Context: an optimization exercise on an open-source flow, tuned for small area, a short achievable clock period and few clock cycles. The choices shown serve that exercise and are no tape-out recipe. At most, simulation tests tie the RTL to the original design; equivalence was not proved. Some runs may be left out. An edit can pass the tests and still lose a function that they never use. Function not checked in runs 4 to 9: the RTL went through the layout flow alone.

==> flow/design.v <==
module convolution_core (
input clk,
input reset,
input [31:0] value0,
input [31:0] value1,
input [31:0] value2,
input [31:0] value3,
input [31:0] value4,
input [31:0] value5,
input [31:0] value6,
input [31:0] value7,
input [31:0] value8,
input caculating_start,
output reg caculating_done,
input res_done,
output reg [31:0] ret
);
	parameter kernel0 = 8'd1;
	parameter kernel1 = 8'd2;
	parameter kernel2 = 8'd3;
	parameter kernel3 = 8'd4;
	parameter kernel4 = 8'd5;
	parameter kernel5 = 8'd6;
	parameter kernel6 = 8'd7;
	parameter kernel7 = 8'd8;
	parameter kernel8 = 8'd9;
	reg [31:0] Add0,Add1,Add2,Add3,Add4,Add5,Add6,Add7,Add8;
	reg [1:0] status;
	reg [31:0] reg_31, reg_32, reg_33;
	always @(posedge clk) begin
		if (reset) begin
			status <= 2'b00;
			ret <= 32'hffffffff;
			caculating_done <= 1'b0;
		end else if (status == 2'b00 && caculating_start) begin
			Add0 <= value0 * kernel0;
			Add1 <= value1 * kernel1;
			Add2 <= value2 * kernel2;
			Add3 <= value3 * kernel3;
			Add4 <= value4 * kernel4;
			Add5 <= value5 * kernel5;
			Add6 <= value6 * kernel6;
			Add7 <= value7 * kernel7;
			Add8 <= value8 * kernel8;
			status <= 1'b01;
		end else if (status == 2'b01 && caculating_start) begin
			reg_31 <= Add0+Add1+Add2;
			reg_32 <= Add3+Add4+Add5;
			reg_33 <= Add6+Add7+Add8;
			status <= 2'b10;
		end else if (status == 2'b10 && caculating_start) begin
			ret <= reg_31 + reg_32 + reg_33;
			status <= 2'b11;  
			caculating_done <= 1'b1;
		end else  if (caculating_start == 1'b0)begin
			caculating_done <= 1'b0;
			status <= 2'b00;
		end
	end 
endmodule
`timescale 1 ps / 1 ps
module chris_slave (
		input  wire [3:0]  avs_s0_address,      
		input  wire        avs_s0_read,         
		output wire [31:0] avs_s0_readdata,     
		input  wire        avs_s0_write,        
		input  wire [31:0] avs_s0_writedata,    
		output wire        avs_s0_waitrequest,  
		input  wire        clock_clk,           
		input  wire        reset_reset,         
		output wire        LEDR                 
	);
	reg [31:0] reg_out;
	assign avs_s0_readdata = reg_out;
   reg			Reg_Status_Read;
   reg			Reg_Status_Write;
	reg 			reg_write_done;
	reg 			reg_read_done;
   reg [31:0] 		reg_value[8:0];
	reg 				led_out;
	reg [31:0] reg_res;
   assign avs_s0_waitrequest = Reg_Status_Read&Reg_Status_Write;
	assign LEDR = led_out;
	reg reg_module_caculation_end;
	reg reg_modue_caculating_start;
	reg reg_module_end;
	reg reg_module_start;
   convolution_core instance_convolution(.clk(clock_clk),
	.reset(reset_reset),
	.value0(reg_value[0]),
	.value1(reg_value[1]),
	.value2(reg_value[2]),
	.value3(reg_value[3]),
	.value4(reg_value[4]),
	.value5(reg_value[5]),
	.value6(reg_value[6]),
	.value7(reg_value[7]),
	.value8(reg_value[8]),
	.caculating_start(reg_modue_caculating_start),
	.caculating_done(reg_module_caculation_end),
	.res_done(reg_module_end),
	.ret(reg_res)
	);
	 reg [3:0] reg_current_status, reg_next_status;
	 parameter IDLE = 4'b0001;
    parameter CALCULATING = 4'b0010;
    parameter WAITTING = 4'b0100;
    parameter FINISH = 4'b1000;
	 always@(posedge clock_clk)
    begin
        if(reset_reset)
            reg_current_status <= IDLE;
        else
            reg_current_status <= reg_next_status;
    end
    always@(reg_current_status or reg_read_done or reg_module_caculation_end or reg_write_done or reset_reset)
    begin
        if(reset_reset)
            reg_next_status = IDLE;
        else
        begin
            case(reg_current_status)
                IDLE:reg_next_status = reg_read_done?CALCULATING:IDLE;
                CALCULATING:reg_next_status = reg_module_caculation_end?WAITTING:CALCULATING;
                WAITTING:reg_next_status = reg_write_done?FINISH:WAITTING;
                FINISH: reg_next_status = IDLE;
                default: reg_next_status = IDLE;
            endcase
        end
    end
	 always@(posedge clock_clk) begin
		if (reset_reset) begin
			led_out <= 1'b0;
			reg_module_start<= 1'b0;
			reg_module_end	<= 1'b0;
			reg_modue_caculating_start <= 1'b0;
		end else begin
		case(reg_current_status)
			IDLE: begin
				reg_module_start<= 1'b0;
				reg_module_end	<= 1'b0;
				reg_modue_caculating_start <= 1'b0;
			end
			CALCULATING: begin
				led_out <= 1'b1;
				reg_module_start <= 1'b1;
				reg_modue_caculating_start <= 1'b1;
			end
			WAITTING:begin
				reg_modue_caculating_start <= 1'b0;
				reg_module_end <= 1'b1;
			end
			FINISH:begin
				reg_module_start <= 1'b0;
				reg_module_end	<= 1'b0;
				reg_modue_caculating_start <= 1'b0;
				led_out <= 1'b0;
			end
			default:begin
			end
		endcase
	 end 
	 end
	always @(posedge clock_clk)
	  if (reset_reset) begin
			Reg_Status_Write <= 1'b1;
			reg_read_done <= 1'b0;
			reg_value[0] <= 32'h00000000;
			reg_value[1] <= 32'h00000000;
			reg_value[2] <= 32'h00000000;
			reg_value[3] <= 32'h00000000;
			reg_value[4] <= 32'h00000000;
			reg_value[5] <= 32'h00000000;
			reg_value[6] <= 32'h00000000;
			reg_value[7] <= 32'h00000000;
			reg_value[8] <= 32'h00000000;			
	  end else if (!avs_s0_waitrequest && avs_s0_write) begin
			case (avs_s0_address[3:0])
				4'b0000: reg_value[0] <= avs_s0_writedata;
				4'b0001: reg_value[1] <= avs_s0_writedata;
				4'b0010: reg_value[2] <= avs_s0_writedata;
				4'b0011: reg_value[3] <= avs_s0_writedata;
				4'b0100: reg_value[4] <= avs_s0_writedata;
				4'b0101: reg_value[5] <= avs_s0_writedata;
				4'b0110: reg_value[6] <= avs_s0_writedata;
				4'b0111: reg_value[7] <= avs_s0_writedata;
				4'b1000:begin
					reg_value[8] <= avs_s0_writedata;
					reg_read_done <= 1'b1;  
				end
			endcase		
			Reg_Status_Write <= 1'b1;
	  end else if (avs_s0_waitrequest && avs_s0_write)begin
			Reg_Status_Write <= 1'b0;
	  end else begin
			if(reg_module_end) begin
				reg_read_done <= 1'b0;
			end 
			Reg_Status_Write <= 1'b1;	
	  end
   always @(posedge clock_clk)
	if (reset_reset) begin
		Reg_Status_Read <= 1'b1;	
		reg_write_done <= 1'b0;
		reg_out <= 32'hffffffff;
	end else if (!avs_s0_waitrequest && avs_s0_read) begin
		Reg_Status_Read <= 1'b1;
		reg_write_done <= 1'b1;	
	end else if(avs_s0_waitrequest && avs_s0_read && reg_current_status == WAITTING) begin
		case (avs_s0_address[3:0])
				4'b0000: reg_out <= reg_value[0];
				4'b0001: reg_out <= reg_value[1];
				4'b0010: reg_out <= reg_value[2];
				4'b0011: reg_out <= reg_value[3];
				4'b0100: reg_out <= reg_value[4];
				4'b0101: reg_out <= reg_value[5];
				4'b0110: reg_out <= reg_value[6];
				4'b0111: reg_out <= reg_value[7];
				4'b1000: reg_out <= reg_value[8];
				4'b1001: reg_out <= reg_res;
			default:reg_out <= 32'hffffffff;
		endcase
		Reg_Status_Read <= 1'b0;	
	end else begin
		Reg_Status_Read <= 1'b1;
		if (reg_module_end) begin
			reg_write_done <= 1'b0;
		end
	end
endmodule
==> flow/run.sh <==
#!/bin/bash
# synth_recipe.tcl (not shown) runs the flow's synth.tcl, then flattens the netlist and writes it again
# the make line also repeats each setting of config.mk as NAME=value (left out here)
make -C /OpenROAD-flow-scripts/flow DESIGN_CONFIG=/design/flow/config.mk WORK_HOME=/design/flow/orfs CLKGATE_MAP_FILE= SYNTH_SCRIPT=/design/flow/synth_recipe.tcl finish
==> flow/config.mk <==
export PLATFORM = sky130hd
export DESIGN_NAME = chris_slave
export DESIGN_NICKNAME = chris_slave
export VERILOG_FILES = /design/flow/design.v
export SDC_FILE = /design/flow/constraint.sdc
export NUM_CORES = 4
export LEC_CHECK = 0
export CAP_MARGIN = 20
export CORE_MARGIN = 2
export CORE_UTILIZATION = 40
export SLEW_MARGIN = 20
==> flow/constraint.sdc <==
create_clock -name core_clock -period 6.0 [get_ports {clock_clk}]
set_input_delay 1.2000 -clock core_clock [delete_from_list [all_inputs] [get_ports {clock_clk}]]
set_output_delay 1.2000 -clock core_clock [all_outputs]
set_load 0.01 [all_outputs]
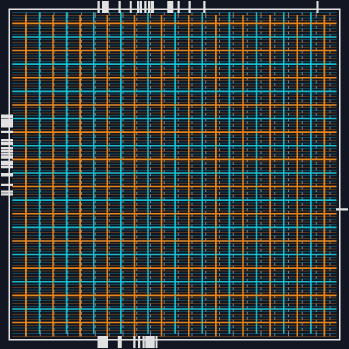
*Power grid, run 1*
Scale: 1 px per um. Pins as bars on the die edge. Tap cells in grey.
Key: VSS = orange; VDD = cyan
1391 tap cells. 23 straps on met5. 120 met1 rails follow the rows. 23 straps on met4. 74 signal pins sit on the boundary.
Die Ht: 329 um
horizontal die dimension: 329 um
core region area: 0.105 mm^2

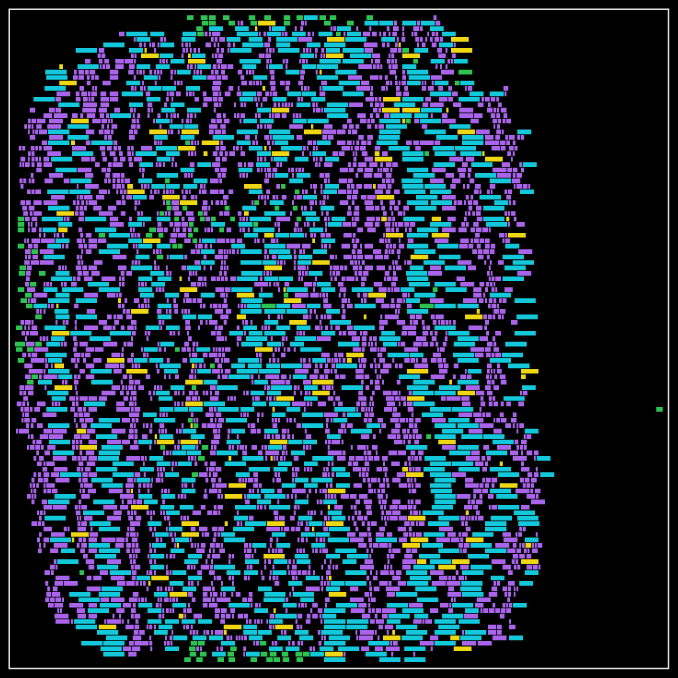
*Cells coloured by class, run 1*
Scale: 2 px per um.
Key: combinational and other logic = purple [cells 3288]; clock drivers and dummy loads = yellow [cells 151]; remaining buffers and delay cells = green [cells 118]; sequential cells = cyan [cells 743]
summed area of non-filler cells in the final layout: 0.0471 mm^2
fraction of standard cell area that is sequential: 39.6%
core utilization of the finished layout: 44.9%
number of placement rows: 119

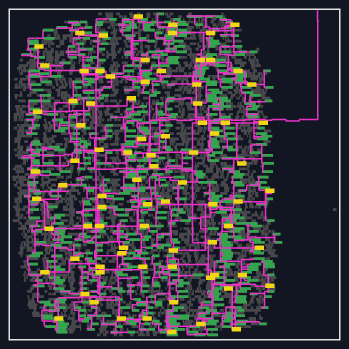
*Routed clock nets over the placement, run 1*
Scale: 1 px per um.
Key: clock wires = magenta [length 10200 um]; clock drivers = yellow [count 81]; flip-flops = green [count 743]
There are 82 routed clock nets.
worst clock skew: 0.0257 ns
clock insertion delay at the later pin of the skew report: 0.65 ns

==> impl_metrics.json, run 1 <==
{
  "synthToLayoutAreaGrowth_pct": 11.6,
  "die-area_mm2": 0.108,
  "cts-root-buf": "sky130_fd_sc_hd__clkbuf_16",
  "cts_sinks": 743,
  "largest_register_ffs": 288,
  "placed_cell_area_mm2": 0.0444,
  "drtPass1Iterations": 6,
  "yosysWarningCount": 4,
  "synth_register_bits": 743,
  "cts_setup_buffers": 0,
  "cp_common_cell": "sky130_fd_sc_hd__o21ai_1",
  "max-cap-violations": 0,
  "layout_commonest_cell": "sky130_fd_sc_hd__nand2_1",
  "htreeDepth": 3,
  "post_route_cells_drive_above_1_share_pct": 5.42,
  "final-hold-violation-count": 0,
  "final.hold.worst_slack_ns": 0.418,
  "drt.antenna.violating_nets": 0,
  "vias_per_cell": 5.77,
  "ys_dominant_reg_cell": "sky130_fd_sc_hd__edfxtp_1",
  "status": "timing/DRC/antenna clean",
  "critical_path_class": "flop to flop",
  "grtUsageMet2_pct": 36.2,
  "synth_fp_nets": 4755,
  "globalRoute.busiestLayer": "met2",
  "finish.net_count": 4753,
  "grt_antenna_before_repair": 4,
  "grt_pass1_vias": 31500,
  "timing.critical_path.fanout_max": 3,
  "worstSetupStartpointType": "flop",
  "ys_types": 80,
  "max_freq_ghz": 0.239,
  "yosysSeqAreaShare_pct": 44.2,
  "highest_delay_cell_along_the_critical_path": "sky130_fd_sc_hd__a2111oi_0",
  "hold_start": "instance_convolution.Add4[0]$_DFFE_PP_",
  "min_period_ns": 4.19
}
Testbench counts for the RTL of run 1, summed over its fixed seeds: cycles 143,798.
-- run 1: path summary, 6_finish.rpt --
path,to,slack [ns],cells after the start
hold reg to reg,instance_convolution.reg_32[0]$_DFFE_PP_,0.42,0
setup reg to reg,instance_convolution.reg_32[30]$_DFFE_PP_,1.81,13
hold / removal,instance_convolution.reg_32[0]$_DFFE_PP_,0.42,0
setup / recovery,instance_convolution.reg_32[30]$_DFFE_PP_,1.81,13
-- run 1: final cells by class --
class                           count  area, um^2
Fill cell                        9829       57900
Multi-Input combinational cell   3204       22600
Sequential cell                   743       18600
Clock buffer                      108        2310
Tap cell                         1391        1740
Timing Repair Buffer              118        1110
Clock inverter                     43         362
Inverter                           84         328
Antenna cell                        2        5.00
-- run 1: stage by stage --
stage / cells / setup slack [ns]
3_3_place_gp: 5540 / 1.87
5_1_grt: 5691 / 1.60
4_1_cts: 5691 / 1.85
3_5_place_dp: 5540 / 1.82
6_report: 5693 / 1.81
2_1_floorplan: 4234 / -2.58
-- run 1: layer usage --
metal	vias up	part of all wire, %
li1	15400	-
met1	16000	46
met2	1341	43
met3	188	8.9
met4	4	2.1
met5	-	0.021
-- run 1: synthesized netlist by cell type (all sizes together), types with 14 or more instances --
cell / instances / area [um^2]
a31oi: 24 / 150
nand2: 777 / 2920
nor2b: 28 / 175
nor2: 153 / 574
a221oi: 36 / 322
a21o: 136 / 1020
edfxtp: 377 / 11300
clkbuf: 199 / 747
o211ai: 34 / 255
nand3: 48 / 240
o21ai: 149 / 749
and3: 26 / 163
a211oi: 30 / 255
xor2: 69 / 604
o21bai: 32 / 240
dfxtp: 366 / 7330
fa: 156 / 3120
inv: 83 / 312
a22oi: 131 / 983
ha: 325 / 4070
o31ai: 14 / 105
nand2b: 29 / 181
nor3: 54 / 270
a21oi: 532 / 2660
o21a: 22 / 165
nand4: 57 / 357
xnor2: 179 / 1570
and2: 18 / 115
nor4: 14 / 93.8
-- run 1: critical path: cells and delay by family, from the launching register on --
family	cells	cell delay (ns)
adders and majority gates	3	0.91
and+or+nand+nor	1	0.06
xor gates and xnor gates	1	0.14
AOI/OAI and AO/OA	7	2.33
DFF	1	0.40
buffers and inverters	1	0.08
-- run 1: kinds of logic (layout without fill, tap and decap cells) --
kind of cell / after synthesis / count (layout) / synth area share [%]
AND/OR/NAND/NOR: 1248 / 1248 / 12.8
adder cells (fa/ha/maj): 481 / 481 / 17.0
AO/OA/AOI/OAI: 1224 / 1224 / 18.2
multiplexers: 3 / 3 / 0.0711
flip-flops: 743 / 743 / 44.2
XOR/XNOR: 248 / 248 / 5.14
other: 0 / 2 / 0
buffers and inverters: 287 / 353 / 2.55
==> run 2: a larger rewrite; changed files in full <==
==> flow/design.v <==
module convolution_core (
input clk,
input reset,
input add_en,
input [3:0] add_addr,
input [31:0] add_val,
input sub_en,
input [3:0] sub_addr,
input [31:0] sub_val,
output [31:0] ret
);
	reg [31:0] acc_s, acc_c;
	assign ret = acc_s + acc_c;
	function [4:0] wdec;    
		input [3:0] a;
		case (a)
			4'd0: wdec = 5'b00_0_00;    
			4'd1: wdec = 5'b00_0_01;    
			4'd2: wdec = 5'b10_0_01;    
			4'd3: wdec = 5'b00_0_10;    
			4'd4: wdec = 5'b10_0_10;    
			4'd5: wdec = 5'b10_1_10;    
			4'd6: wdec = 5'b11_0_11;    
			4'd7: wdec = 5'b00_0_11;    
			4'd8: wdec = 5'b10_0_11;    
			default: wdec = 5'b00_0_00;
		endcase
	endfunction
	function [31:0] shl;
		input [31:0] x;
		input [1:0] s;
		case (s)
			2'd0: shl = x;
			2'd1: shl = {x[30:0], 1'b0};
			2'd2: shl = {x[29:0], 2'b0};
			default: shl = {x[28:0], 3'b0};
		endcase
	endfunction
	wire       a_on = add_en & ~add_addr[3] | add_en & (add_addr == 4'd8);
	wire [4:0] aw   = wdec(add_addr);
	wire [4:0] sw   = wdec(sub_addr);
	wire [31:0] a1  = a_on ? shl(add_val, aw[1:0]) : 32'd0;
	wire [31:0] a2p = aw[2] ? {add_val[30:0], 1'b0} : add_val;
	wire [31:0] a2  = (a_on & aw[4]) ? (aw[3] ? ~a2p : a2p) : 32'd0;
	wire        a_k = a_on & aw[4] & aw[3];
	wire [31:0] b1  = sub_en ? ~shl(sub_val, sw[1:0]) : 32'd0;
	wire        b1k = sub_en;
	wire [31:0] b2p = sw[2] ? {sub_val[30:0], 1'b0} : sub_val;
	wire [31:0] b2  = (sub_en & sw[4]) ? (sw[3] ? b2p : ~b2p) : 32'd0;
	wire        b2k = sub_en & sw[4] & ~sw[3];
	wire [31:0] s1 = acc_s ^ acc_c ^ b1;
	wire [31:0] c1 = {(acc_s[30:0] & acc_c[30:0]) | (acc_s[30:0] & b1[30:0]) | (acc_c[30:0] & b1[30:0]), b1k};
	wire [31:0] s2 = s1 ^ c1 ^ b2;
	wire [31:0] c2 = {(s1[30:0] & c1[30:0]) | (s1[30:0] & b2[30:0]) | (c1[30:0] & b2[30:0]), b2k};
	wire [31:0] s3 = s2 ^ a1 ^ a2;
	wire [31:0] c3 = {(s2[30:0] & a1[30:0]) | (s2[30:0] & a2[30:0]) | (a1[30:0] & a2[30:0]), a_k};
	wire [31:0] s4 = s3 ^ c3 ^ c2;
	wire [31:0] c4 = {(s3[30:0] & c3[30:0]) | (s3[30:0] & c2[30:0]) | (c3[30:0] & c2[30:0]), 1'b0};
	always @(posedge clk) begin
		if (reset) begin
			acc_s <= 32'd0;
			acc_c <= 32'd0;
		end else begin
			acc_s <= s4;
			acc_c <= c4;
		end
	end
endmodule
`timescale 1 ps / 1 ps
module chris_slave (
		input  wire [3:0]  avs_s0_address,
		input  wire        avs_s0_read,
		output wire [31:0] avs_s0_readdata,
		input  wire        avs_s0_write,
		input  wire [31:0] avs_s0_writedata,
		output wire        avs_s0_waitrequest,
		input  wire        clock_clk,
		input  wire        reset_reset,
		output wire        LEDR
	);
	wire [3:0]  a   = avs_s0_address;
	wire [31:0] wd  = avs_s0_writedata;
	wire        rst = reset_reset;
	reg  [31:0] v0, v1, v2, v3, v4, v5, v6, v7, v8;
	reg  [31:0] rdata;
	reg         wait_q;    
	reg         led_q;     
	reg         rdone;     
	reg         pv;        
	reg  [3:0]  pa;        
	assign avs_s0_readdata    = rdata;
	assign avs_s0_waitrequest = wait_q;
	assign LEDR               = led_q;
	wire [31:0] wdm = wd & {32{~rst}};
	wire        wr  = avs_s0_write;
	always @(posedge clock_clk) begin
		if (rst | (wr && a == 4'd0)) v0 <= wdm;
		if (rst | (wr && a == 4'd1)) v1 <= wdm;
		if (rst | (wr && a == 4'd2)) v2 <= wdm;
		if (rst | (wr && a == 4'd3)) v3 <= wdm;
		if (rst | (wr && a == 4'd4)) v4 <= wdm;
		if (rst | (wr && a == 4'd5)) v5 <= wdm;
		if (rst | (wr && a == 4'd6)) v6 <= wdm;
		if (rst | (wr && a == 4'd7)) v7 <= wdm;
		if (rst | (wr && a == 4'd8)) v8 <= wdm;
	end
	wire [31:0] res;
	wire [3:0] ra = rdone ? 4'd8 : a;
	reg  [31:0] rmux;
	always @(*) begin
		case (ra)
			4'd0: rmux = v0;
			4'd1: rmux = v1;
			4'd2: rmux = v2;
			4'd3: rmux = v3;
			4'd4: rmux = v4;
			4'd5: rmux = v5;
			4'd6: rmux = v6;
			4'd7: rmux = v7;
			4'd8: rmux = v8;
			4'd9: rmux = res;
			default: rmux = 32'hffffffff;
		endcase
	end
	always @(posedge clock_clk) rdata <= rmux;
	always @(posedge clock_clk) begin
		if (rst) begin
			wait_q <= 1'b0;
			led_q  <= 1'b0;
			rdone  <= 1'b0;
			pv     <= 1'b0;
			pa     <= 4'd0;
		end else begin
			if (wr && a == 4'd8) begin
				wait_q <= 1'b1;
				led_q  <= 1'b1;
			end else begin
				if (avs_s0_read && wait_q) wait_q <= 1'b0;
				if (rdone) led_q <= 1'b0;
			end
			rdone <= avs_s0_read && wait_q;
			pv    <= (wr && a[3] == 1'b0) || rdone;
			pa    <= ra;
		end
	end
	convolution_core acc (
		.clk(clock_clk),
		.reset(rst),
		.add_en(wr),
		.add_addr(a),
		.add_val(wd),
		.sub_en(pv),
		.sub_addr(pa),
		.sub_val(rdata),
		.ret(res)
	);
endmodule
==> flow/config.mk <==
export PLATFORM = sky130hd
export DESIGN_NAME = chris_slave
export DESIGN_NICKNAME = chris_slave
export VERILOG_FILES = /design/flow/design.v
export SDC_FILE = /design/flow/constraint.sdc
export NUM_CORES = 4
export LEC_CHECK = 0
export ABC_CLOCK_PERIOD_IN_PS = 2000
export CAP_MARGIN = 20
export CORE_MARGIN = 2
export CORE_UTILIZATION = 40
export SETUP_SLACK_MARGIN = 3.6
export SLEW_MARGIN = 20
==> impl_metrics.json, run 2 <==
{
  "max-cap-violations": 0,
  "pin_count": 74,
  "yosys.cell_count.top_type": "sky130_fd_sc_hd__edfxtp_1",
  "post_route_cells_drive_above_1_share_pct": 31.2,
  "vias_per_cell": 5.83,
  "synthToLayoutAreaGrowth_pct": 27.5,
  "timing.critical_path.fanout_max": 8,
  "cts_max_path_buffers": 3,
  "synth_area_leaders": "sky130_fd_sc_hd__edfxtp_1, sky130_fd_sc_hd__fa_1, sky130_fd_sc_hd__dfxtp_1, sky130_fd_sc_hd__mux4_2, sky130_fd_sc_hd__mux2i_1",
  "final.hold.worst_slack_ns": 0.478,
  "yosysSeqAreaShare_pct": 48.8,
  "synth_register_bits": 392,
  "status": "timing/DRC/antenna clean",
  "htreeDepth": 2,
  "drt.antenna.violating_nets": 0,
  "tritoncts_buffers": 42,
  "worstSetupStartpointType": "input pin",
  "synth_largest_type_area_fraction_pct": 39.3,
  "finish.net_count": 2128,
  "worst-slew-pin-transition_ns": 1.06,
  "grt_pass1_vias": 15700,
  "ys_types": 78,
  "synth_fp_nets": 1949,
  "critical_path_class": "input pin to flop",
  "die-area_mm2": 0.0568,
  "final-hold-violation-count": 0,
  "cts_tree": "built",
  "cts_sinks": 392,
  "setup-tns-final_ns": 0,
  "netlist_top_cells_count": "sky130_fd_sc_hd__edfxtp_1, sky130_fd_sc_hd__inv_1, sky130_fd_sc_hd__fa_1",
  "floorplan.rows": 85,
  "hold_start": "v8[3]$_DFFE_PP_",
  "drtPass1Iterations": 7,
  "ys_dominant_reg_cell": "sky130_fd_sc_hd__edfxtp_1",
  "grt_antenna_before_repair": 2,
  "placed_cell_area_mm2": 0.0238,
  "synth_top_cell_by_area": "sky130_fd_sc_hd__edfxtp_1",
  "layout.filler_cells": 4459,
  "yosysWarningCount": 2
}
Testbench counts for the RTL of run 2, summed over its fixed seeds: cycles 55,899.
## run 2: logic make-up (layout without fill, tap and decap cells)
| family | after synthesis | in the layout | synth area share [%] |
|---|---|---|---|
| mux | 153 | 153 | 9.68 |
| compound gates | 303 | 305 | 10.4 |
| simple gates | 404 | 404 | 9.51 |
| xor+xnor | 92 | 92 | 3.73 |
| buf+inv | 243 | 454 | 4.43 |
| flops | 392 | 392 | 48.8 |
| fa+ha+maj | 161 | 161 | 13.4 |
| other cells | 0 | 1 | 0 |
## run 2: worst max-delay path, stage by stage
cell                         delay [ns]
sky130_fd_sc_hd__buf_8             0.10
sky130_fd_sc_hd__clkinvlp_4        0.09
sky130_fd_sc_hd__ha_4              0.14
sky130_fd_sc_hd__nor2b_4           0.16
sky130_fd_sc_hd__nand2b_4          0.15
sky130_fd_sc_hd__a21boi_4          0.19
sky130_fd_sc_hd__buf_12            0.13
sky130_fd_sc_hd__buf_12            0.11
sky130_fd_sc_hd__buf_16            0.14
sky130_fd_sc_hd__buf_12            0.16
sky130_fd_sc_hd__mux2_4            0.33
sky130_fd_sc_hd__nor2_4            0.09
sky130_fd_sc_hd__a211oi_2          0.06
sky130_fd_sc_hd__fa_2              0.58
sky130_fd_sc_hd__fa_2              0.42
sky130_fd_sc_hd__nor2b_1           0.13
## run 2: final timing paths
kind	end	slack (ns)	cells after the start
setup / recovery	acc.acc_s[29]$_SDFF_PP0_	2.22	16
hold / removal	rdata[3]$_DFF_P_	0.48	2
setup reg to reg	acc.acc_s[31]$_SDFF_PP0_	2.35	13
hold reg to reg	rdata[3]$_DFF_P_	0.48	2
## run 2: what timing repair did
item	in CTS	in global routing
resized for setup	403	114
gates cloned	18	2
endpoints found under the setup margin	639	529
buffers inserted	91	25
pin swaps	78	67
## run 2: area by class of cell
cell class / instances / area, um^2 / area share [%]
tap: 696 / 871 / 3.11
clock buffer: 52 / 1120 / 4.00
clock inverter: 26 / 289 / 1.03
timing repair buffer: 242 / 2770 / 9.90
multi-input combinational: 1115 / 11600 / 41.4
inverter: 134 / 518 / 1.85
antenna: 1 / 2.50 / 0.00893
sequential: 392 / 10800 / 38.7
## run 2: through the flow
step                setup WS (ns)  cells  util (%)
floorplan                    1.94   1748         -
global placement            0.910   2443      44.0
detailed placement          0.893   2443      44.0
CTS                          2.31   2630      50.9
global route                 2.15   2658      51.9
finish                       2.22   2658      51.9
## run 2: routing by layer
layer	vias up	GRT usage (%)	routed length (um)
met5	-	0	0
met4	0	8.48	2970
met3	154	2.72	4160
met2	673	40.8	33500
met1	7954	32.8	28700
li1	6724	-	-
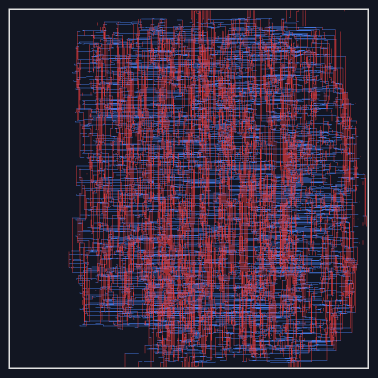
*Wiring by layer, run 2*
Scale: 1.5 px per um. Two of the layers only.
Key: metal 2 = red [wire length 33.5 mm]; metal 1 = blue [wire length 28.7 mm]
routed len/inst: 26.1 um
wirelength, routed: 69400 um

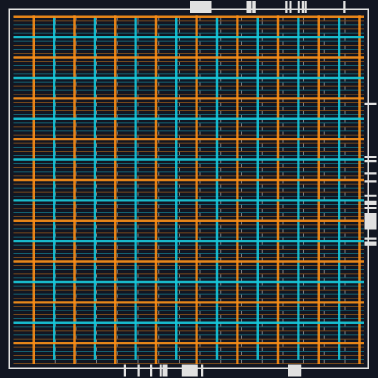
*Power grid, run 2*
Scale: 1.5 px per um. Pins as bars on the die edge. Tap cells in grey.
Key: VDD = cyan; VSS = orange
17 straps on met5. 74 signal pins sit on the boundary. 696 tap cells.
horizontal die dimension: 238 um
Die Ht: 238 um

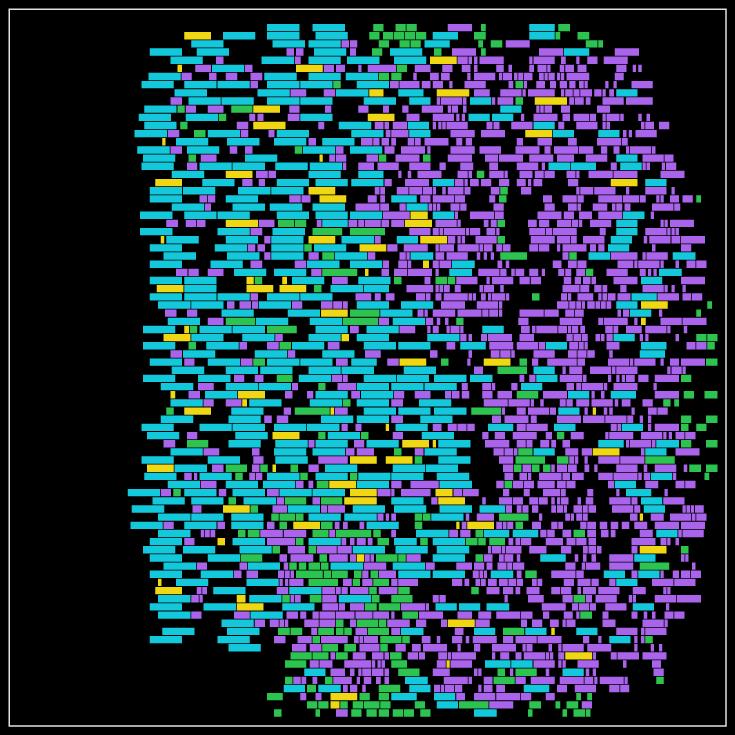
*Cells coloured by class, run 2*
Scale: 3 px per um.
core region area: 0.0540 mm^2
summed area of non-filler cells in the final layout: 0.0280 mm^2

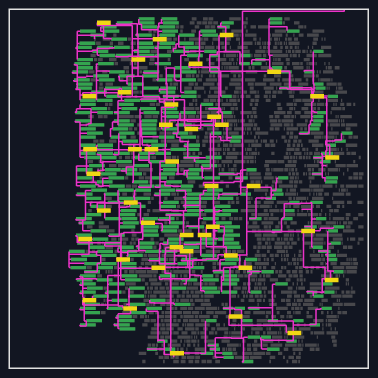
*Routed clock nets over the placement, run 2*
Scale: 1.5 px per um.
Key: clock drivers = yellow [count 42]; flip-flops = green [count 392]; clock wires = magenta [length 4970 um]
There are 43 routed clock nets.
worst clock skew: 0.0170 ns
clock insertion delay at the later pin of the skew report: 0.56 ns

==> run 3, diff against run 2 <==
--- a/flow/config.mk
+++ b/flow/config.mk
@@ -5,9 +5,7 @@
 export SDC_FILE = /design/flow/constraint.sdc
 export NUM_CORES = 4
 export LEC_CHECK = 0
-export ABC_CLOCK_PERIOD_IN_PS = 2000
 export CAP_MARGIN = 20
 export CORE_MARGIN = 2
 export CORE_UTILIZATION = 40
-export SETUP_SLACK_MARGIN = 3.6
 export SLEW_MARGIN = 20
==> impl_metrics.json, run 3 <==
{
  "reg2reg_slack_ns": 1.92,
  "cts_sinks": 392,
  "yosysSeqAreaShare_pct": 48.8,
  "synth_fp_nets": 1949,
  "finish.net_count": 1995,
  "htreeDepth": 2,
  "cts_setup_buffers": 0,
  "synth_largest_type_area_fraction_pct": 39.3,
  "setup.worst_path.end": "acc.acc_s[31]$_SDFF_PP0_",
  "drt.antenna.violating_nets": 0,
  "yosys.cell_count.top_type": "sky130_fd_sc_hd__edfxtp_1",
  "cts_max_path_buffers": 3,
  "post_route_cells_drive_above_1_share_pct": 11.4,
  "grt_pass1_vias": 14600,
  "insertedDiodeCount": 0,
  "reg2reg_to": "acc.acc_s[4]$_SDFF_PP0_",
  "drtPass1Iterations": 6,
  "depth_of_the_most_critical_reg_to_reg_path": 10,
  "layout.filler_cells": 4838,
  "core_region_area_mm2": 0.0540,
  "placed_cell_area_mm2": 0.0235,
  "multi_input_area_mm2": 0.0103,
  "die-area_mm2": 0.0568,
  "status": "timing/DRC/antenna clean",
  "cts-root-buf": "sky130_fd_sc_hd__clkbuf_16",
  "number_of_resized_instances_in_the_post_cts_repair_step": 0,
  "area.sequential_mm2": 0.0107,
  "max-cap-violations": 0,
  "final-hold-violation-count": 0,
  "tritoncts_buffers": 41,
  "synth_top_cell_by_area": "sky130_fd_sc_hd__edfxtp_1",
  "yosysWarningCount": 2,
  "layout_commonest_cell": "sky130_fd_sc_hd__edfxtp_1",
  "ys_dominant_reg_cell": "sky130_fd_sc_hd__edfxtp_1",
  "ys_types": 78,
  "vias_per_cell": 5.67,
  "critical_path_class": "input pin to flop",
  "cts_tree": "built",
  "worstSetupStartpointType": "input pin",
  "synthToLayoutAreaGrowth_pct": 13.1
}
## run 3: layer usage
| layer | GRT usage [%] | vias to the layer above | routed length, um |
|---|---|---|---|
| met5 | 0 | - | 13 |
| met4 | 5.04 | 2 | 1220 |
| met3 | 3.35 | 84 | 3690 |
| met2 | 35.5 | 459 | 28900 |
| met1 | 29.3 | 7314 | 26400 |
| li1 | - | 6439 | - |
## run 3: metrics by stage
step	worst slack [ns]	util, %	hold WS [ns]	cells
global placement	1.04	43.5	0.462	2446
global route	1.32	46.0	0.514	2521
detailed placement	0.983	43.5	0.473	2446
CTS	1.57	46.0	0.479	2520
floorplan	1.62	-	0.435	1748
finish	1.59	46.0	0.480	2521
## run 3: kinds of logic (layout without fill, tap and decap cells)
group	Yosys count	after routing	share of synthesized area, %
AND/OR/NAND/NOR	404	404	9.51
buffers and inverters	243	320	4.43
AO/OA/AOI/OAI	303	303	10.4
XOR/XNOR	92	92	3.73
multiplexers	153	153	9.68
flip-flops	392	392	48.8
adder cells (fa/ha/maj)	161	161	13.4
## run 3: worst min path at each step
stage | start | endpoint | slack [ns] | cells after the start
after global placement | led_q$_SDFFE_PP0P_ | led_q$_SDFFE_PP0P_ | 0.46 | 2
after detailed placement | led_q$_SDFFE_PP0P_ | led_q$_SDFFE_PP0P_ | 0.47 | 2
after floorplan | v8[3]$_DFFE_PP_ | rdata[3]$_DFF_P_ | 0.43 | 2
final | v1[17]$_DFFE_PP_ | rdata[17]$_DFF_P_ | 0.48 | 2
after global routing | v5[12]$_DFFE_PP_ | rdata[12]$_DFF_P_ | 0.51 | 2
after CTS | v1[17]$_DFFE_PP_ | rdata[17]$_DFF_P_ | 0.48 | 2
## run 3: final cells by class
type / instances / share of cell area (%)
Clock buffer: 53 / 4.43
Sequential cell: 392 / 43.2
Tap cell: 696 / 3.50
Multi-Input combinational cell: 1113 / 41.6
Clock inverter: 21 / 1.02
Timing Repair Buffer: 112 / 4.25
Inverter: 134 / 2.02
## run 3: critical path: stages
cell                              delay (ns)
sky130_fd_sc_hd__clkdlybuf4s50_1        0.43
sky130_fd_sc_hd__inv_1                  0.17
sky130_fd_sc_hd__ha_1                   0.23
sky130_fd_sc_hd__nor2b_1                0.20
sky130_fd_sc_hd__nand2b_1               0.25
sky130_fd_sc_hd__a21boi_4               0.24
sky130_fd_sc_hd__buf_12                 0.25
sky130_fd_sc_hd__mux4_2                 0.24
sky130_fd_sc_hd__nand3_1                0.11
sky130_fd_sc_hd__fa_1                   0.43
sky130_fd_sc_hd__xor2_1                 0.16
sky130_fd_sc_hd__xnor2_1                0.13
sky130_fd_sc_hd__xnor2_1                0.21
sky130_fd_sc_hd__xnor2_1                0.14
sky130_fd_sc_hd__xnor3_1                0.40
sky130_fd_sc_hd__nor2_1                 0.09
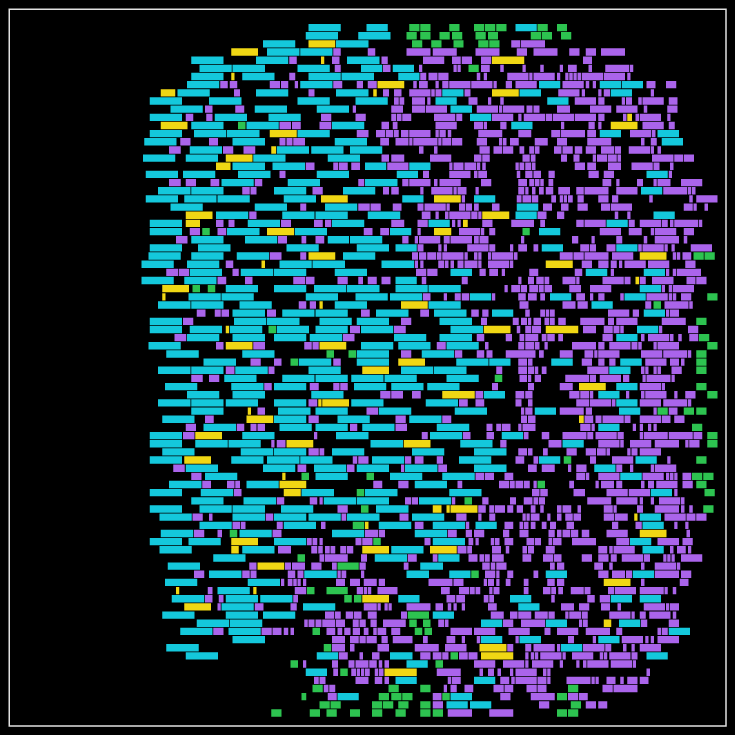
*Cells coloured by class, run 3*
Scale: 3 px per um.
Key: combinational and other logic = purple [cells 1247]; clock drivers and dummy loads = yellow [cells 74]; remaining buffers and delay cells = green [cells 112]; sequential cells = cyan [cells 392]
core utilization of the finished layout: 46.0%
number of placement rows: 85
summed area of non-filler cells in the final layout: 0.0249 mm^2
fraction of standard cell area that is sequential: 43.2%

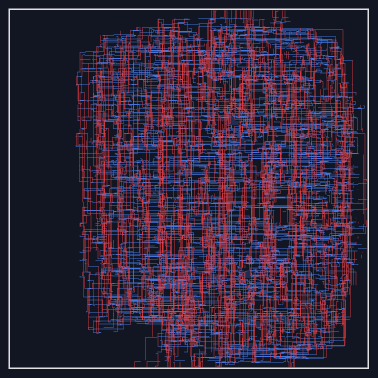
*Wiring by layer, run 3*
Scale: 1.5 px per um. Two of the layers only.
wirelength, routed: 60200 um
routed len/inst: 23.9 um

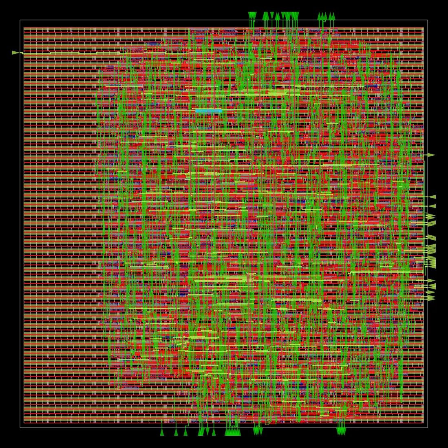
*The routed nets, run 3*
total number of vias: 14300
highest metal layer used by the detailed router: met5

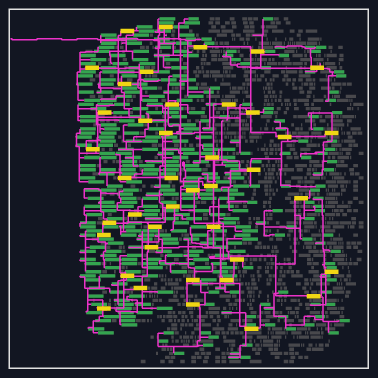
*Routed clock nets over the placement, run 3*
Scale: 1.5 px per um.
Key: clock drivers = yellow [count 41]; flip-flops = green [count 392]; clock wires = magenta [length 4970 um]
There are 42 routed clock nets.
clock insertion delay at the later pin of the skew report: 0.57 ns
worst clock skew: 0.0428 ns

## Run 4: files that changed since run 3, shown whole
==> flow/design.v <==
module convolution_core (
input clk,
input reset,
input upd,
input [3:0] upd_addr,
input [31:0] new_val,
input [31:0] old_val,
input [31:0] v8,
output [31:0] ret
);
	reg [31:0] acc_s, acc_c;
	reg        rst_q;    
	wire [31:0] v8s = {v8[28:0], 3'b0};
	wire [31:0] rs1 = acc_s ^ acc_c ^ v8;
	wire [31:0] rc1 = {(acc_s[30:0] & acc_c[30:0]) | (acc_s[30:0] & v8[30:0]) | (acc_c[30:0] & v8[30:0]), 1'b0};
	wire [31:0] rs2 = rs1 ^ rc1 ^ v8s;
	wire [31:0] rc2 = {(rs1[30:0] & rc1[30:0]) | (rs1[30:0] & v8s[30:0]) | (rc1[30:0] & v8s[30:0]), 1'b0};
	assign ret = rs2 + rc2;
	function [31:0] shl;
		input [31:0] x;
		input [1:0] s;
		case (s)
			2'd0: shl = x;
			2'd1: shl = {x[30:0], 1'b0};
			2'd2: shl = {x[29:0], 2'b0};
			default: shl = {x[28:0], 3'b0};
		endcase
	endfunction
	reg [4:0] w;
	always @(*) begin
		case (upd_addr)
			4'd0: w = 5'b00_0_00;    
			4'd1: w = 5'b00_0_01;    
			4'd2: w = 5'b11_0_10;    
			4'd3: w = 5'b00_0_10;    
			4'd4: w = 5'b10_0_10;    
			4'd5: w = 5'b10_1_10;    
			4'd6: w = 5'b11_0_11;    
			default: w = 5'b00_0_11;    
		endcase
	end
	wire en  = upd & ~rst_q;
	wire two = en & w[4];
	wire neg = w[3];
	wire [31:0] n2 = w[2] ? {new_val[30:0], 1'b0} : new_val;
	wire [31:0] t1 = en ? shl(new_val, w[1:0]) : 32'd0;
	wire [31:0] t2 = two ? (neg ? ~n2 : n2) : 32'd0;
	wire [31:0] o2 = w[2] ? {old_val[30:0], 1'b0} : old_val;
	wire [31:0] t3 = en ? ~shl(old_val, w[1:0]) : 32'd0;
	wire [31:0] t4 = two ? (neg ? o2 : ~o2) : 32'd0;
	wire k1 = two & neg;     
	wire k2 = en;            
	wire k3 = two & ~neg;    
	wire [31:0] xs = acc_s & {32{~rst_q}};
	wire [31:0] xc = acc_c & {32{~rst_q}};
	wire [31:0] sa = xs ^ xc ^ t1;
	wire [31:0] ca = {(xs[30:0] & xc[30:0]) | (xs[30:0] & t1[30:0]) | (xc[30:0] & t1[30:0]), k1};
	wire [31:0] sb = t2 ^ t3 ^ t4;
	wire [31:0] cb = {(t2[30:0] & t3[30:0]) | (t2[30:0] & t4[30:0]) | (t3[30:0] & t4[30:0]), k2};
	wire [31:0] sc = sa ^ ca ^ sb;
	wire [31:0] cc = {(sa[30:0] & ca[30:0]) | (sa[30:0] & sb[30:0]) | (ca[30:0] & sb[30:0]), k3};
	wire [31:0] sd = sc ^ cc ^ cb;
	wire [31:0] cd = {(sc[30:0] & cc[30:0]) | (sc[30:0] & cb[30:0]) | (cc[30:0] & cb[30:0]), 1'b0};
	always @(posedge clk) begin
		rst_q <= reset;
		acc_s <= sd;
		acc_c <= cd;
	end
endmodule
`timescale 1 ps / 1 ps
module chris_slave (
		input  wire [3:0]  avs_s0_address,
		input  wire        avs_s0_read,
		output wire [31:0] avs_s0_readdata,
		input  wire        avs_s0_write,
		input  wire [31:0] avs_s0_writedata,
		output wire        avs_s0_waitrequest,
		input  wire        clock_clk,
		input  wire        reset_reset,
		output wire        LEDR
	);
	wire [3:0]  a   = avs_s0_address;
	wire [31:0] wd  = avs_s0_writedata;
	wire        rst = reset_reset;
	wire        wr  = avs_s0_write;
	wire        rd  = avs_s0_read;
	reg  [31:0] v0, v1, v2, v3, v4, v5, v6, v7, v8;
	reg  [31:0] rdata;     
	reg  [31:0] dreg;      
	reg         wait_q;    
	reg         led_q;     
	reg         pv;        
	reg  [3:0]  pa;        
	assign avs_s0_readdata    = rdata;
	assign avs_s0_waitrequest = wait_q;
	assign LEDR               = led_q;
	wire [31:0] wdm = wd & {32{~rst}};
	always @(posedge clock_clk) begin
		if (rst | (wr && a == 4'd0)) v0 <= wdm;
		if (rst | (wr && a == 4'd1)) v1 <= wdm;
		if (rst | (wr && a == 4'd2)) v2 <= wdm;
		if (rst | (wr && a == 4'd3)) v3 <= wdm;
		if (rst | (wr && a == 4'd4)) v4 <= wdm;
		if (rst | (wr && a == 4'd5)) v5 <= wdm;
		if (rst | (wr && a == 4'd6)) v6 <= wdm;
		if (rst | (wr && a == 4'd7)) v7 <= wdm;
		if (rst | (wr && a == 4'd8)) v8 <= wdm;
	end
	wire [31:0] res;
	reg  [31:0] rmux;
	always @(*) begin
		case (a)
			4'd0: rmux = v0;
			4'd1: rmux = v1;
			4'd2: rmux = v2;
			4'd3: rmux = v3;
			4'd4: rmux = v4;
			4'd5: rmux = v5;
			4'd6: rmux = v6;
			4'd7: rmux = v7;
			4'd8: rmux = v8;
			4'd9: rmux = res;
			default: rmux = 32'hffffffff;
		endcase
	end
	always @(posedge clock_clk) begin
		rdata <= rmux;
		dreg  <= wd;
	end
	always @(posedge clock_clk) begin
		if (rst) begin
			wait_q <= 1'b0;
			led_q  <= 1'b0;
			pv     <= 1'b0;
			pa     <= 4'd0;
		end else begin
			if (wr && a == 4'd8) begin
				wait_q <= 1'b1;
				led_q  <= 1'b1;
			end else if (rd) begin
				if (wait_q) wait_q <= 1'b0;
				else        led_q  <= 1'b0;
			end
			pv <= wr && a[3] == 1'b0;
			pa <= a;
		end
	end
	convolution_core acc (
		.clk(clock_clk),
		.reset(rst),
		.upd(pv),
		.upd_addr(pa),
		.new_val(dreg),
		.old_val(rdata),
		.v8(v8),
		.ret(res)
	);
endmodule
==> flow/config.mk <==
export PLATFORM = sky130hd
export DESIGN_NAME = chris_slave
export DESIGN_NICKNAME = chris_slave
export VERILOG_FILES = /design/flow/design.v
export SDC_FILE = /design/flow/constraint.sdc
export NUM_CORES = 4
export LEC_CHECK = 0
export ABC_CLOCK_PERIOD_IN_PS = 2500
export CAP_MARGIN = 20
export CORE_MARGIN = 2
export CORE_UTILIZATION = 40
export SETUP_SLACK_MARGIN = 3.4
export SLEW_MARGIN = 20
==> impl_metrics.json, run 4 <==
{
  "post_route_cells_drive_above_1_share_pct": 24.9,
  "insertion_delay_ns": 0.60,
  "final.hold.worst_slack_ns": 0.475,
  "skew_ns": 0.0373,
  "yosysSeqAreaShare_pct": 47.7,
  "synthToLayoutAreaGrowth_pct": 26.2,
  "cts_sinks": 423,
  "synth_register_bits": 423,
  "cts-root-buf": "sky130_fd_sc_hd__clkbuf_16",
  "final-hold-violation-count": 0,
  "max_freq_ghz": 0.283,
  "synth_fp_nets": 2239,
  "status": "timing/DRC/antenna clean",
  "grt_antenna_before_repair": 4,
  "finish.net_count": 2402,
  "worstSetupStartpointType": "flop",
  "die-area_mm2": 0.0615,
  "hold_end": "rdata[7]$_DFF_P_",
  "reg2reg_to": "rdata[25]$_DFF_P_",
  "synth_area_leaders": "sky130_fd_sc_hd__edfxtp_1, sky130_fd_sc_hd__fa_1, sky130_fd_sc_hd__dfxtp_1, sky130_fd_sc_hd__mux2i_1, sky130_fd_sc_hd__inv_1",
  "setup-tns-final_ns": 0,
  "insertedDiodeCount": 0,
  "htreeDepth": 2,
  "synth_largest_type_area_fraction_pct": 36.3,
  "min_delay_path_depth": 2,
  "cts_max_path_buffers": 3,
  "place_ws_ns": 1.64,
  "area.sequential_mm2": 0.0115,
  "pin_count": 74,
  "timing.critical_path.fanout_max": 5,
  "multi_input_area_mm2": 0.0130
}
[run 4: cell types whose count changed after synthesis, moves of 34 or more]
cell / delta
sky130_fd_sc_hd__inv_1: +34
sky130_fd_sc_hd__nand2_1: +43
sky130_fd_sc_hd__mux2i_1: +56
sky130_fd_sc_hd__a21oi_1: +58
sky130_fd_sc_hd__fa_1: +58
sky130_fd_sc_hd__mux4_2: -45
[run 4: kinds of logic after synthesis]
logic type	count (synthesis)	synth area share, %
AO/OA/AOI/OAI	404	12.1
XOR/XNOR	95	3.49
adder cells (fa/ha/maj)	215	17.0
buffers and inverters	283	4.86
flip-flops	423	47.7
multiplexers	144	6.08
AND/OR/NAND/NOR	420	8.79
[run 4: worst max-delay path, cell delays in order (launching register included)]
cell and delay [ns]:
sky130_fd_sc_hd__edfxtp_1 0.52, sky130_fd_sc_hd__fa_1 0.47, sky130_fd_sc_hd__fa_1 0.54, sky130_fd_sc_hd__ha_2 0.34, sky130_fd_sc_hd__a21oi_2 0.24, sky130_fd_sc_hd__o211ai_1 0.17
sky130_fd_sc_hd__a221oi_2 0.26, sky130_fd_sc_hd__buf_4 0.19, sky130_fd_sc_hd__nand3_4 0.09, sky130_fd_sc_hd__buf_6 0.16, sky130_fd_sc_hd__a21boi_2 0.13, sky130_fd_sc_hd__xor2_1 0.20
sky130_fd_sc_hd__o21ai_1 0.07
[run 4: how the worst max path moves through the flow]
| stage | startpoint | endpoint |
|---|---|---|
| 2_1_floorplan | v8[2]$_DFFE_PP_ | rdata[30]$_DFF_P_ |
| 3_3_place_gp | avs_s0_address[3] | v2[31]$_DFFE_PP_ |
| 3_5_place_dp | avs_s0_address[3] | v2[31]$_DFFE_PP_ |
| 4_1_cts | v8[3]$_DFFE_PP_ | rdata[30]$_DFF_P_ |
| 5_1_grt | v8[9]$_DFFE_PP_ | rdata[25]$_DFF_P_ |
| 6_report | v8[9]$_DFFE_PP_ | rdata[25]$_DFF_P_ |
[run 4: stage by stage]
step	area, um^2
after floorplan	24600
after global placement	25800
after detailed placement	25800
after CTS	29300
after global routing	30100
final	30100
[run 4: layout make-up]
class                      instances  share of cell area [%]
inverter                         169                    2.19
clock inverter                    29                   0.933
multi-input combinational       1290                    43.1
timing repair buffer             217                    8.19
clock buffer                      57                    4.21
sequential                       423                    38.2
tap                              773                    3.22
[run 4: metal layers]
layer  GRT usage [%]  share of wire, %
met1            35.6                41
met5            2.15              0.28
met2            38.7                44
met4            9.83               3.7
met3            7.18                11
[run 4: what timing repair did]
item | in CTS | in global routing
endpoints found under the setup margin | 419 | 274
resized for setup | 217 | 142
pin swaps | 88 | 75
buffers inserted | 92 | 11
hold endpoints to repair | 0 | 0
cloned | 24 | 1
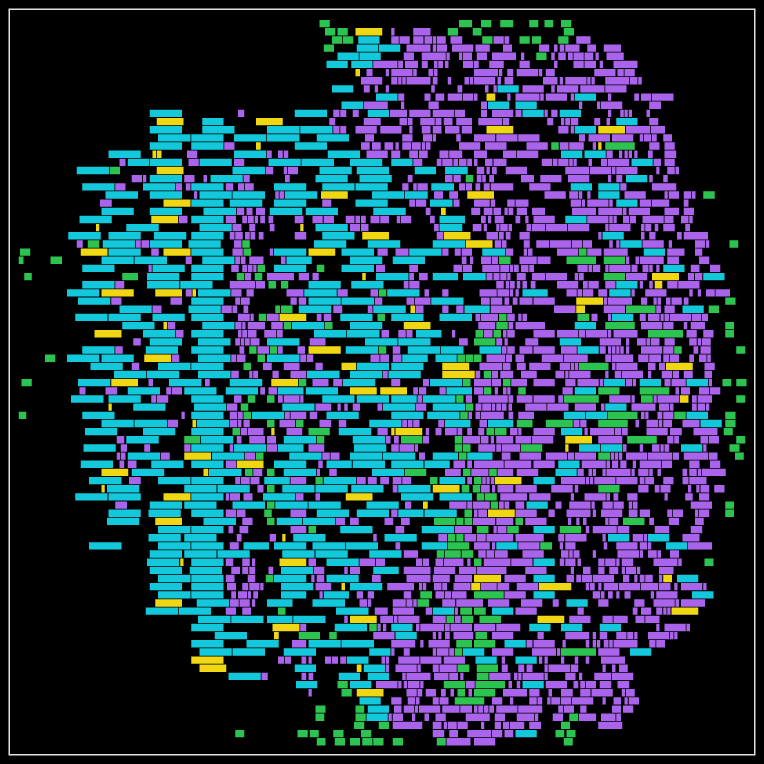
*Cells coloured by class, run 4*
Scale: 3 px per um.
Key: combinational and other logic = purple [cells 1459]; clock drivers and dummy loads = yellow [cells 86]; remaining buffers and delay cells = green [cells 217]; sequential cells = cyan [cells 423]
number of placement rows: 89
core utilization of the finished layout: 51.0%

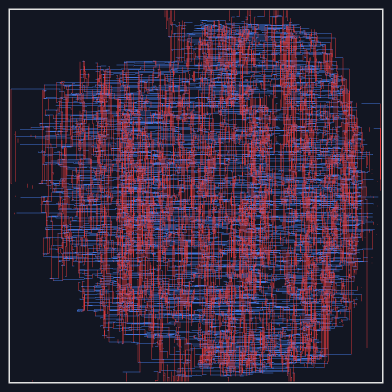
*Wiring by layer, run 4*
Scale: 1.5 px per um. Two of the layers only.
Key: metal 1 = blue [wire length 32.9 mm]; metal 2 = red [wire length 35.1 mm]
routed len/inst: 26.9 um
Total GRT Usage: 25.9%
wirelength, routed: 79700 um

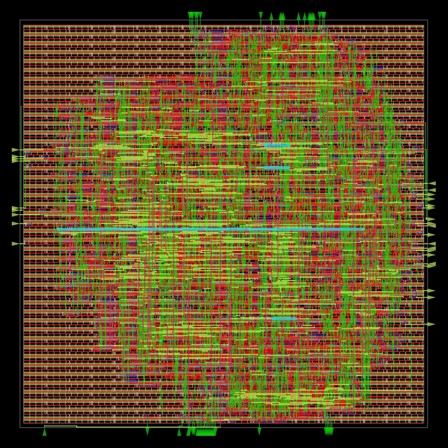
*The routed nets, run 4*
routed wire length on met3: 8460 um
sum of routed wire segments on met1: 32900 um
total number of vias: 17300
total length of routed met2 wires: 35100 um

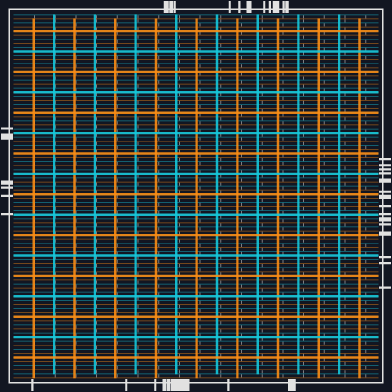
*Power grid, run 4*
Scale: 1.5 px per um. Pins as bars on the die edge. Tap cells in grey.
Die Ht: 248 um
core region area: 0.0589 mm^2
horizontal die dimension: 248 um

==> run 5, diff against run 4 <==
--- a/flow/design.v
+++ b/flow/design.v
@@ -5,17 +5,11 @@
 input [3:0] upd_addr,
 input [31:0] new_val,
 input [31:0] old_val,
-input [31:0] v8,
 output [31:0] ret
 );
 	reg [31:0] acc_s, acc_c;
 	reg        rst_q;    
-	wire [31:0] v8s = {v8[28:0], 3'b0};
-	wire [31:0] rs1 = acc_s ^ acc_c ^ v8;
-	wire [31:0] rc1 = {(acc_s[30:0] & acc_c[30:0]) | (acc_s[30:0] & v8[30:0]) | (acc_c[30:0] & v8[30:0]), 1'b0};
-	wire [31:0] rs2 = rs1 ^ rc1 ^ v8s;
-	wire [31:0] rc2 = {(rs1[30:0] & rc1[30:0]) | (rs1[30:0] & v8s[30:0]) | (rc1[30:0] & v8s[30:0]), 1'b0};
-	assign ret = rs2 + rc2;
+	assign ret = acc_s + acc_c;
 	function [31:0] shl;
 		input [31:0] x;
 		input [1:0] s;
@@ -36,7 +30,8 @@
 			4'd4: w = 5'b10_0_10;    
 			4'd5: w = 5'b10_1_10;    
 			4'd6: w = 5'b11_0_11;    
-			default: w = 5'b00_0_11;    
+			4'd7: w = 5'b00_0_11;    
+			default: w = 5'b10_0_11;    
 		endcase
 	end
 	wire en  = upd & ~rst_q;
@@ -88,6 +83,7 @@
 	reg  [31:0] rdata;     
 	reg  [31:0] dreg;      
 	reg         wait_q;    
+	reg         wait2;     
 	reg         led_q;     
 	reg         pv;        
 	reg  [3:0]  pa;        
@@ -130,18 +126,24 @@
 	always @(posedge clock_clk) begin
 		if (rst) begin
 			wait_q <= 1'b0;
+			wait2  <= 1'b0;
 			led_q  <= 1'b0;
 			pv     <= 1'b0;
 			pa     <= 4'd0;
 		end else begin
 			if (wr && a == 4'd8) begin
 				wait_q <= 1'b1;
+				wait2  <= 1'b0;
 				led_q  <= 1'b1;
 			end else if (rd) begin
-				if (wait_q) wait_q <= 1'b0;
-				else        led_q  <= 1'b0;
+				if (wait_q) begin
+					wait2 <= 1'b1;
+					if (wait2) wait_q <= 1'b0;
+				end else begin
+					led_q <= 1'b0;
+				end
 			end
-			pv <= wr && a[3] == 1'b0;
+			pv <= wr && (a[3] == 1'b0 || a == 4'd8);
 			pa <= a;
 		end
 	end
@@ -152,7 +154,6 @@
 		.upd_addr(pa),
 		.new_val(dreg),
 		.old_val(rdata),
-		.v8(v8),
 		.ret(res)
 	);
 endmodule
==> impl_metrics.json, run 5 <==
{
  "synth_fp_nets": 2198,
  "max_freq_ghz": 0.323,
  "route.layer.met1.wl_um": 31600,
  "place_ws_ns": 1.83,
  "pin_count": 74,
  "finish.net_count": 2341,
  "drt.antenna.violating_nets": 0,
  "final-hold-violation-count": 0,
  "timing.critical_path.fanout_max": 8,
  "grt_antenna_before_repair": 4,
  "worst-slew-pin-transition_ns": 0.987,
  "ys_dominant_reg_cell": "sky130_fd_sc_hd__edfxtp_1",
  "die_w_um": 243,
  "die-area_mm2": 0.0590,
  "yosysSeqAreaShare_pct": 50.0,
  "yosys.area_share.simple_pct": 9.44,
  "yosysWarningCount": 2,
  "vias_per_cell": 5.94,
  "max-cap-violations": 0,
  "cts_max_path_buffers": 3,
  "status": "timing/DRC/antenna clean",
  "tritoncts_buffers": 45,
  "fp.dieH_um": 243,
  "cts_tree": "built",
  "top_signal_layer_used": "met4",
  "synth_register_bits": 426,
  "cts-root-buf": "sky130_fd_sc_hd__clkbuf_16",
  "post_synth_mux_area_share_pct": 4.87,
  "htreeDepth": 2,
  "drtPass1Iterations": 7,
  "final_cell_count_no_fill": 2939,
  "yosys.area_share.xor_xnor_pct": 3.41,
  "post-place-cells": 2737,
  "syn_inst": 2003,
  "netlist_top_cells_count": "sky130_fd_sc_hd__edfxtp_1, sky130_fd_sc_hd__inv_1, sky130_fd_sc_hd__a21oi_1",
  "worstSetupStartpointType": "flop",
  "synth_area_leaders": "sky130_fd_sc_hd__edfxtp_1, sky130_fd_sc_hd__dfxtp_1, sky130_fd_sc_hd__fa_1, sky130_fd_sc_hd__mux2i_1, sky130_fd_sc_hd__nor2b_1",
  "layout.filler_cells": 4856,
  "min_period_ns": 3.10,
  "synth_largest_type_area_fraction_pct": 37.9,
  "synth_top_cell_by_area": "sky130_fd_sc_hd__edfxtp_1",
  "combinational_family_with_the_most_area_after_synthesis": "compound AO/OA/AOI/OAI gates",
  "cts_sinks": 426,
  "synth_compound_area_share_pct": 14.8,
  "synthToLayoutAreaGrowth_pct": 25.5,
  "grt_pass1_vias": 17600,
  "yosys.cell_count.top_type": "sky130_fd_sc_hd__edfxtp_1",
  "ys_types": 67,
  "post_route_cells_drive_above_1_share_pct": 22.0
}
run 5: cell type report:
cell class	instances	area, um^2	share of cell area [%]
Clock buffer	56	1240	4.33
Clock inverter	27	302	1.05
Antenna cell	1	2.50	0.00874
Tap cell	756	946	3.30
Sequential cell	426	11500	40.2
Inverter	166	637	2.22
Timing Repair Buffer	218	2760	9.62
Multi-Input combinational cell	1289	11200	39.2
run 5: path summary, 6_finish.rpt:
kind | start | end | slack [ns] | cells after the start
max | flop | acc.acc_s[6]$_DFF_P_ | 2.90 | 10
min | wait2$_SDFFE_PP0P_ | wait2$_SDFFE_PP0P_ | 0.48 | 2
max reg2reg | flop | acc.acc_s[6]$_DFF_P_ | 2.90 | 10
min reg2reg | wait2$_SDFFE_PP0P_ | wait2$_SDFFE_PP0P_ | 0.48 | 2
run 5: cells by family (layout without fill, tap and decap cells):
| group | after synthesis | count (layout) |
|---|---|---|
| DFF | 426 | 426 |
| muxes | 110 | 110 |
| adders and majority gates | 155 | 155 |
| buffers and inverters | 296 | 467 |
| xor gates and xnor gates | 89 | 89 |
| and+or+nand+nor | 425 | 427 |
| other | 0 | 1 |
| AOI/OAI and AO/OA | 502 | 508 |
run 5: metrics by stage:
| step | hold WS (ns) | area (um^2) |
|---|---|---|
| finish | 0.476 | 28600 |
| global route | 0.492 | 28600 |
| CTS | 0.475 | 28000 |
| detailed placement | 0.454 | 24500 |
| global placement | 0.450 | 24500 |
| floorplan | 0.426 | 23300 |
run 5: critical path, cell delays in order, from the launching register on:
cell and delay [ns]:
sky130_fd_sc_hd__dfxtp_4 0.48, sky130_fd_sc_hd__buf_12 0.19, sky130_fd_sc_hd__buf_16 0.17, sky130_fd_sc_hd__mux2i_1 0.19, sky130_fd_sc_hd__o21ai_1 0.07, sky130_fd_sc_hd__o221a_2 0.27, sky130_fd_sc_hd__fa_1 0.52, sky130_fd_sc_hd__inv_2 0.04
sky130_fd_sc_hd__fa_1 0.52, sky130_fd_sc_hd__inv_2 0.05, sky130_fd_sc_hd__fa_2 0.51
run 5: what timing repair did:
| action | CTS | global route |
|---|---|---|
| buffers inserted | 56 | 29 |
| hold endpoints to repair | 0 | 0 |
| endpoints found under the setup margin | 420 | 128 |
| gates cloned | 29 | 4 |
| pin swaps | 127 | 64 |
| gates resized for setup | 277 | 115 |
run 5: routing by layer:
layer,global-route usage [%],up-vias
met1,34.8,8730
met4,13.0,0
met2,43.7,1015
met5,0,-
li1,-,7500
met3,4.92,226
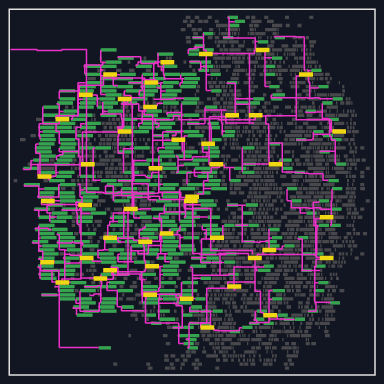
*Routed clock nets over the placement, run 5*
Scale: 1.5 px per um.
Key: clock drivers = yellow [count 45]; flip-flops = green [count 426]; clock wires = magenta [length 5450 um]
There are 46 routed clock nets.
clock insertion delay at the later pin of the skew report: 0.61 ns
worst clock skew: 0.0142 ns

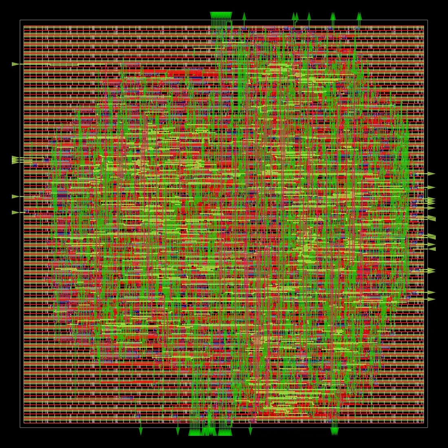
*The routed nets, run 5*
total length of routed met2 wires: 37300 um
routed len/inst: 27.4 um
routed wire length on met3: 7140 um

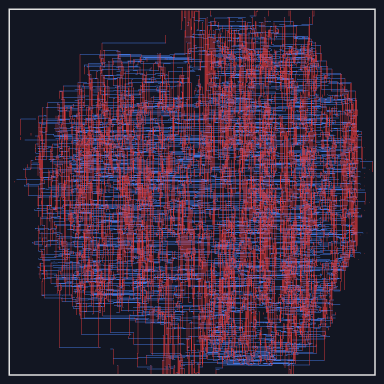
*Wiring by layer, run 5*
Scale: 1.5 px per um. Two of the layers only.
total number of vias: 17500
Total GRT Usage: 26.9%
wirelength, routed: 80500 um

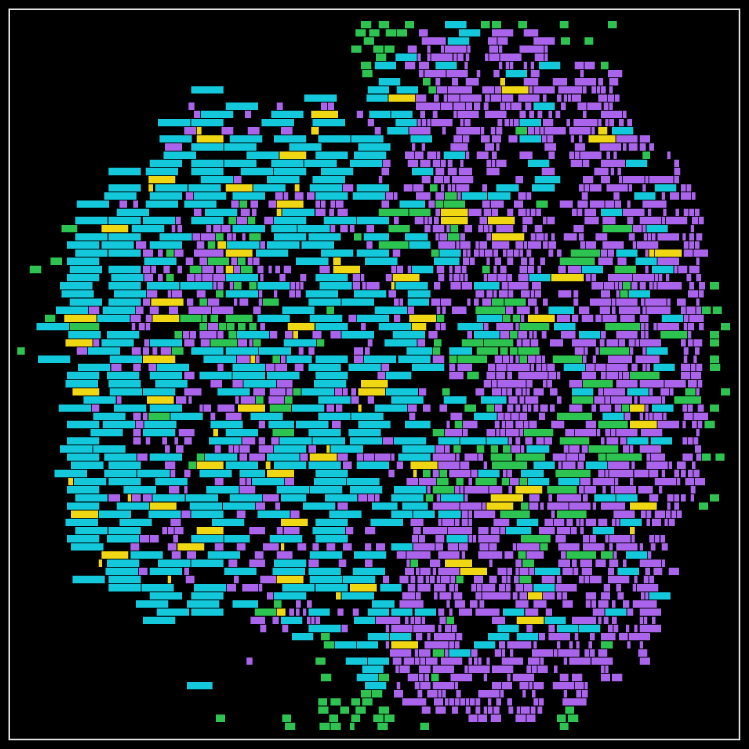
*Cells coloured by class, run 5*
Scale: 3 px per um.
Key: remaining buffers and delay cells = green [cells 218]; sequential cells = cyan [cells 426]; clock drivers and dummy loads = yellow [cells 83]; combinational and other logic = purple [cells 1455]
core region area: 0.0564 mm^2
fraction of standard cell area that is sequential: 40.2%
core utilization of the finished layout: 50.8%
summed area of non-filler cells in the final layout: 0.0286 mm^2
number of placement rows: 87

==> run 6, diff against run 5 <==
--- a/flow/design.v
+++ b/flow/design.v
@@ -8,7 +8,6 @@
 output [31:0] ret
 );
 	reg [31:0] acc_s, acc_c;
-	reg        rst_q;    
 	assign ret = acc_s + acc_c;
 	function [31:0] shl;
 		input [31:0] x;
@@ -34,7 +33,7 @@
 			default: w = 5'b10_0_11;    
 		endcase
 	end
-	wire en  = upd & ~rst_q;
+	wire en  = upd & ~reset;
 	wire two = en & w[4];
 	wire neg = w[3];
 	wire [31:0] n2 = w[2] ? {new_val[30:0], 1'b0} : new_val;
@@ -46,8 +45,8 @@
 	wire k1 = two & neg;     
 	wire k2 = en;            
 	wire k3 = two & ~neg;    
-	wire [31:0] xs = acc_s & {32{~rst_q}};
-	wire [31:0] xc = acc_c & {32{~rst_q}};
+	wire [31:0] xs = acc_s & {32{~reset}};
+	wire [31:0] xc = acc_c & {32{~reset}};
 	wire [31:0] sa = xs ^ xc ^ t1;
 	wire [31:0] ca = {(xs[30:0] & xc[30:0]) | (xs[30:0] & t1[30:0]) | (xc[30:0] & t1[30:0]), k1};
 	wire [31:0] sb = t2 ^ t3 ^ t4;
@@ -57,7 +56,6 @@
 	wire [31:0] sd = sc ^ cc ^ cb;
 	wire [31:0] cd = {(sc[30:0] & cc[30:0]) | (sc[30:0] & cb[30:0]) | (cc[30:0] & cb[30:0]), 1'b0};
 	always @(posedge clk) begin
-		rst_q <= reset;
 		acc_s <= sd;
 		acc_c <= cd;
 	end
--- a/flow/config.mk
+++ b/flow/config.mk
@@ -9,5 +9,5 @@
 export CAP_MARGIN = 20
 export CORE_MARGIN = 2
 export CORE_UTILIZATION = 40
-export SETUP_SLACK_MARGIN = 3.4
+export SETUP_SLACK_MARGIN = 3.5
 export SLEW_MARGIN = 20
==> impl_metrics.json, run 6 <==
{
  "insertedDiodeCount": 0,
  "min_period_ns": 3.32,
  "synth_top_cell_by_area": "sky130_fd_sc_hd__edfxtp_1",
  "grt_antenna_before_repair": 2,
  "final_cell_count_no_fill": 2953,
  "yosys.cell_count.top_type": "sky130_fd_sc_hd__edfxtp_1",
  "drtPass1Iterations": 6,
  "timing.critical_path.slowest_cell_delay_ns": 0.51,
  "cts-root-buf": "sky130_fd_sc_hd__clkbuf_16",
  "post_route_cells_drive_above_1_share_pct": 21.3,
  "post-place-cells": 2778,
  "grt_start_max_net_pins": 56,
  "syn_inst": 2037,
  "crit_path_start": "reset_reset",
  "die-area_mm2": 0.0595,
  "worstSetupStartpointType": "input pin",
  "depth_of_the_most_critical_reg_to_reg_path": 13,
  "ys_dominant_reg_cell": "sky130_fd_sc_hd__edfxtp_1",
  "multi_input_area_mm2": 0.0116,
  "drt.antenna.violating_nets": 0,
  "synth_area_leaders": "sky130_fd_sc_hd__edfxtp_1, sky130_fd_sc_hd__dfxtp_1, sky130_fd_sc_hd__fa_1, sky130_fd_sc_hd__mux2i_1, sky130_fd_sc_hd__nor2b_1",
  "tritoncts_buffers": 46,
  "final_global_route_overflow_total": 0,
  "highest_delay_cell_along_the_critical_path": "sky130_fd_sc_hd__fa_2",
  "area.sequential_mm2": 0.0115,
  "crit_chain": "buf_8, nor2b_4, bufinv_16, nor2_4, buf_12, buf_12, buf_4, buf_16, nand2_4, fa_1, fa_1, inv_1, fa_2",
  "hold_start": "wait_q$_SDFFE_PP0P_",
  "synth_largest_type_area_fraction_pct": 37.6,
  "timing.critical_path.fanout_max": 5,
  "reg2reg_slack_ns": 2.73,
  "synthToLayoutAreaGrowth_pct": 23.9,
  "critical_path_class": "input pin to flop",
  "ff_to_ff_start": "pa[3]$_SDFF_PP0_",
  "grt_pass1_vias": 17300,
  "synth_fp_nets": 2232,
  "netlist_top_cells_count": "sky130_fd_sc_hd__edfxtp_1, sky130_fd_sc_hd__inv_1, sky130_fd_sc_hd__a21oi_1",
  "htreeDepth": 2,
  "setup-tns-final_ns": 0,
  "min_delay_path_depth": 2,
  "yosysSeqAreaShare_pct": 49.5,
  "cts_max_path_buffers": 3,
  "status": "timing/DRC/antenna clean",
  "reg2reg_to": "acc.acc_s[31]$_DFF_P_",
  "cts_tree": "built",
  "final-hold-violation-count": 0,
  "max-cap-violations": 0,
  "layout.filler_cells": 4894
}
## run 6: cell types whose count changed in the layout (fill, tap and decap cells not counted), sizes merged, moves of 7 or more
cell / change
buf: -23
mux2i: +19
nor4: -7
a21o: -18
a22oi: -9
nand4: -9
o21ai: +30
nand2: +43
## run 6: how the worst max path moves through the flow
stage | to | slack (ns)
after global placement | acc.acc_s[18]$_DFF_P_ | 1.55
after CTS | acc.acc_s[25]$_DFF_P_ | 2.71
final | acc.acc_s[20]$_DFF_P_ | 2.68
after global routing | acc.acc_s[20]$_DFF_P_ | 2.61
after floorplan | acc.acc_s[24]$_DFF_P_ | 2.47
after detailed placement | acc.acc_s[18]$_DFF_P_ | 1.39
## run 6: repair_timing
action                                  in CTS  in global routing
buffers inserted                            58                  9
pin swaps                                   46                 52
endpoints found under the setup margin     421                199
resized for setup                          313                112
cloned                                      21                  2
## run 6: through the flow
step                      hold WS (ns)  instance area (um^2)  worst slack, ns
after floorplan                  0.426                 23400             2.47
after global placement           0.441                 24600             1.55
after detailed placement         0.451                 24600             1.39
after CTS                        0.488                 28000             2.71
after global routing             0.518                 28500             2.61
final                            0.486                 28500             2.68
## run 6: critical path, delay by kind of cell
family	cells	cell delay, ns
adder cells (fa/ha/maj)	3	1.50
buffers and inverters	7	0.85
AND/OR/NAND/NOR	3	0.28
## run 6: cells by family after synthesis
family / count (synthesis) / share of synthesized area, %
and+or+nand+nor: 440 / 9.30
xor gates and xnor gates: 88 / 3.35
adders and majority gates: 155 / 12.5
AOI/OAI and AO/OA: 512 / 14.8
buffers and inverters: 291 / 5.01
muxes: 126 / 5.51
DFF: 425 / 49.5
## run 6: per-layer routing
metal | GRT usage (%) | share of wire, %
met4 | 10.1 | 4.0
met5 | 0 | 0.034
met3 | 4.38 | 7.8
met2 | 41.9 | 48
met1 | 32.5 | 40
## run 6: final cells by class
cell class | count | share of cell area (%)
repair inverters | 1 | 0.0307
well taps | 756 | 3.32
repair buffers | 190 | 8.03
flip-flops and latches | 425 | 40.4
clock buffers | 63 | 4.33
clock inverters | 22 | 0.803
inverters | 168 | 2.37
multi-input cells | 1328 | 40.7
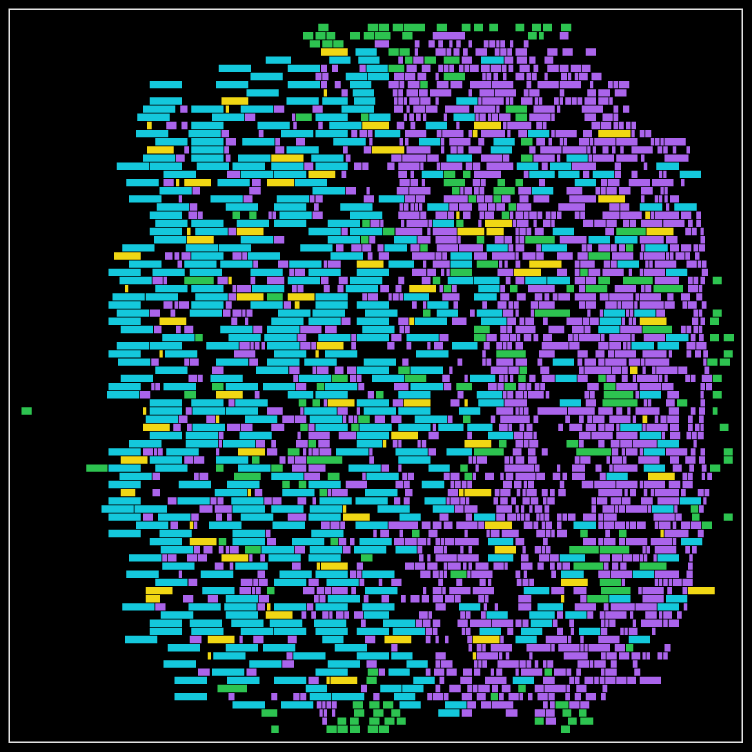
*Cells coloured by class, run 6*
Scale: 3 px per um.
core region area: 0.0566 mm^2
summed area of non-filler cells in the final layout: 0.0285 mm^2
core utilization of the finished layout: 50.4%
fraction of standard cell area that is sequential: 40.4%

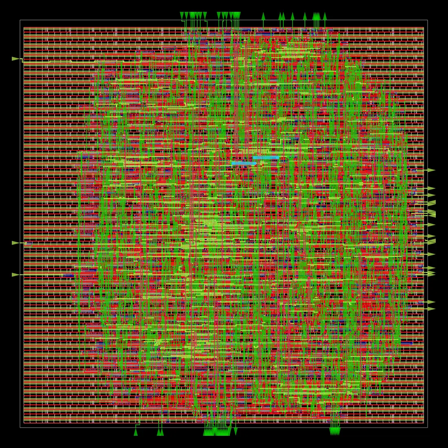
*The routed nets, run 6*
wirelength, routed: 75700 um
sum of routed wire segments on met1: 30300 um
total length of routed met2 wires: 36500 um

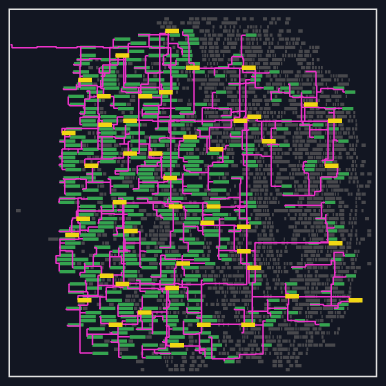
*Routed clock nets over the placement, run 6*
Scale: 1.5 px per um.
worst clock skew: 0.0167 ns
clock insertion delay at the later pin of the skew report: 0.59 ns

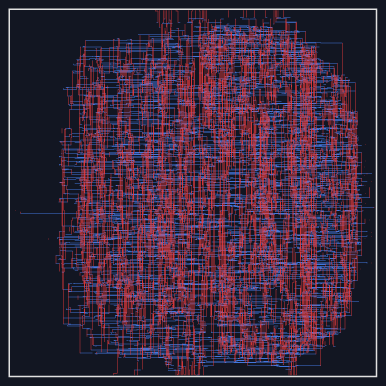
*Wiring by layer, run 6*
Scale: 1.5 px per um. Two of the layers only.
Key: metal 1 = blue [wire length 30.3 mm]; metal 2 = red [wire length 36.5 mm]
routed len/inst: 25.6 um
Total GRT Usage: 25.2%
total number of vias: 17200

==> run 7, diff against run 6 <==
--- a/flow/config.mk
+++ b/flow/config.mk
@@ -5,9 +5,9 @@
 export SDC_FILE = /design/flow/constraint.sdc
 export NUM_CORES = 4
 export LEC_CHECK = 0
-export ABC_CLOCK_PERIOD_IN_PS = 2500
+export ABC_CLOCK_PERIOD_IN_PS = 2200
 export CAP_MARGIN = 20
 export CORE_MARGIN = 2
 export CORE_UTILIZATION = 40
-export SETUP_SLACK_MARGIN = 3.5
+export SETUP_SLACK_MARGIN = 3.8
 export SLEW_MARGIN = 20
==> impl_metrics.json, run 7 <==
{
  "final-hold-violation-count": 0,
  "synth_fa_ha_area_share_pct": 12.5,
  "finish.net_count": 2538,
  "ys_dominant_reg_cell": "sky130_fd_sc_hd__edfxtp_1",
  "max_freq_ghz": 0.307,
  "post_route_cells_drive_above_1_share_pct": 32.8,
  "status": "timing/DRC/antenna clean",
  "grt_pass1_vias": 18400,
  "tritoncts_buffers": 45,
  "yosys.area_share.simple_pct": 9.30,
  "htreeDepth": 2,
  "route.layer.met1.wl_um": 32400,
  "combinational_family_with_the_most_area_after_synthesis": "compound AO/OA/AOI/OAI gates",
  "critical_path_class": "input pin to flop",
  "synth_largest_type_area_fraction_pct": 37.6,
  "cts_sinks": 425,
  "cts_max_path_buffers": 3,
  "drt.antenna.violating_nets": 0,
  "final.hold.worst_slack_ns": 0.443,
  "synth_top_cell_by_area": "sky130_fd_sc_hd__edfxtp_1",
  "yosys.cell_count.top_type": "sky130_fd_sc_hd__edfxtp_1",
  "floorplan.rows": 87,
  "final_cell_count_no_fill": 3139,
  "post-place-cells": 2776,
  "core_region_area_mm2": 0.0566,
  "final_global_route_overflow_total": 0,
  "insertion_delay_ns": 0.59,
  "synthToLayoutAreaGrowth_pct": 37.9,
  "die-area_mm2": 0.0595,
  "cts-root-buf": "sky130_fd_sc_hd__clkbuf_16",
  "synth_area_leaders": "sky130_fd_sc_hd__edfxtp_1, sky130_fd_sc_hd__dfxtp_1, sky130_fd_sc_hd__fa_1, sky130_fd_sc_hd__mux2i_1, sky130_fd_sc_hd__nor2b_1",
  "max-cap-violations": 0,
  "grt_start_max_net_pins": 44,
  "timing.critical_path.fanout_max": 5,
  "yosysWarningCount": 2,
  "min_period_ns": 3.26,
  "pin_count": 74,
  "worstSetupStartpointType": "input pin",
  "vias_per_cell": 5.86,
  "post_synth_mux_area_share_pct": 5.51,
  "worst-slew-pin-transition_ns": 0.921,
  "detailroute.wirelength.met2_um": 40500,
  "synth_compound_area_share_pct": 14.8,
  "die_w_um": 244,
  "fp.dieH_um": 244,
  "drtPass1Iterations": 6
}
run 7: area by class of cell:
class / instances / area (um^2)
fill: 4517 / 24900
inverter: 168 / 682
clock inverter: 29 / 378
sequential: 425 / 11500
clock buffer: 55 / 1180
multi-input combinational: 1336 / 12500
tap: 756 / 946
antenna: 3 / 7.51
timing repair inverter: 1 / 11.3
timing repair buffer: 366 / 4480
run 7: worst max-delay path: stages:
cell	delay, ns
sky130_fd_sc_hd__buf_16	0.11
sky130_fd_sc_hd__nor2b_4	0.16
sky130_fd_sc_hd__buf_12	0.13
sky130_fd_sc_hd__inv_12	0.03
sky130_fd_sc_hd__nor2_4	0.12
sky130_fd_sc_hd__buf_6	0.15
sky130_fd_sc_hd__buf_12	0.12
sky130_fd_sc_hd__buf_12	0.13
sky130_fd_sc_hd__nand2_4	0.05
sky130_fd_sc_hd__fa_1	0.50
sky130_fd_sc_hd__fa_1	0.50
sky130_fd_sc_hd__inv_1	0.05
sky130_fd_sc_hd__fa_2	0.51
run 7: through the flow:
stage | instance area [um^2]
after floorplan | 23900
final | 31700
after global routing | 31700
after global placement | 25000
after detailed placement | 25000
after CTS | 30200
run 7: cells by family (layout without fill, tap and decap cells):
group,count (synthesis),after routing
buffers and inverters,291,619
DFF,425,425
adders and majority gates,155,155
xor gates and xnor gates,88,88
AOI/OAI and AO/OA,512,512
and+or+nand+nor,440,455
other,0,3
muxes,126,126
run 7: path summary, 6_finish.rpt:
kind	startpoint	to	slack, ns	depth (start not counted)
worst min register to register	v8[0]$_DFFE_PP_	rdata[0]$_DFF_P_	0.44	2
worst min-delay path	v8[0]$_DFFE_PP_	rdata[0]$_DFF_P_	0.44	2
worst max-delay path	reset_reset	acc.acc_s[5]$_DFF_P_	2.74	13
worst max register to register	pa[3]$_SDFF_PP0_	acc.acc_s[1]$_DFF_P_	2.81	9
run 7: metal layers:
metal	vias to the layer above	GRT usage, %
met3	247	5.21
met2	1011	44.9
met4	0	11.8
met1	9231	34.4
met5	-	0
li1	7915	-
run 7: repair_timing:
action                                  4_1_cts  5_1_grt
cloned                                       33       10
pin swaps                                    98       84
hold endpoints to repair                      0        0
gates resized for setup                     552      161
setup buffers                               176       57
endpoints found under the setup margin      639      331
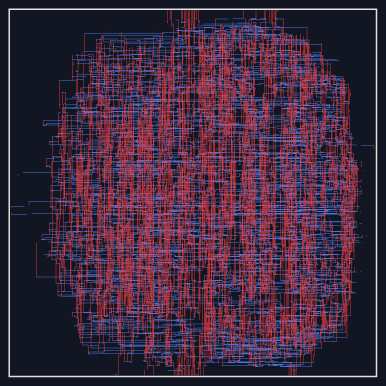
*Wiring by layer, run 7*
Scale: 1.5 px per um. Two of the layers only.
total number of vias: 18400
routed len/inst: 26.8 um
Total GRT Usage: 27.0%
wirelength, routed: 84200 um

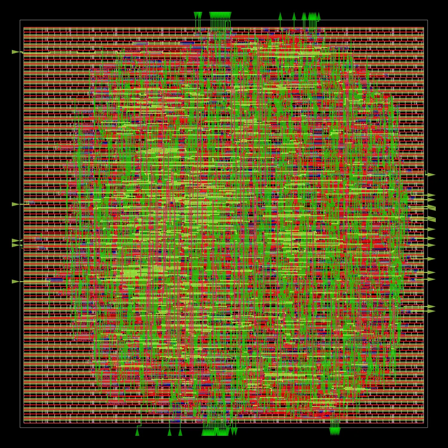
*The routed nets, run 7*
routed wire length on met3: 7240 um
highest metal layer used by the detailed router: met4

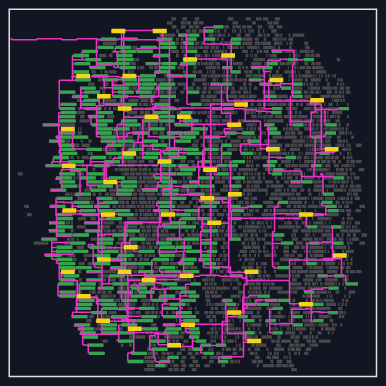
*Routed clock nets over the placement, run 7*
Scale: 1.5 px per um.
Key: flip-flops = green [count 425]; clock drivers = yellow [count 45]; clock wires = magenta [length 5660 um]
There are 46 routed clock nets.
worst clock skew: 0.0160 ns

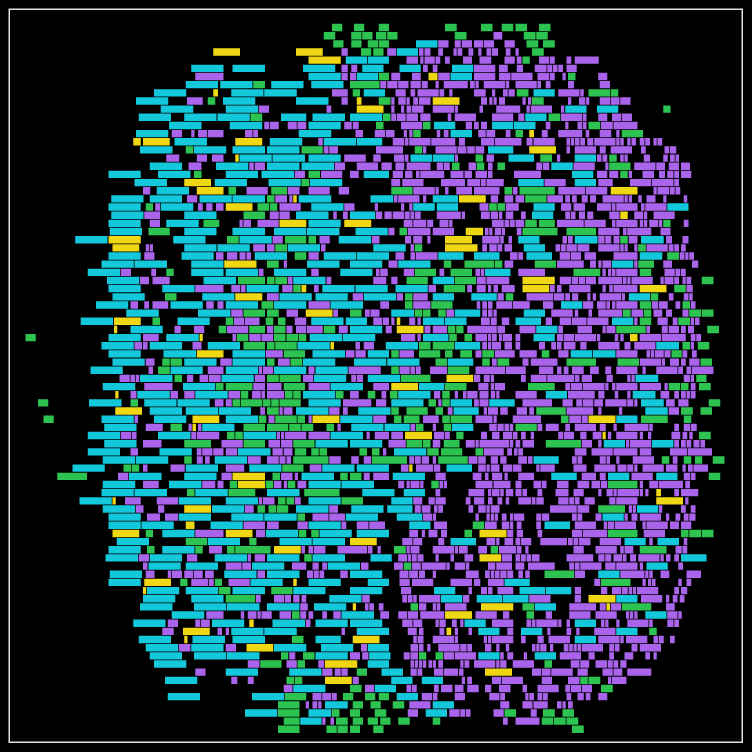
*Cells coloured by class, run 7*
Scale: 3 px per um.
Key: sequential cells = cyan [cells 425]; clock drivers and dummy loads = yellow [cells 84]; combinational and other logic = purple [cells 1505]; remaining buffers and delay cells = green [cells 366]
core utilization of the finished layout: 56.1%
fraction of standard cell area that is sequential: 36.4%
summed area of non-filler cells in the final layout: 0.0317 mm^2

==> run 8: a larger rewrite; changed files in full <==
==> flow/design.v <==
module convolution_core (
input clk,
input reset,
input [31:0] t1,
input [31:0] t2,
input [31:0] t3,
input [31:0] t4,
input [2:0] k,
output [31:0] ret
);
	reg [31:0] acc_s, acc_c;
	reg        rst_q;
	assign ret = acc_s + acc_c;
	wire [31:0] xs = acc_s & {32{~rst_q}};
	wire [31:0] xc = acc_c & {32{~rst_q}};
	wire [31:0] sa = xs ^ xc ^ t1;
	wire [31:0] ca = {(xs[30:0] & xc[30:0]) | (xs[30:0] & t1[30:0]) | (xc[30:0] & t1[30:0]), k[0]};
	wire [31:0] sb = t2 ^ t3 ^ t4;
	wire [31:0] cb = {(t2[30:0] & t3[30:0]) | (t2[30:0] & t4[30:0]) | (t3[30:0] & t4[30:0]), k[1]};
	wire [31:0] sc = sa ^ ca ^ sb;
	wire [31:0] cc = {(sa[30:0] & ca[30:0]) | (sa[30:0] & sb[30:0]) | (ca[30:0] & sb[30:0]), k[2]};
	wire [31:0] sd = sc ^ cc ^ cb;
	wire [31:0] cd = {(sc[30:0] & cc[30:0]) | (sc[30:0] & cb[30:0]) | (cc[30:0] & cb[30:0]), 1'b0};
	always @(posedge clk) begin
		rst_q <= reset;
		acc_s <= sd;
		acc_c <= cd;
	end
endmodule
`timescale 1 ps / 1 ps
module chris_slave (
		input  wire [3:0]  avs_s0_address,
		input  wire        avs_s0_read,
		output wire [31:0] avs_s0_readdata,
		input  wire        avs_s0_write,
		input  wire [31:0] avs_s0_writedata,
		output wire        avs_s0_waitrequest,
		input  wire        clock_clk,
		input  wire        reset_reset,
		output wire        LEDR
	);
	wire [3:0]  a   = avs_s0_address;
	wire [31:0] wd  = avs_s0_writedata;
	wire        rst = reset_reset;
	wire        wr  = avs_s0_write;
	wire        rd  = avs_s0_read;
	reg  [31:0] v0, v1, v2, v3, v4, v5, v6, v7, v8;
	reg  [31:0] rdata;     
	reg  [31:0] n1, n2, o2;
	reg  [2:0]  k;         
	reg         pv;        
	reg         wait_q;    
	reg         wait2;     
	reg         led_q;     
	assign avs_s0_readdata    = rdata;
	assign avs_s0_waitrequest = wait_q;
	assign LEDR               = led_q;
	wire [31:0] wdm = wd & {32{~rst}};
	always @(posedge clock_clk) begin
		if (rst | (wr && a == 4'd0)) v0 <= wdm;
		if (rst | (wr && a == 4'd1)) v1 <= wdm;
		if (rst | (wr && a == 4'd2)) v2 <= wdm;
		if (rst | (wr && a == 4'd3)) v3 <= wdm;
		if (rst | (wr && a == 4'd4)) v4 <= wdm;
		if (rst | (wr && a == 4'd5)) v5 <= wdm;
		if (rst | (wr && a == 4'd6)) v6 <= wdm;
		if (rst | (wr && a == 4'd7)) v7 <= wdm;
		if (rst | (wr && a == 4'd8)) v8 <= wdm;
	end
	wire [31:0] res;
	reg  [31:0] rmux;
	always @(*) begin
		case (a)
			4'd0: rmux = v0;
			4'd1: rmux = v1;
			4'd2: rmux = v2;
			4'd3: rmux = v3;
			4'd4: rmux = v4;
			4'd5: rmux = v5;
			4'd6: rmux = v6;
			4'd7: rmux = v7;
			4'd8: rmux = v8;
			4'd9: rmux = res;
			default: rmux = 32'hffffffff;
		endcase
	end
	function [31:0] shl;
		input [31:0] x;
		input [1:0] s;
		case (s)
			2'd0: shl = x;
			2'd1: shl = {x[30:0], 1'b0};
			2'd2: shl = {x[29:0], 2'b0};
			default: shl = {x[28:0], 3'b0};
		endcase
	endfunction
	reg [4:0] w;
	always @(*) begin
		case (a)
			4'd0: w = 5'b00_0_00;    
			4'd1: w = 5'b00_0_01;    
			4'd2: w = 5'b11_0_10;    
			4'd3: w = 5'b00_0_10;    
			4'd4: w = 5'b10_0_10;    
			4'd5: w = 5'b10_1_10;    
			4'd6: w = 5'b11_0_11;    
			4'd7: w = 5'b00_0_11;    
			default: w = 5'b10_0_11;    
		endcase
	end
	wire on  = wr && (a[3] == 1'b0 || a == 4'd8);
	wire two = on && w[4];
	wire neg = w[3];
	wire [31:0] wd2  = w[2] ? {wd[30:0], 1'b0} : wd;
	wire [31:0] old2 = w[2] ? {rmux[30:0], 1'b0} : rmux;
	always @(posedge clock_clk) begin
		rdata <= on ? ~shl(rmux, w[1:0]) : rmux;
		n1    <= on ? shl(wd, w[1:0]) : 32'd0;
		n2    <= two ? (neg ? ~wd2 : wd2) : 32'd0;
		o2    <= two ? (neg ? old2 : ~old2) : 32'd0;
		k     <= {two & ~neg, on, two & neg};
		pv    <= on;
	end
	always @(posedge clock_clk) begin
		if (rst) begin
			wait_q <= 1'b0;
			wait2  <= 1'b0;
			led_q  <= 1'b0;
		end else begin
			if (wr && a == 4'd8) begin
				wait_q <= 1'b1;
				wait2  <= 1'b0;
				led_q  <= 1'b1;
			end else if (rd) begin
				if (wait_q) begin
					wait2 <= 1'b1;
					if (wait2) wait_q <= 1'b0;
				end else begin
					led_q <= 1'b0;
				end
			end
		end
	end
	convolution_core acc (
		.clk(clock_clk),
		.reset(rst),
		.t1(n1),
		.t2(n2),
		.t3(rdata & {32{pv}}),
		.t4(o2),
		.k(k),
		.ret(res)
	);
endmodule
==> flow/config.mk <==
export PLATFORM = sky130hd
export DESIGN_NAME = chris_slave
export DESIGN_NICKNAME = chris_slave
export VERILOG_FILES = /design/flow/design.v
export SDC_FILE = /design/flow/constraint.sdc
export NUM_CORES = 4
export LEC_CHECK = 0
export ABC_CLOCK_PERIOD_IN_PS = 2300
export CAP_MARGIN = 20
export CORE_MARGIN = 2
export CORE_UTILIZATION = 40
export SETUP_SLACK_MARGIN = 3.7
export SLEW_MARGIN = 20
==> impl_metrics.json, run 8 <==
{
  "ys_dominant_reg_cell": "sky130_fd_sc_hd__edfxtp_1",
  "setup-tns-final_ns": 0,
  "ys_types": 78,
  "drt.antenna.violating_nets": 0,
  "cts-root-buf": "sky130_fd_sc_hd__clkbuf_16",
  "htreeDepth": 2,
  "finish.net_count": 2485,
  "critical_path_class": "flop to flop",
  "floorplan.rows": 89,
  "drtPass1Iterations": 5,
  "pin_count": 74,
  "syn_inst": 2036,
  "die-area_mm2": 0.0612,
  "synth_area_leaders": "sky130_fd_sc_hd__edfxtp_1, sky130_fd_sc_hd__dfxtp_1, sky130_fd_sc_hd__fa_1, sky130_fd_sc_hd__a21oi_1, sky130_fd_sc_hd__nand2_1",
  "insertedDiodeCount": 0,
  "grt_pass1_vias": 18400,
  "timing.critical_path.fanout_max": 4,
  "worst-slew-pin-transition_ns": 0.809,
  "grt_start_max_net_pins": 74,
  "netlist_top_cells_count": "sky130_fd_sc_hd__edfxtp_1, sky130_fd_sc_hd__nand2_1, sky130_fd_sc_hd__dfxtp_1",
  "max-cap-violations": 0,
  "synth_register_bits": 486,
  "yosysWarningCount": 2,
  "synth_fa_ha_area_share_pct": 12.1,
  "grt_antenna_before_repair": 1,
  "vias_per_cell": 6.15,
  "final-hold-violation-count": 0,
  "status": "timing/DRC/antenna clean",
  "tritoncts_buffers": 52,
  "worstSetupStartpointType": "flop",
  "postLayoutSetupSlackWorst_ns": 2.98,
  "synthToLayoutAreaGrowth_pct": 36.0,
  "max_freq_ghz": 0.331,
  "summed_area_of_non_filler_cells_in_the_final_layout_mm2": 0.0322,
  "synth_compound_area_share_pct": 15.7,
  "area.sequential_mm2": 0.0127,
  "post_synth_mux_area_share_pct": 2.99,
  "cts_tree": "built",
  "multi_input_area_mm2": 0.0129,
  "final_global_route_overflow_total": 0
}
run 8: cell types whose count changed in the layout (fill, tap and decap cells not counted), moves of 43 or more:
cell and change:
sky130_fd_sc_hd__dfxtp_1 +72, sky130_fd_sc_hd__inv_1 -132, sky130_fd_sc_hd__mux2i_1 -43, sky130_fd_sc_hd__nand2_1 +125, sky130_fd_sc_hd__nor2b_1 -85, sky130_fd_sc_hd__o21ai_0 -71
run 8: area by class of cell:
type                    count  area share [%]
inverters                  29           0.357
well taps                 773            3.00
multi-input cells        1407            40.1
flip-flops and latches    486            39.4
clock inverters            22           0.598
clock buffers              72            4.68
repair buffers            314            11.8
run 8: worst max-delay path, stage by stage, from the launching register on:
cell and delay [ns]:
sky130_fd_sc_hd__dfxtp_2 0.33, sky130_fd_sc_hd__ha_4 0.17, sky130_fd_sc_hd__fa_2 0.36, sky130_fd_sc_hd__a21o_2 0.21, sky130_fd_sc_hd__a221o_2 0.41, sky130_fd_sc_hd__a31oi_4 0.30, sky130_fd_sc_hd__buf_6 0.15, sky130_fd_sc_hd__o22ai_4 0.08
sky130_fd_sc_hd__o21ai_4 0.21, sky130_fd_sc_hd__mux2i_4 0.12, sky130_fd_sc_hd__or3_1 0.39, sky130_fd_sc_hd__a21oi_2 0.19
run 8: worst paths after layout:
check / start / slack, ns / to / depth (start not counted)
worst max-delay path: acc.acc_s[1]$_DFF_P_ / 2.98 / o2[27]$_SDFF_PN0_ / 11
worst min-delay path: led_q$_SDFFE_PP0P_ / 0.49 / led_q$_SDFFE_PP0P_ / 2
worst max register to register: acc.acc_s[1]$_DFF_P_ / 2.98 / o2[27]$_SDFF_PN0_ / 11
worst min register to register: led_q$_SDFFE_PP0P_ / 0.49 / led_q$_SDFFE_PP0P_ / 2
run 8: logic make-up after synthesis:
group / count (synthesis)
xor+xnor: 31
flops: 486
simple gates: 589
compound gates: 546
mux: 69
fa+ha+maj: 155
buf+inv: 160
run 8: routing by layer:
| layer | up-vias | GRT usage, % | routed length (um) |
|---|---|---|---|
| met5 | - | 0 | 0 |
| met2 | 1241 | 45.8 | 41900 |
| met4 | 0 | 12.6 | 4330 |
| li1 | 8092 | - | - |
| met1 | 9532 | 41.2 | 37100 |
| met3 | 217 | 5.22 | 9590 |
run 8: what timing repair did:
| action | in CTS | in global routing |
|---|---|---|
| pin swaps | 111 | 91 |
| resized for setup | 599 | 180 |
| buffers inserted | 121 | 56 |
| gates cloned | 39 | 6 |
| endpoints found under the setup margin | 528 | 467 |
run 8: per-stage QoR:
| stage | hold WS, ns | instances |
|---|---|---|
| floorplan | 0.432 | 2036 |
| global placement | 0.452 | 2787 |
| detailed placement | 0.476 | 2787 |
| CTS | 0.490 | 3041 |
| global route | 0.521 | 3103 |
| finish | 0.490 | 3103 |
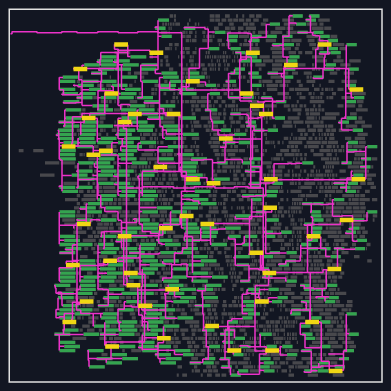
*Routed clock nets over the placement, run 8*
Scale: 1.5 px per um.
Key: clock wires = magenta [length 6230 um]; clock drivers = yellow [count 52]; flip-flops = green [count 486]
There are 53 routed clock nets. Position of the flops: all over the die.
clock insertion delay at the later pin of the skew report: 0.62 ns
worst clock skew: 0.0196 ns

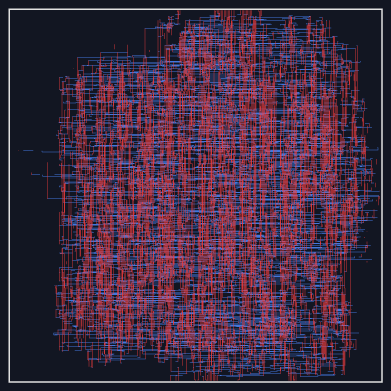
*Wiring by layer, run 8*
Scale: 1.5 px per um. Two of the layers only.
routed len/inst: 29.9 um
total number of vias: 19100
Total GRT Usage: 29.7%

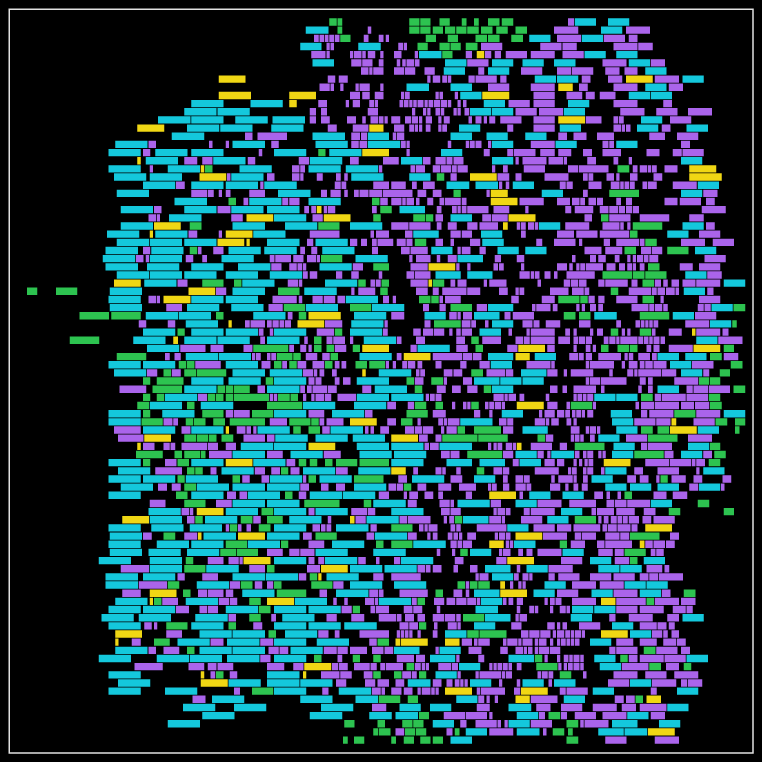
*Cells coloured by class, run 8*
Scale: 3 px per um.
Key: remaining buffers and delay cells = green [cells 314]; sequential cells = cyan [cells 486]; combinational and other logic = purple [cells 1436]; clock drivers and dummy loads = yellow [cells 94]
core utilization of the finished layout: 54.8%
fraction of standard cell area that is sequential: 39.4%

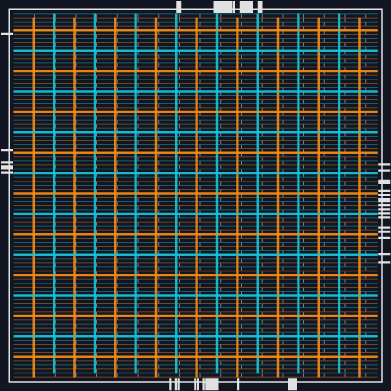
*Power grid, run 8*
Scale: 1.5 px per um. Pins as bars on the die edge. Tap cells in grey.
Key: VDD = cyan; VSS = orange
74 signal pins sit on the boundary. 17 straps on met5.
core region area: 0.0588 mm^2
horizontal die dimension: 247 um
Die Ht: 247 um

==> run 9, diff against run 8 <==
--- a/flow/config.mk
+++ b/flow/config.mk
@@ -5,9 +5,9 @@
 export SDC_FILE = /design/flow/constraint.sdc
 export NUM_CORES = 4
 export LEC_CHECK = 0
-export ABC_CLOCK_PERIOD_IN_PS = 2300
+export ABC_CLOCK_PERIOD_IN_PS = 2500
 export CAP_MARGIN = 20
 export CORE_MARGIN = 2
 export CORE_UTILIZATION = 40
-export SETUP_SLACK_MARGIN = 3.7
+export SETUP_SLACK_MARGIN = 3.4
 export SLEW_MARGIN = 20
==> impl_metrics.json, run 9 <==
{
  "status": "timing/DRC/antenna clean",
  "syn_inst": 2036,
  "wire_per_inst_um": 28.9,
  "grt_pass1_vias": 18400,
  "setup-tns-final_ns": 0,
  "pin_count": 74,
  "finalMaxSlewViolations": 0,
  "synth_fp_nets": 2231,
  "placed_cell_area_mm2": 0.0257,
  "place_ws_ns": 1.57,
  "final-hold-violation-count": 0,
  "max_freq_ghz": 0.313,
  "skew_ns": 0.0325,
  "cts_tree": "built",
  "synth_largest_type_area_fraction_pct": 36.5,
  "worst-slew-pin-transition_ns": 0.953,
  "layout_commonest_cell": "sky130_fd_sc_hd__edfxtp_1",
  "depth_of_the_most_critical_reg_to_reg_path": 10,
  "fp.dieH_um": 247,
  "synth_area_leaders": "sky130_fd_sc_hd__edfxtp_1, sky130_fd_sc_hd__dfxtp_1, sky130_fd_sc_hd__fa_1, sky130_fd_sc_hd__a21oi_1, sky130_fd_sc_hd__nand2_1",
  "max-cap-violations": 0,
  "netlist_top_cells_count": "sky130_fd_sc_hd__edfxtp_1, sky130_fd_sc_hd__nand2_1, sky130_fd_sc_hd__dfxtp_1",
  "clk_pin_slew_ns": 0.06,
  "grt_start_max_net_pins": 74,
  "die-area_mm2": 0.0612,
  "cts_max_path_buffers": 3,
  "postLayoutSetupSlackWorst_ns": 2.81,
  "cts-root-buf": "sky130_fd_sc_hd__clkbuf_16",
  "yosysSeqAreaShare_pct": 53.2,
  "min_period_ns": 3.19,
  "post_route_cells_drive_above_1_share_pct": 23.0,
  "highest_delay_cell_along_the_critical_path": "sky130_fd_sc_hd__a221o_2",
  "timing.critical_path.fanout_max": 5,
  "die_w_um": 247,
  "globalRoute.busiestLayer": "met2",
  "final_global_route_overflow_total": 0,
  "cts_sinks": 486,
  "drtPass1Iterations": 6,
  "core_region_area_mm2": 0.0588,
  "synth_register_bits": 486,
  "grtUsageMet2_pct": 42.9,
  "synth_top_cell_by_area": "sky130_fd_sc_hd__edfxtp_1",
  "ys_types": 78,
  "critical_path_class": "flop to flop",
  "synthToLayoutAreaGrowth_pct": 29.2,
  "tritoncts_buffers": 52,
  "grt.met1_usage_pct": 40.4,
  "drt.antenna.violating_nets": 0,
  "timing.critical_path.required_ns": 6.49,
  "finish.net_count": 2424,
  "grt_antenna_before_repair": 2,
  "worstSetupStartpointType": "flop",
  "insertion_delay_ns": 0.64
}
run 9: final timing paths:
check,end,start,slack (ns)
worst max-delay path,o2[15]$_SDFF_PN0_,acc.acc_s[1]$_DFF_P_,2.81
worst min-delay path,wait2$_SDFFE_PP0P_,wait2$_SDFFE_PP0P_,0.47
worst max register to register,o2[15]$_SDFF_PN0_,acc.acc_s[1]$_DFF_P_,2.81
worst min register to register,wait2$_SDFFE_PP0P_,wait2$_SDFFE_PP0P_,0.47
run 9: through the flow:
step / hold WS [ns] / cells
4_1_cts: 0.484 / 2999
3_5_place_dp: 0.470 / 2792
3_3_place_gp: 0.462 / 2792
5_1_grt: 0.519 / 3045
2_1_floorplan: 0.432 / 2036
6_report: 0.473 / 3047
run 9: metal layers:
layer,wire length (um),up-vias
met1,36000,9317
met2,38600,1281
met3,9400,259
met5,0,-
met4,4060,0
li1,-,7931
run 9: timing repair:
item | CTS | global route
gates resized for setup | 282 | 89
hold buffers | 0 | 0
setup endpoints to repair | 422 | 97
gates cloned | 16 | 1
pin swaps | 87 | 75
setup buffers | 94 | 45
run 9: cell families (layout without fill, tap and decap cells):
group,Yosys count,in the layout,synth area share [%]
compound gates,546,548,15.7
xor+xnor,31,31,1.15
fa+ha+maj,155,155,12.1
buf+inv,160,393,2.66
flops,486,486,53.2
mux,69,69,2.99
other cells,0,2,0
simple gates,589,590,12.2
run 9: area by class of cell:
| class | count | area [um^2] |
|---|---|---|
| clock inverters | 29 | 339 |
| diodes | 2 | 5.00 |
| well taps | 773 | 967 |
| inverters | 29 | 119 |
| multi-input cells | 1393 | 12100 |
| clock buffers | 68 | 1450 |
| fillers | 4992 | 28200 |
| repair buffers | 267 | 3030 |
| flip-flops and latches | 486 | 12600 |
run 9: critical path, delay by kind of cell, from the launching register on:
family | cells | cell delay [ns]
flops | 1 | 0.34
compound gates | 5 | 1.28
mux | 3 | 0.89
fa+ha+maj | 2 | 0.54
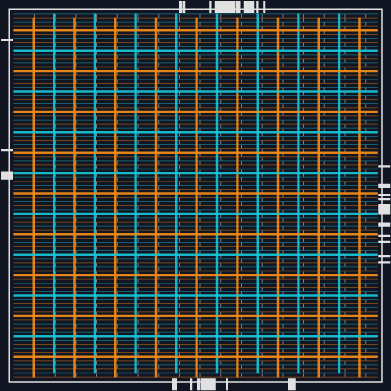
*Power grid, run 9*
Scale: 1.5 px per um. Pins as bars on the die edge. Tap cells in grey.
Key: VSS = orange; VDD = cyan
17 straps on met5. 17 straps on met4. 773 tap cells.

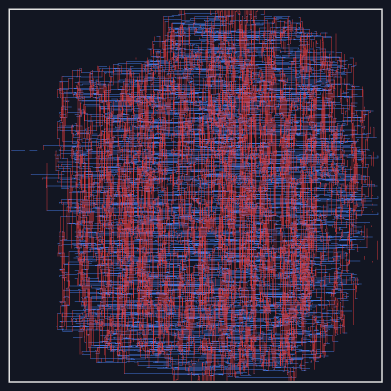
*Wiring by layer, run 9*
Scale: 1.5 px per um. Two of the layers only.
Key: metal 2 = red [wire length 38.6 mm]; metal 1 = blue [wire length 36.0 mm]
Total GRT Usage: 28.5%
wirelength, routed: 88100 um

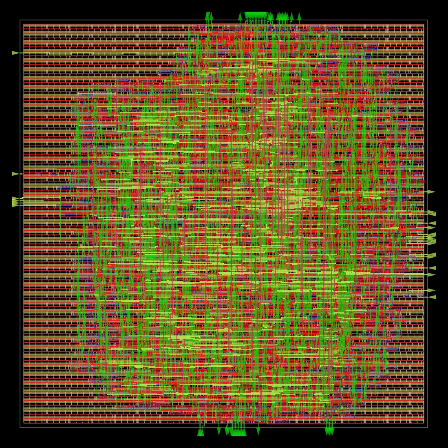
*The routed nets, run 9*
total number of vias: 18800
routed wire length on met3: 9400 um

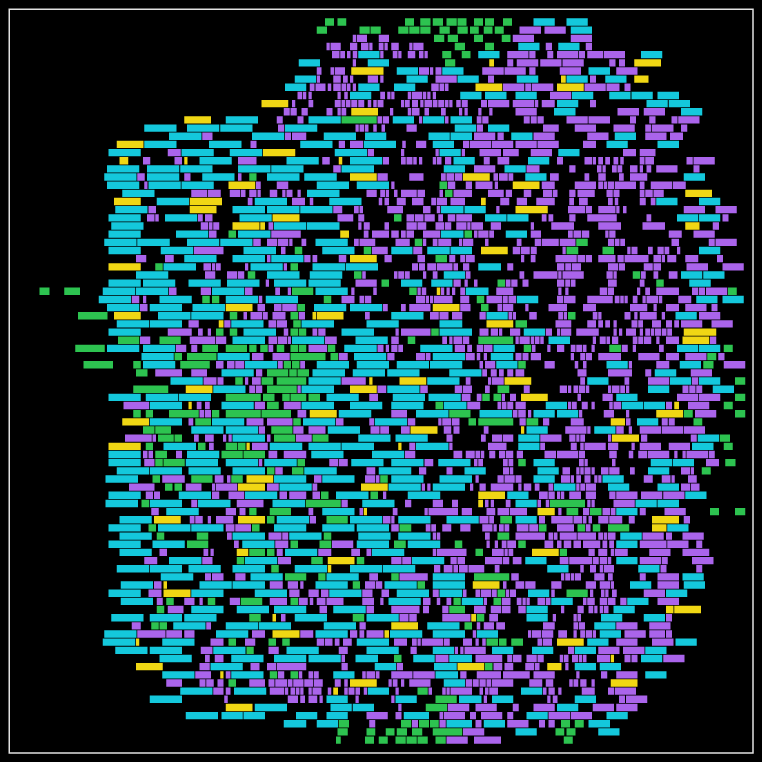
*Cells coloured by class, run 9*
Scale: 3 px per um.
summed area of non-filler cells in the final layout: 0.0306 mm^2
core utilization of the finished layout: 52.1%
fraction of standard cell area that is sequential: 41.3%
number of placement rows: 89

==> run 10, diff against run 9 <==
--- a/flow/design.v
+++ b/flow/design.v
@@ -10,7 +10,42 @@
 );
 	reg [31:0] acc_s, acc_c;
 	reg        rst_q;
-	assign ret = acc_s + acc_c;
+	wire [31:0] g0 = acc_s & acc_c;
+	wire [31:0] p0 = acc_s ^ acc_c;
+	wire [31:0] g1, p1, g2, p2, g3, p3, g4, p4, g5, p5;
+	genvar i;
+	generate for (i = 0; i < 32; i = i + 1) begin : pfx
+		if (i % 2 == 1) begin
+			assign g1[i] = g0[i] | p0[i] & g0[i-1];
+			assign p1[i] = p0[i] & p0[i-1];
+		end else begin
+			assign g1[i] = g0[i]; assign p1[i] = p0[i];
+		end
+		if (i % 4 >= 2) begin
+			assign g2[i] = g1[i] | p1[i] & g1[(i/4)*4+1];
+			assign p2[i] = p1[i] & p1[(i/4)*4+1];
+		end else begin
+			assign g2[i] = g1[i]; assign p2[i] = p1[i];
+		end
+		if (i % 8 >= 4) begin
+			assign g3[i] = g2[i] | p2[i] & g2[(i/8)*8+3];
+			assign p3[i] = p2[i] & p2[(i/8)*8+3];
+		end else begin
+			assign g3[i] = g2[i]; assign p3[i] = p2[i];
+		end
+		if (i % 16 >= 8) begin
+			assign g4[i] = g3[i] | p3[i] & g3[(i/16)*16+7];
+			assign p4[i] = p3[i] & p3[(i/16)*16+7];
+		end else begin
+			assign g4[i] = g3[i]; assign p4[i] = p3[i];
+		end
+		if (i >= 16) begin
+			assign g5[i] = g4[i] | p4[i] & g4[15];
+		end else begin
+			assign g5[i] = g4[i];
+		end
+	end endgenerate
+	assign ret = p0 ^ {g5[30:0], 1'b0};
 	wire [31:0] xs = acc_s & {32{~rst_q}};
 	wire [31:0] xc = acc_c & {32{~rst_q}};
 	wire [31:0] sa = xs ^ xc ^ t1;
@@ -67,23 +102,22 @@
 		if (rst | (wr && a == 4'd7)) v7 <= wdm;
 		if (rst | (wr && a == 4'd8)) v8 <= wdm;
 	end
-	wire [31:0] res;
-	reg  [31:0] rmux;
+	reg  [31:0] vmux;
 	always @(*) begin
 		case (a)
-			4'd0: rmux = v0;
-			4'd1: rmux = v1;
-			4'd2: rmux = v2;
-			4'd3: rmux = v3;
-			4'd4: rmux = v4;
-			4'd5: rmux = v5;
-			4'd6: rmux = v6;
-			4'd7: rmux = v7;
-			4'd8: rmux = v8;
-			4'd9: rmux = res;
-			default: rmux = 32'hffffffff;
+			4'd0: vmux = v0;
+			4'd1: vmux = v1;
+			4'd2: vmux = v2;
+			4'd3: vmux = v3;
+			4'd4: vmux = v4;
+			4'd5: vmux = v5;
+			4'd6: vmux = v6;
+			4'd7: vmux = v7;
+			default: vmux = v8;
 		endcase
 	end
+	wire [31:0] res;
+	wire [31:0] rmux = (a == 4'd9) ? res : (a > 4'd9) ? 32'hffffffff : vmux;
 	function [31:0] shl;
 		input [31:0] x;
 		input [1:0] s;
@@ -112,9 +146,9 @@
 	wire two = on && w[4];
 	wire neg = w[3];
 	wire [31:0] wd2  = w[2] ? {wd[30:0], 1'b0} : wd;
-	wire [31:0] old2 = w[2] ? {rmux[30:0], 1'b0} : rmux;
+	wire [31:0] old2 = w[2] ? {vmux[30:0], 1'b0} : vmux;
 	always @(posedge clock_clk) begin
-		rdata <= on ? ~shl(rmux, w[1:0]) : rmux;
+		rdata <= on ? ~shl(vmux, w[1:0]) : rmux;
 		n1    <= on ? shl(wd, w[1:0]) : 32'd0;
 		n2    <= two ? (neg ? ~wd2 : wd2) : 32'd0;
 		o2    <= two ? (neg ? old2 : ~old2) : 32'd0;
--- a/flow/config.mk
+++ b/flow/config.mk
@@ -5,7 +5,6 @@
 export SDC_FILE = /design/flow/constraint.sdc
 export NUM_CORES = 4
 export LEC_CHECK = 0
-export ABC_CLOCK_PERIOD_IN_PS = 2500
 export CAP_MARGIN = 20
 export CORE_MARGIN = 2
 export CORE_UTILIZATION = 40
==> impl_metrics.json, run 10 <==
{
  "cts-root-buf": "sky130_fd_sc_hd__clkbuf_16",
  "layout.filler_cells": 4749,
  "finish.net_count": 2142,
  "synth_largest_type_area_fraction_pct": 38.3,
  "final_global_route_overflow_total": 0,
  "max-cap-violations": 0,
  "yosys.cell_count.top_type": "sky130_fd_sc_hd__edfxtp_1",
  "netlist_top_cells_count": "sky130_fd_sc_hd__edfxtp_1, sky130_fd_sc_hd__dfxtp_1, sky130_fd_sc_hd__nand2_1",
  "ys_dominant_reg_cell": "sky130_fd_sc_hd__edfxtp_1",
  "synth_area_leaders": "sky130_fd_sc_hd__edfxtp_1, sky130_fd_sc_hd__dfxtp_1, sky130_fd_sc_hd__fa_1, sky130_fd_sc_hd__a22oi_1, sky130_fd_sc_hd__nand2_1",
  "yosysSeqAreaShare_pct": 55.8,
  "cts_tree": "built",
  "place_ws_ns": 1.43,
  "ys_types": 68,
  "grt_antenna_before_repair": 2,
  "post_route_cells_drive_above_1_share_pct": 20.5,
  "synth_top_cell_by_area": "sky130_fd_sc_hd__edfxtp_1",
  "finalMaxSlewViolations": 0,
  "timing.critical_path.required_ns": 6.53,
  "grt_start_max_net_pins": 63,
  "critical_path_class": "input pin to flop",
  "ff_to_ff_start": "acc.acc_s[3]$_DFF_P_",
  "grt_pass1_vias": 16500,
  "cts_sinks": 486,
  "final-hold-violation-count": 0,
  "htreeDepth": 2,
  "layout_commonest_cell": "sky130_fd_sc_hd__edfxtp_1",
  "die_w_um": 242,
  "min_period_ns": 2.74,
  "cts_hold_repair.buffers": 0,
  "clk_pin_slew_ns": 0.06,
  "pin_count": 74,
  "core_region_area_mm2": 0.0561,
  "synth_fp_nets": 1993,
  "worst-slew-pin-transition_ns": 0.746,
  "floorplan.rows": 87,
  "timing.critical_path.fanout_max": 7,
  "syn_inst": 1795,
  "drtPass1Iterations": 8,
  "tritoncts_buffers": 50,
  "max_freq_ghz": 0.365,
  "drt.antenna.violating_nets": 0,
  "die-area_mm2": 0.0584,
  "status": "timing/DRC/antenna clean",
  "synth_register_bits": 486,
  "reg2reg_slack_ns": 3.32
}
Testbench counts for the RTL of run 10, summed over its fixed seeds: cycles 63,899.
[run 10: stage by stage]
stage	hold WS [ns]	utilization, %	cells	instance area, um^2
floorplan	0.437	-	1795	23100
global placement	0.452	43.6	2547	24400
detailed placement	0.465	43.6	2547	24400
CTS	0.479	49.6	2725	27800
global route	0.516	50.4	2741	28300
finish	0.478	50.4	2743	28300
[run 10: kinds of logic (layout without fill, tap and decap cells)]
| logic type | count (synthesis) | after routing | share of synthesized area (%) |
|---|---|---|---|
| AND/OR/NAND/NOR | 443 | 445 | 9.94 |
| multiplexers | 56 | 56 | 2.49 |
| flip-flops | 486 | 486 | 55.8 |
| adder cells (fa/ha/maj) | 159 | 159 | 13.0 |
| XOR/XNOR | 73 | 73 | 2.83 |
| other | 0 | 2 | 0 |
| AO/OA/AOI/OAI | 430 | 432 | 13.1 |
| buffers and inverters | 148 | 334 | 2.75 |
[run 10: layer usage]
metal / vias to the layer above / part of all wire, % / track usage [%] / wire, um
met5: - / 0.017 / 0 / 12
met4: 2 / 4.3 / 10.6 / 3140
met3: 171 / 9.0 / 5.11 / 6480
met2: 810 / 47 / 39.5 / 34000
met1: 8035 / 40 / 31.3 / 28500
li1: 6918 / - / - / -
[run 10: how the worst max path moves through the flow]
stage | start | to | slack (ns) | depth (start not counted)
after floorplan | avs_s0_address[1] | rdata[14]$_DFF_P_ | 3.13 | 11
after CTS | avs_s0_address[2] | rdata[6]$_DFF_P_ | 3.33 | 12
after global routing | acc.acc_c[5]$_DFF_P_ | rdata[14]$_DFF_P_ | 3.18 | 11
after detailed placement | avs_s0_address[1] | rdata[26]$_DFF_P_ | 1.43 | 10
final | avs_s0_address[2] | rdata[6]$_DFF_P_ | 3.26 | 12
after global placement | avs_s0_address[1] | rdata[21]$_DFF_P_ | 1.47 | 11
[run 10: critical path, stage by stage]
cell and delay, ns:
sky130_fd_sc_hd__buf_8 0.11, sky130_fd_sc_hd__buf_12 0.13, sky130_fd_sc_hd__nor4bb_4 0.18, sky130_fd_sc_hd__buf_4 0.14, sky130_fd_sc_hd__buf_8 0.13, sky130_fd_sc_hd__a22oi_2 0.19, sky130_fd_sc_hd__nand4_1 0.19, sky130_fd_sc_hd__mux2_4 0.32
sky130_fd_sc_hd__maj3_2 0.32, sky130_fd_sc_hd__nor2_2 0.12, sky130_fd_sc_hd__a21oi_2 0.05, sky130_fd_sc_hd__o21ai_2 0.18
[run 10: area by class of cell]
| cell class | count | share of cell area, % |
|---|---|---|
| Multi-Input combinational cell | 1165 | 37.0 |
| Tap cell | 756 | 3.35 |
| Clock inverter | 34 | 1.12 |
| Sequential cell | 486 | 44.7 |
| Inverter | 33 | 0.447 |
| Timing Repair Buffer | 208 | 8.53 |
| Antenna cell | 2 | 0.0177 |
| Clock buffer | 59 | 4.77 |
[run 10: timing repair]
item | in CTS | in global routing
endpoints found under the setup margin | 516 | 127
pin swaps | 57 | 46
gates resized for setup | 209 | 97
cloned | 15 | 1
buffers inserted | 70 | 15
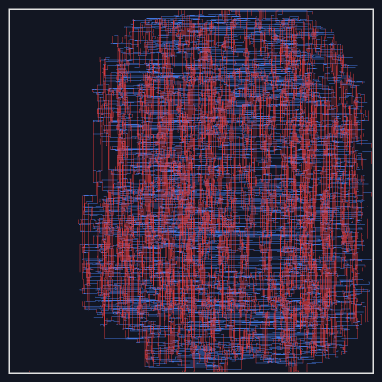
*Wiring by layer, run 10*
Scale: 1.5 px per um. Two of the layers only.
Key: metal 1 = blue [wire length 28.5 mm]; metal 2 = red [wire length 34.0 mm]
total number of vias: 15900
routed len/inst: 26.3 um
wirelength, routed: 72100 um

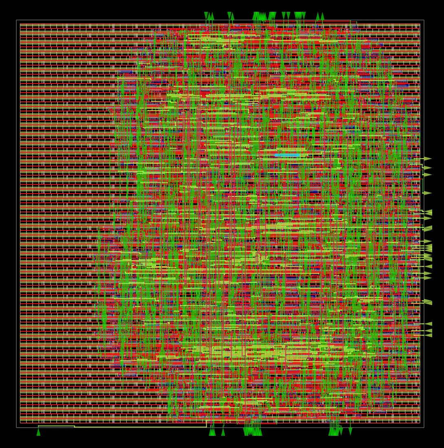
*The routed nets, run 10*
sum of routed wire segments on met1: 28500 um
Total GRT Usage: 24.2%

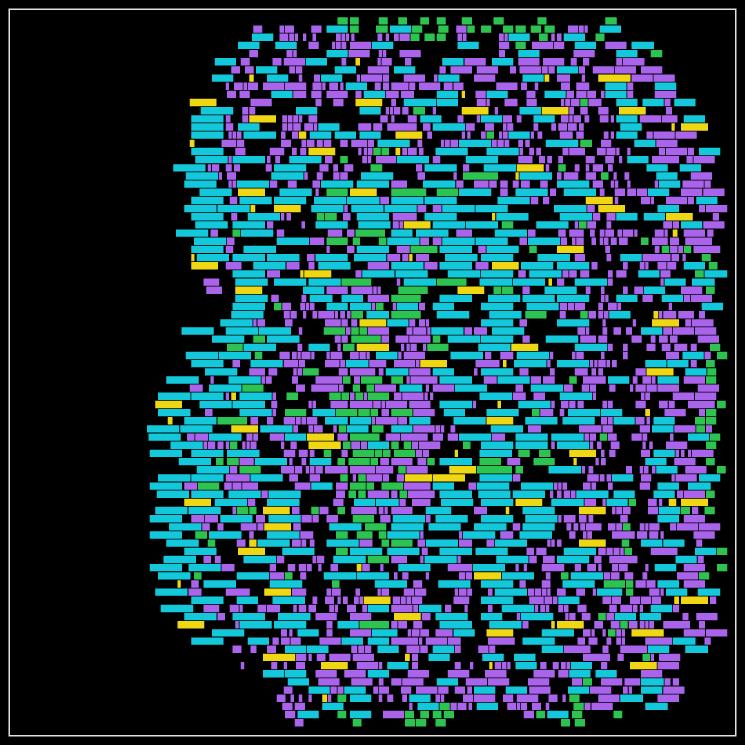
*Cells coloured by class, run 10*
Scale: 3 px per um.
Key: clock drivers and dummy loads = yellow [cells 93]; combinational and other logic = purple [cells 1198]; sequential cells = cyan [cells 486]; remaining buffers and delay cells = green [cells 208]
core utilization of the finished layout: 50.4%
fraction of standard cell area that is sequential: 44.7%

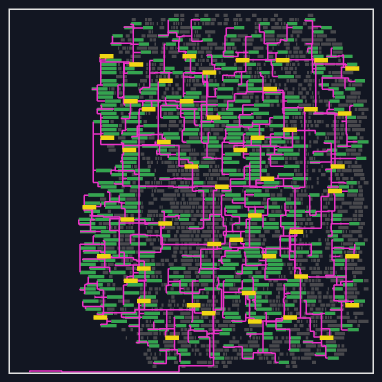
*Routed clock nets over the placement, run 10*
Scale: 1.5 px per um.
Key: flip-flops = green [count 486]; clock drivers = yellow [count 50]; clock wires = magenta [length 5970 um]
Position of the flops: all over the die. There are 51 routed clock nets.
worst clock skew: 0.0218 ns
clock insertion delay at the later pin of the skew report: 0.61 ns

==> run 11, diff against run 10 <==
--- a/flow/config.mk
+++ b/flow/config.mk
@@ -8,5 +8,6 @@
 export CAP_MARGIN = 20
 export CORE_MARGIN = 2
 export CORE_UTILIZATION = 40
+export CTS_BUF_LIST = sky130_fd_sc_hd__clkbuf_4 sky130_fd_sc_hd__clkbuf_8
 export SETUP_SLACK_MARGIN = 3.4
 export SLEW_MARGIN = 20
==> impl_metrics.json, run 11 <==
{
  "final_global_route_overflow_total": 0,
  "finalMaxSlewViolations": 0,
  "final-hold-violation-count": 0,
  "netlist_top_cells_count": "sky130_fd_sc_hd__edfxtp_1, sky130_fd_sc_hd__dfxtp_1, sky130_fd_sc_hd__nand2_1",
  "cp_common_cell": "sky130_fd_sc_hd__buf_12",
  "status": "timing/DRC/antenna clean",
  "cts_tree": "built",
  "cpLargestDelayFamily": "buffers and inverters",
  "finish.net_count": 2184,
  "crit_path_start": "avs_s0_address[1]",
  "setup-tns-final_ns": 0,
  "route.layer.met1.wl_um": 29400,
  "synth_top_cell_by_area": "sky130_fd_sc_hd__edfxtp_1",
  "tritoncts_buffers": 81,
  "gr-usage-all-layers_pct": 24.2,
  "ff_to_ff_start": "acc.acc_s[2]$_DFF_P_",
  "globalRoute.busiestLayer": "met2",
  "grt_start_max_net_pins": 63,
  "worst-slew-pin-transition_ns": 0.739,
  "grt_pass1_vias": 16700,
  "timing.critical_path.slowest_cell_delay_ns": 0.30,
  "layout_commonest_cell": "sky130_fd_sc_hd__edfxtp_1",
  "drtPass1Iterations": 8,
  "ys_types": 68,
  "crit_chain": "buf_12, buf_12, buf_4, nor4b_4, buf_6, buf_12, nand2_1, and3_1, nand4_1, mux2i_2, o2111a_1, a21oi_2, o32ai_1",
  "drt.antenna.violating_nets": 0,
  "cts_max_path_buffers": 3,
  "top_signal_layer_used": "met4",
  "die-area_mm2": 0.0584,
  "met3_usage_pct": 4.92,
  "timing.critical_path.buf_inv": 5,
  "synth_area_leaders": "sky130_fd_sc_hd__edfxtp_1, sky130_fd_sc_hd__dfxtp_1, sky130_fd_sc_hd__fa_1, sky130_fd_sc_hd__a22oi_1, sky130_fd_sc_hd__nand2_1",
  "synthToLayoutAreaGrowth_pct": 25.5,
  "cts-root-buf": "sky130_fd_sc_hd__clkbuf_8",
  "yosysSeqAreaShare_pct": 55.8,
  "reg2reg_to": "rdata[30]$_DFF_P_",
  "vias_per_cell": 5.85,
  "grt_antenna_before_repair": 2,
  "timing.critical_path.required_ns": 6.52,
  "timing.critical_path.fanout_max": 14,
  "depth_of_the_most_critical_reg_to_reg_path": 10
}
-- run 11: cell counts after synthesis --
No cell type changed its count.
-- run 11: logic make-up (layout without fill, tap and decap cells) --
logic type               count (synthesis)  after routing  share of synthesized area (%)
buffers and inverters                  148            399                           2.75
AND/OR/NAND/NOR                        443            445                           9.94
XOR/XNOR                                73             73                           2.83
flip-flops                             486            486                           55.8
AO/OA/AOI/OAI                          430            435                           13.1
adder cells (fa/ha/maj)                159            159                           13.0
other                                    0              1                              0
multiplexers                            56             56                           2.49
-- run 11: repair_timing --
action                     CTS  global route
pin swaps                   59            75
resized for setup          204           132
setup endpoints to repair  514           165
cloned                      14             8
buffers inserted            59            31
-- run 11: area by class of cell --
type,instances,area (um^2)
fill,4759,27700
sequential,486,12600
multi-input combinational,1168,10600
timing repair buffer,216,2440
clock buffer,106,1320
tap,756,946
clock inverter,44,259
inverter,33,129
antenna,1,2.50
-- run 11: worst reg2reg max path: stages (launching register included) --
cell	delay [ns]
sky130_fd_sc_hd__dfxtp_1	0.38
sky130_fd_sc_hd__ha_4	0.23
sky130_fd_sc_hd__a211oi_4	0.30
sky130_fd_sc_hd__o211a_4	0.26
sky130_fd_sc_hd__or4_1	0.12
sky130_fd_sc_hd__o211ai_1	0.08
sky130_fd_sc_hd__buf_4	0.20
sky130_fd_sc_hd__a21o_4	0.26
sky130_fd_sc_hd__o41ai_4	0.31
sky130_fd_sc_hd__xor2_1	0.29
sky130_fd_sc_hd__a21boi_2	0.09
-- run 11: worst min path at each step --
stage,to,from,slack [ns]
floorplan,wait2$_SDFFE_PP0P_,wait2$_SDFFE_PP0P_,0.44
global placement,wait2$_SDFFE_PP0P_,wait2$_SDFFE_PP0P_,0.45
detailed placement,wait2$_SDFFE_PP0P_,wait2$_SDFFE_PP0P_,0.47
CTS,wait2$_SDFFE_PP0P_,wait2$_SDFFE_PP0P_,0.48
global route,wait2$_SDFFE_PP0P_,wait2$_SDFFE_PP0P_,0.51
finish,wait2$_SDFFE_PP0P_,wait2$_SDFFE_PP0P_,0.49
-- run 11: stage by stage --
| stage | worst slack [ns] | std cells |
|---|---|---|
| detailed placement | 1.43 | 2547 |
| CTS | 3.31 | 2770 |
| floorplan | 3.13 | 1795 |
| finish | 3.32 | 2810 |
| global route | 3.26 | 2810 |
| global placement | 1.47 | 2547 |
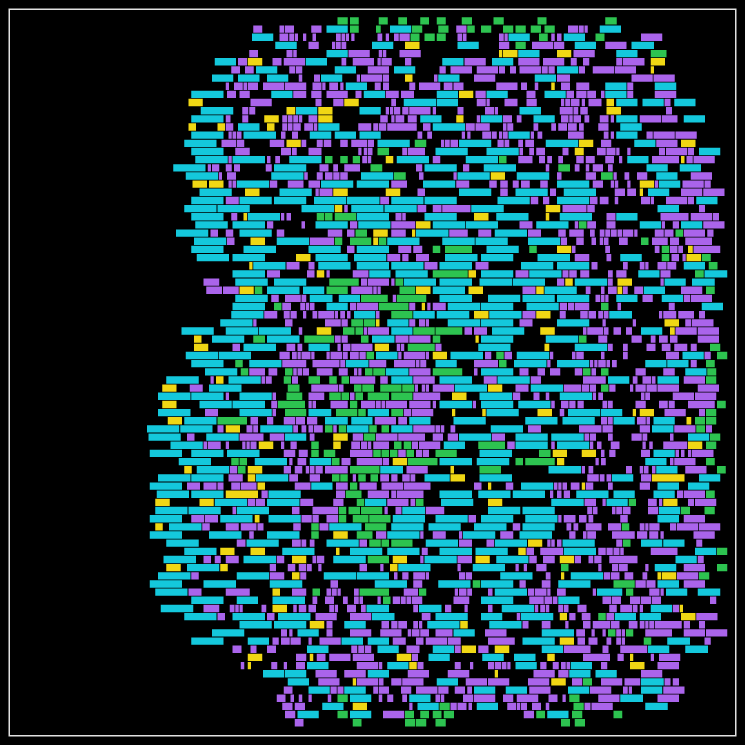
*Cells coloured by class, run 11*
Scale: 3 px per um.
Key: combinational and other logic = purple [cells 1201]; clock drivers and dummy loads = yellow [cells 150]; remaining buffers and delay cells = green [cells 216]; sequential cells = cyan [cells 486]
core region area: 0.0561 mm^2
summed area of non-filler cells in the final layout: 0.0284 mm^2
core utilization of the finished layout: 50.6%
number of placement rows: 87

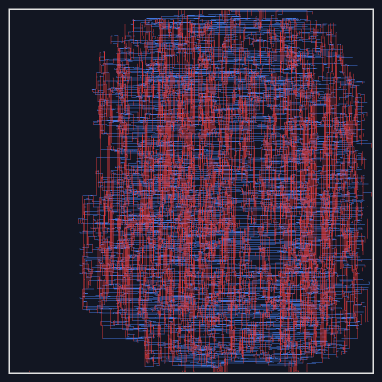
*Wiring by layer, run 11*
Scale: 1.5 px per um. Two of the layers only.
routed len/inst: 26.1 um
wirelength, routed: 73400 um

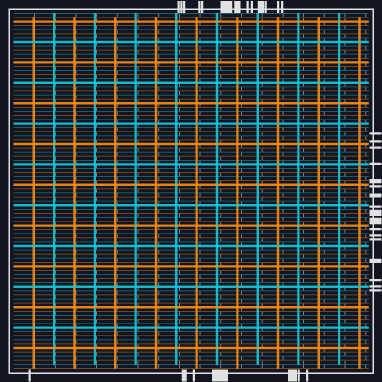
*Power grid, run 11*
Scale: 1.5 px per um. Pins as bars on the die edge. Tap cells in grey.
Key: VDD = cyan; VSS = orange
756 tap cells. 74 signal pins sit on the boundary.
horizontal die dimension: 242 um
Die Ht: 242 um

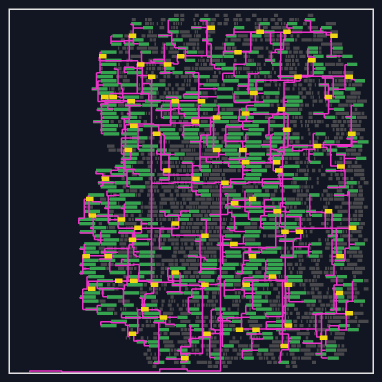
*Routed clock nets over the placement, run 11*
Scale: 1.5 px per um.
Key: clock drivers = yellow [count 81]; flip-flops = green [count 486]; clock wires = magenta [length 6380 um]
Position of the flops: all over the die.
worst clock skew: 0.0277 ns
clock insertion delay at the later pin of the skew report: 0.68 ns

==> afterwards: timing with drivers on the ports <==
The flow's constraints put no driver on any port. The routed layouts listed below were extracted and timed again, unchanged, in two steps.
Step 1 sets driving cells, clkbuf_16 on the clock port and buf_2 on the other inputs (assumed; they add their load-dependent delay and slew).
Step 2 adds t to the input delays and takes it off the output delays; t is the mean of the earliest and latest rising clock arrival at the registers after step 1. Input paths then give back, and output paths get back, about the clock's delay inside the block.
a / b / c = ideal ports / drivers / drivers and shift; a / b = the first two.
run | shift t [ns] | setup slack, ns | pins driven straight from the clock port
run 1 | 0.714 | 1.808 / 1.808 / 1.694 | 1
run 2 | 0.607 | 2.224 / 2.239 / 1.632 | 1
run 3 | 0.610 | 1.595 / 1.636 / 1.026 | 1
run 4 | 0.633 | 2.470 / 2.470 / 2.466 | 1
run 5 | 0.659 | 2.900 / 2.900 / 2.630 | 1
run 6 | 0.644 | 2.683 / 2.703 / 2.059 | 1
run 7 | 0.646 | 2.738 / 2.647 / 2.001 | 1
run 8 | 0.665 | 2.982 / 2.871 / 2.205 | 1
run 9 | 0.682 | 2.808 / 2.808 / 2.157 | 1
run 10 | 0.656 | 3.259 / 3.202 / 2.546 | 1
run 11 | 0.720 | 3.324 / 3.276 / 2.557 | 1
After both steps setup and hold are still met in every run listed. For run 8, which loses most, drivers alone change the setup slack by -0.111 ns; drivers and shift together by -0.777 ns.
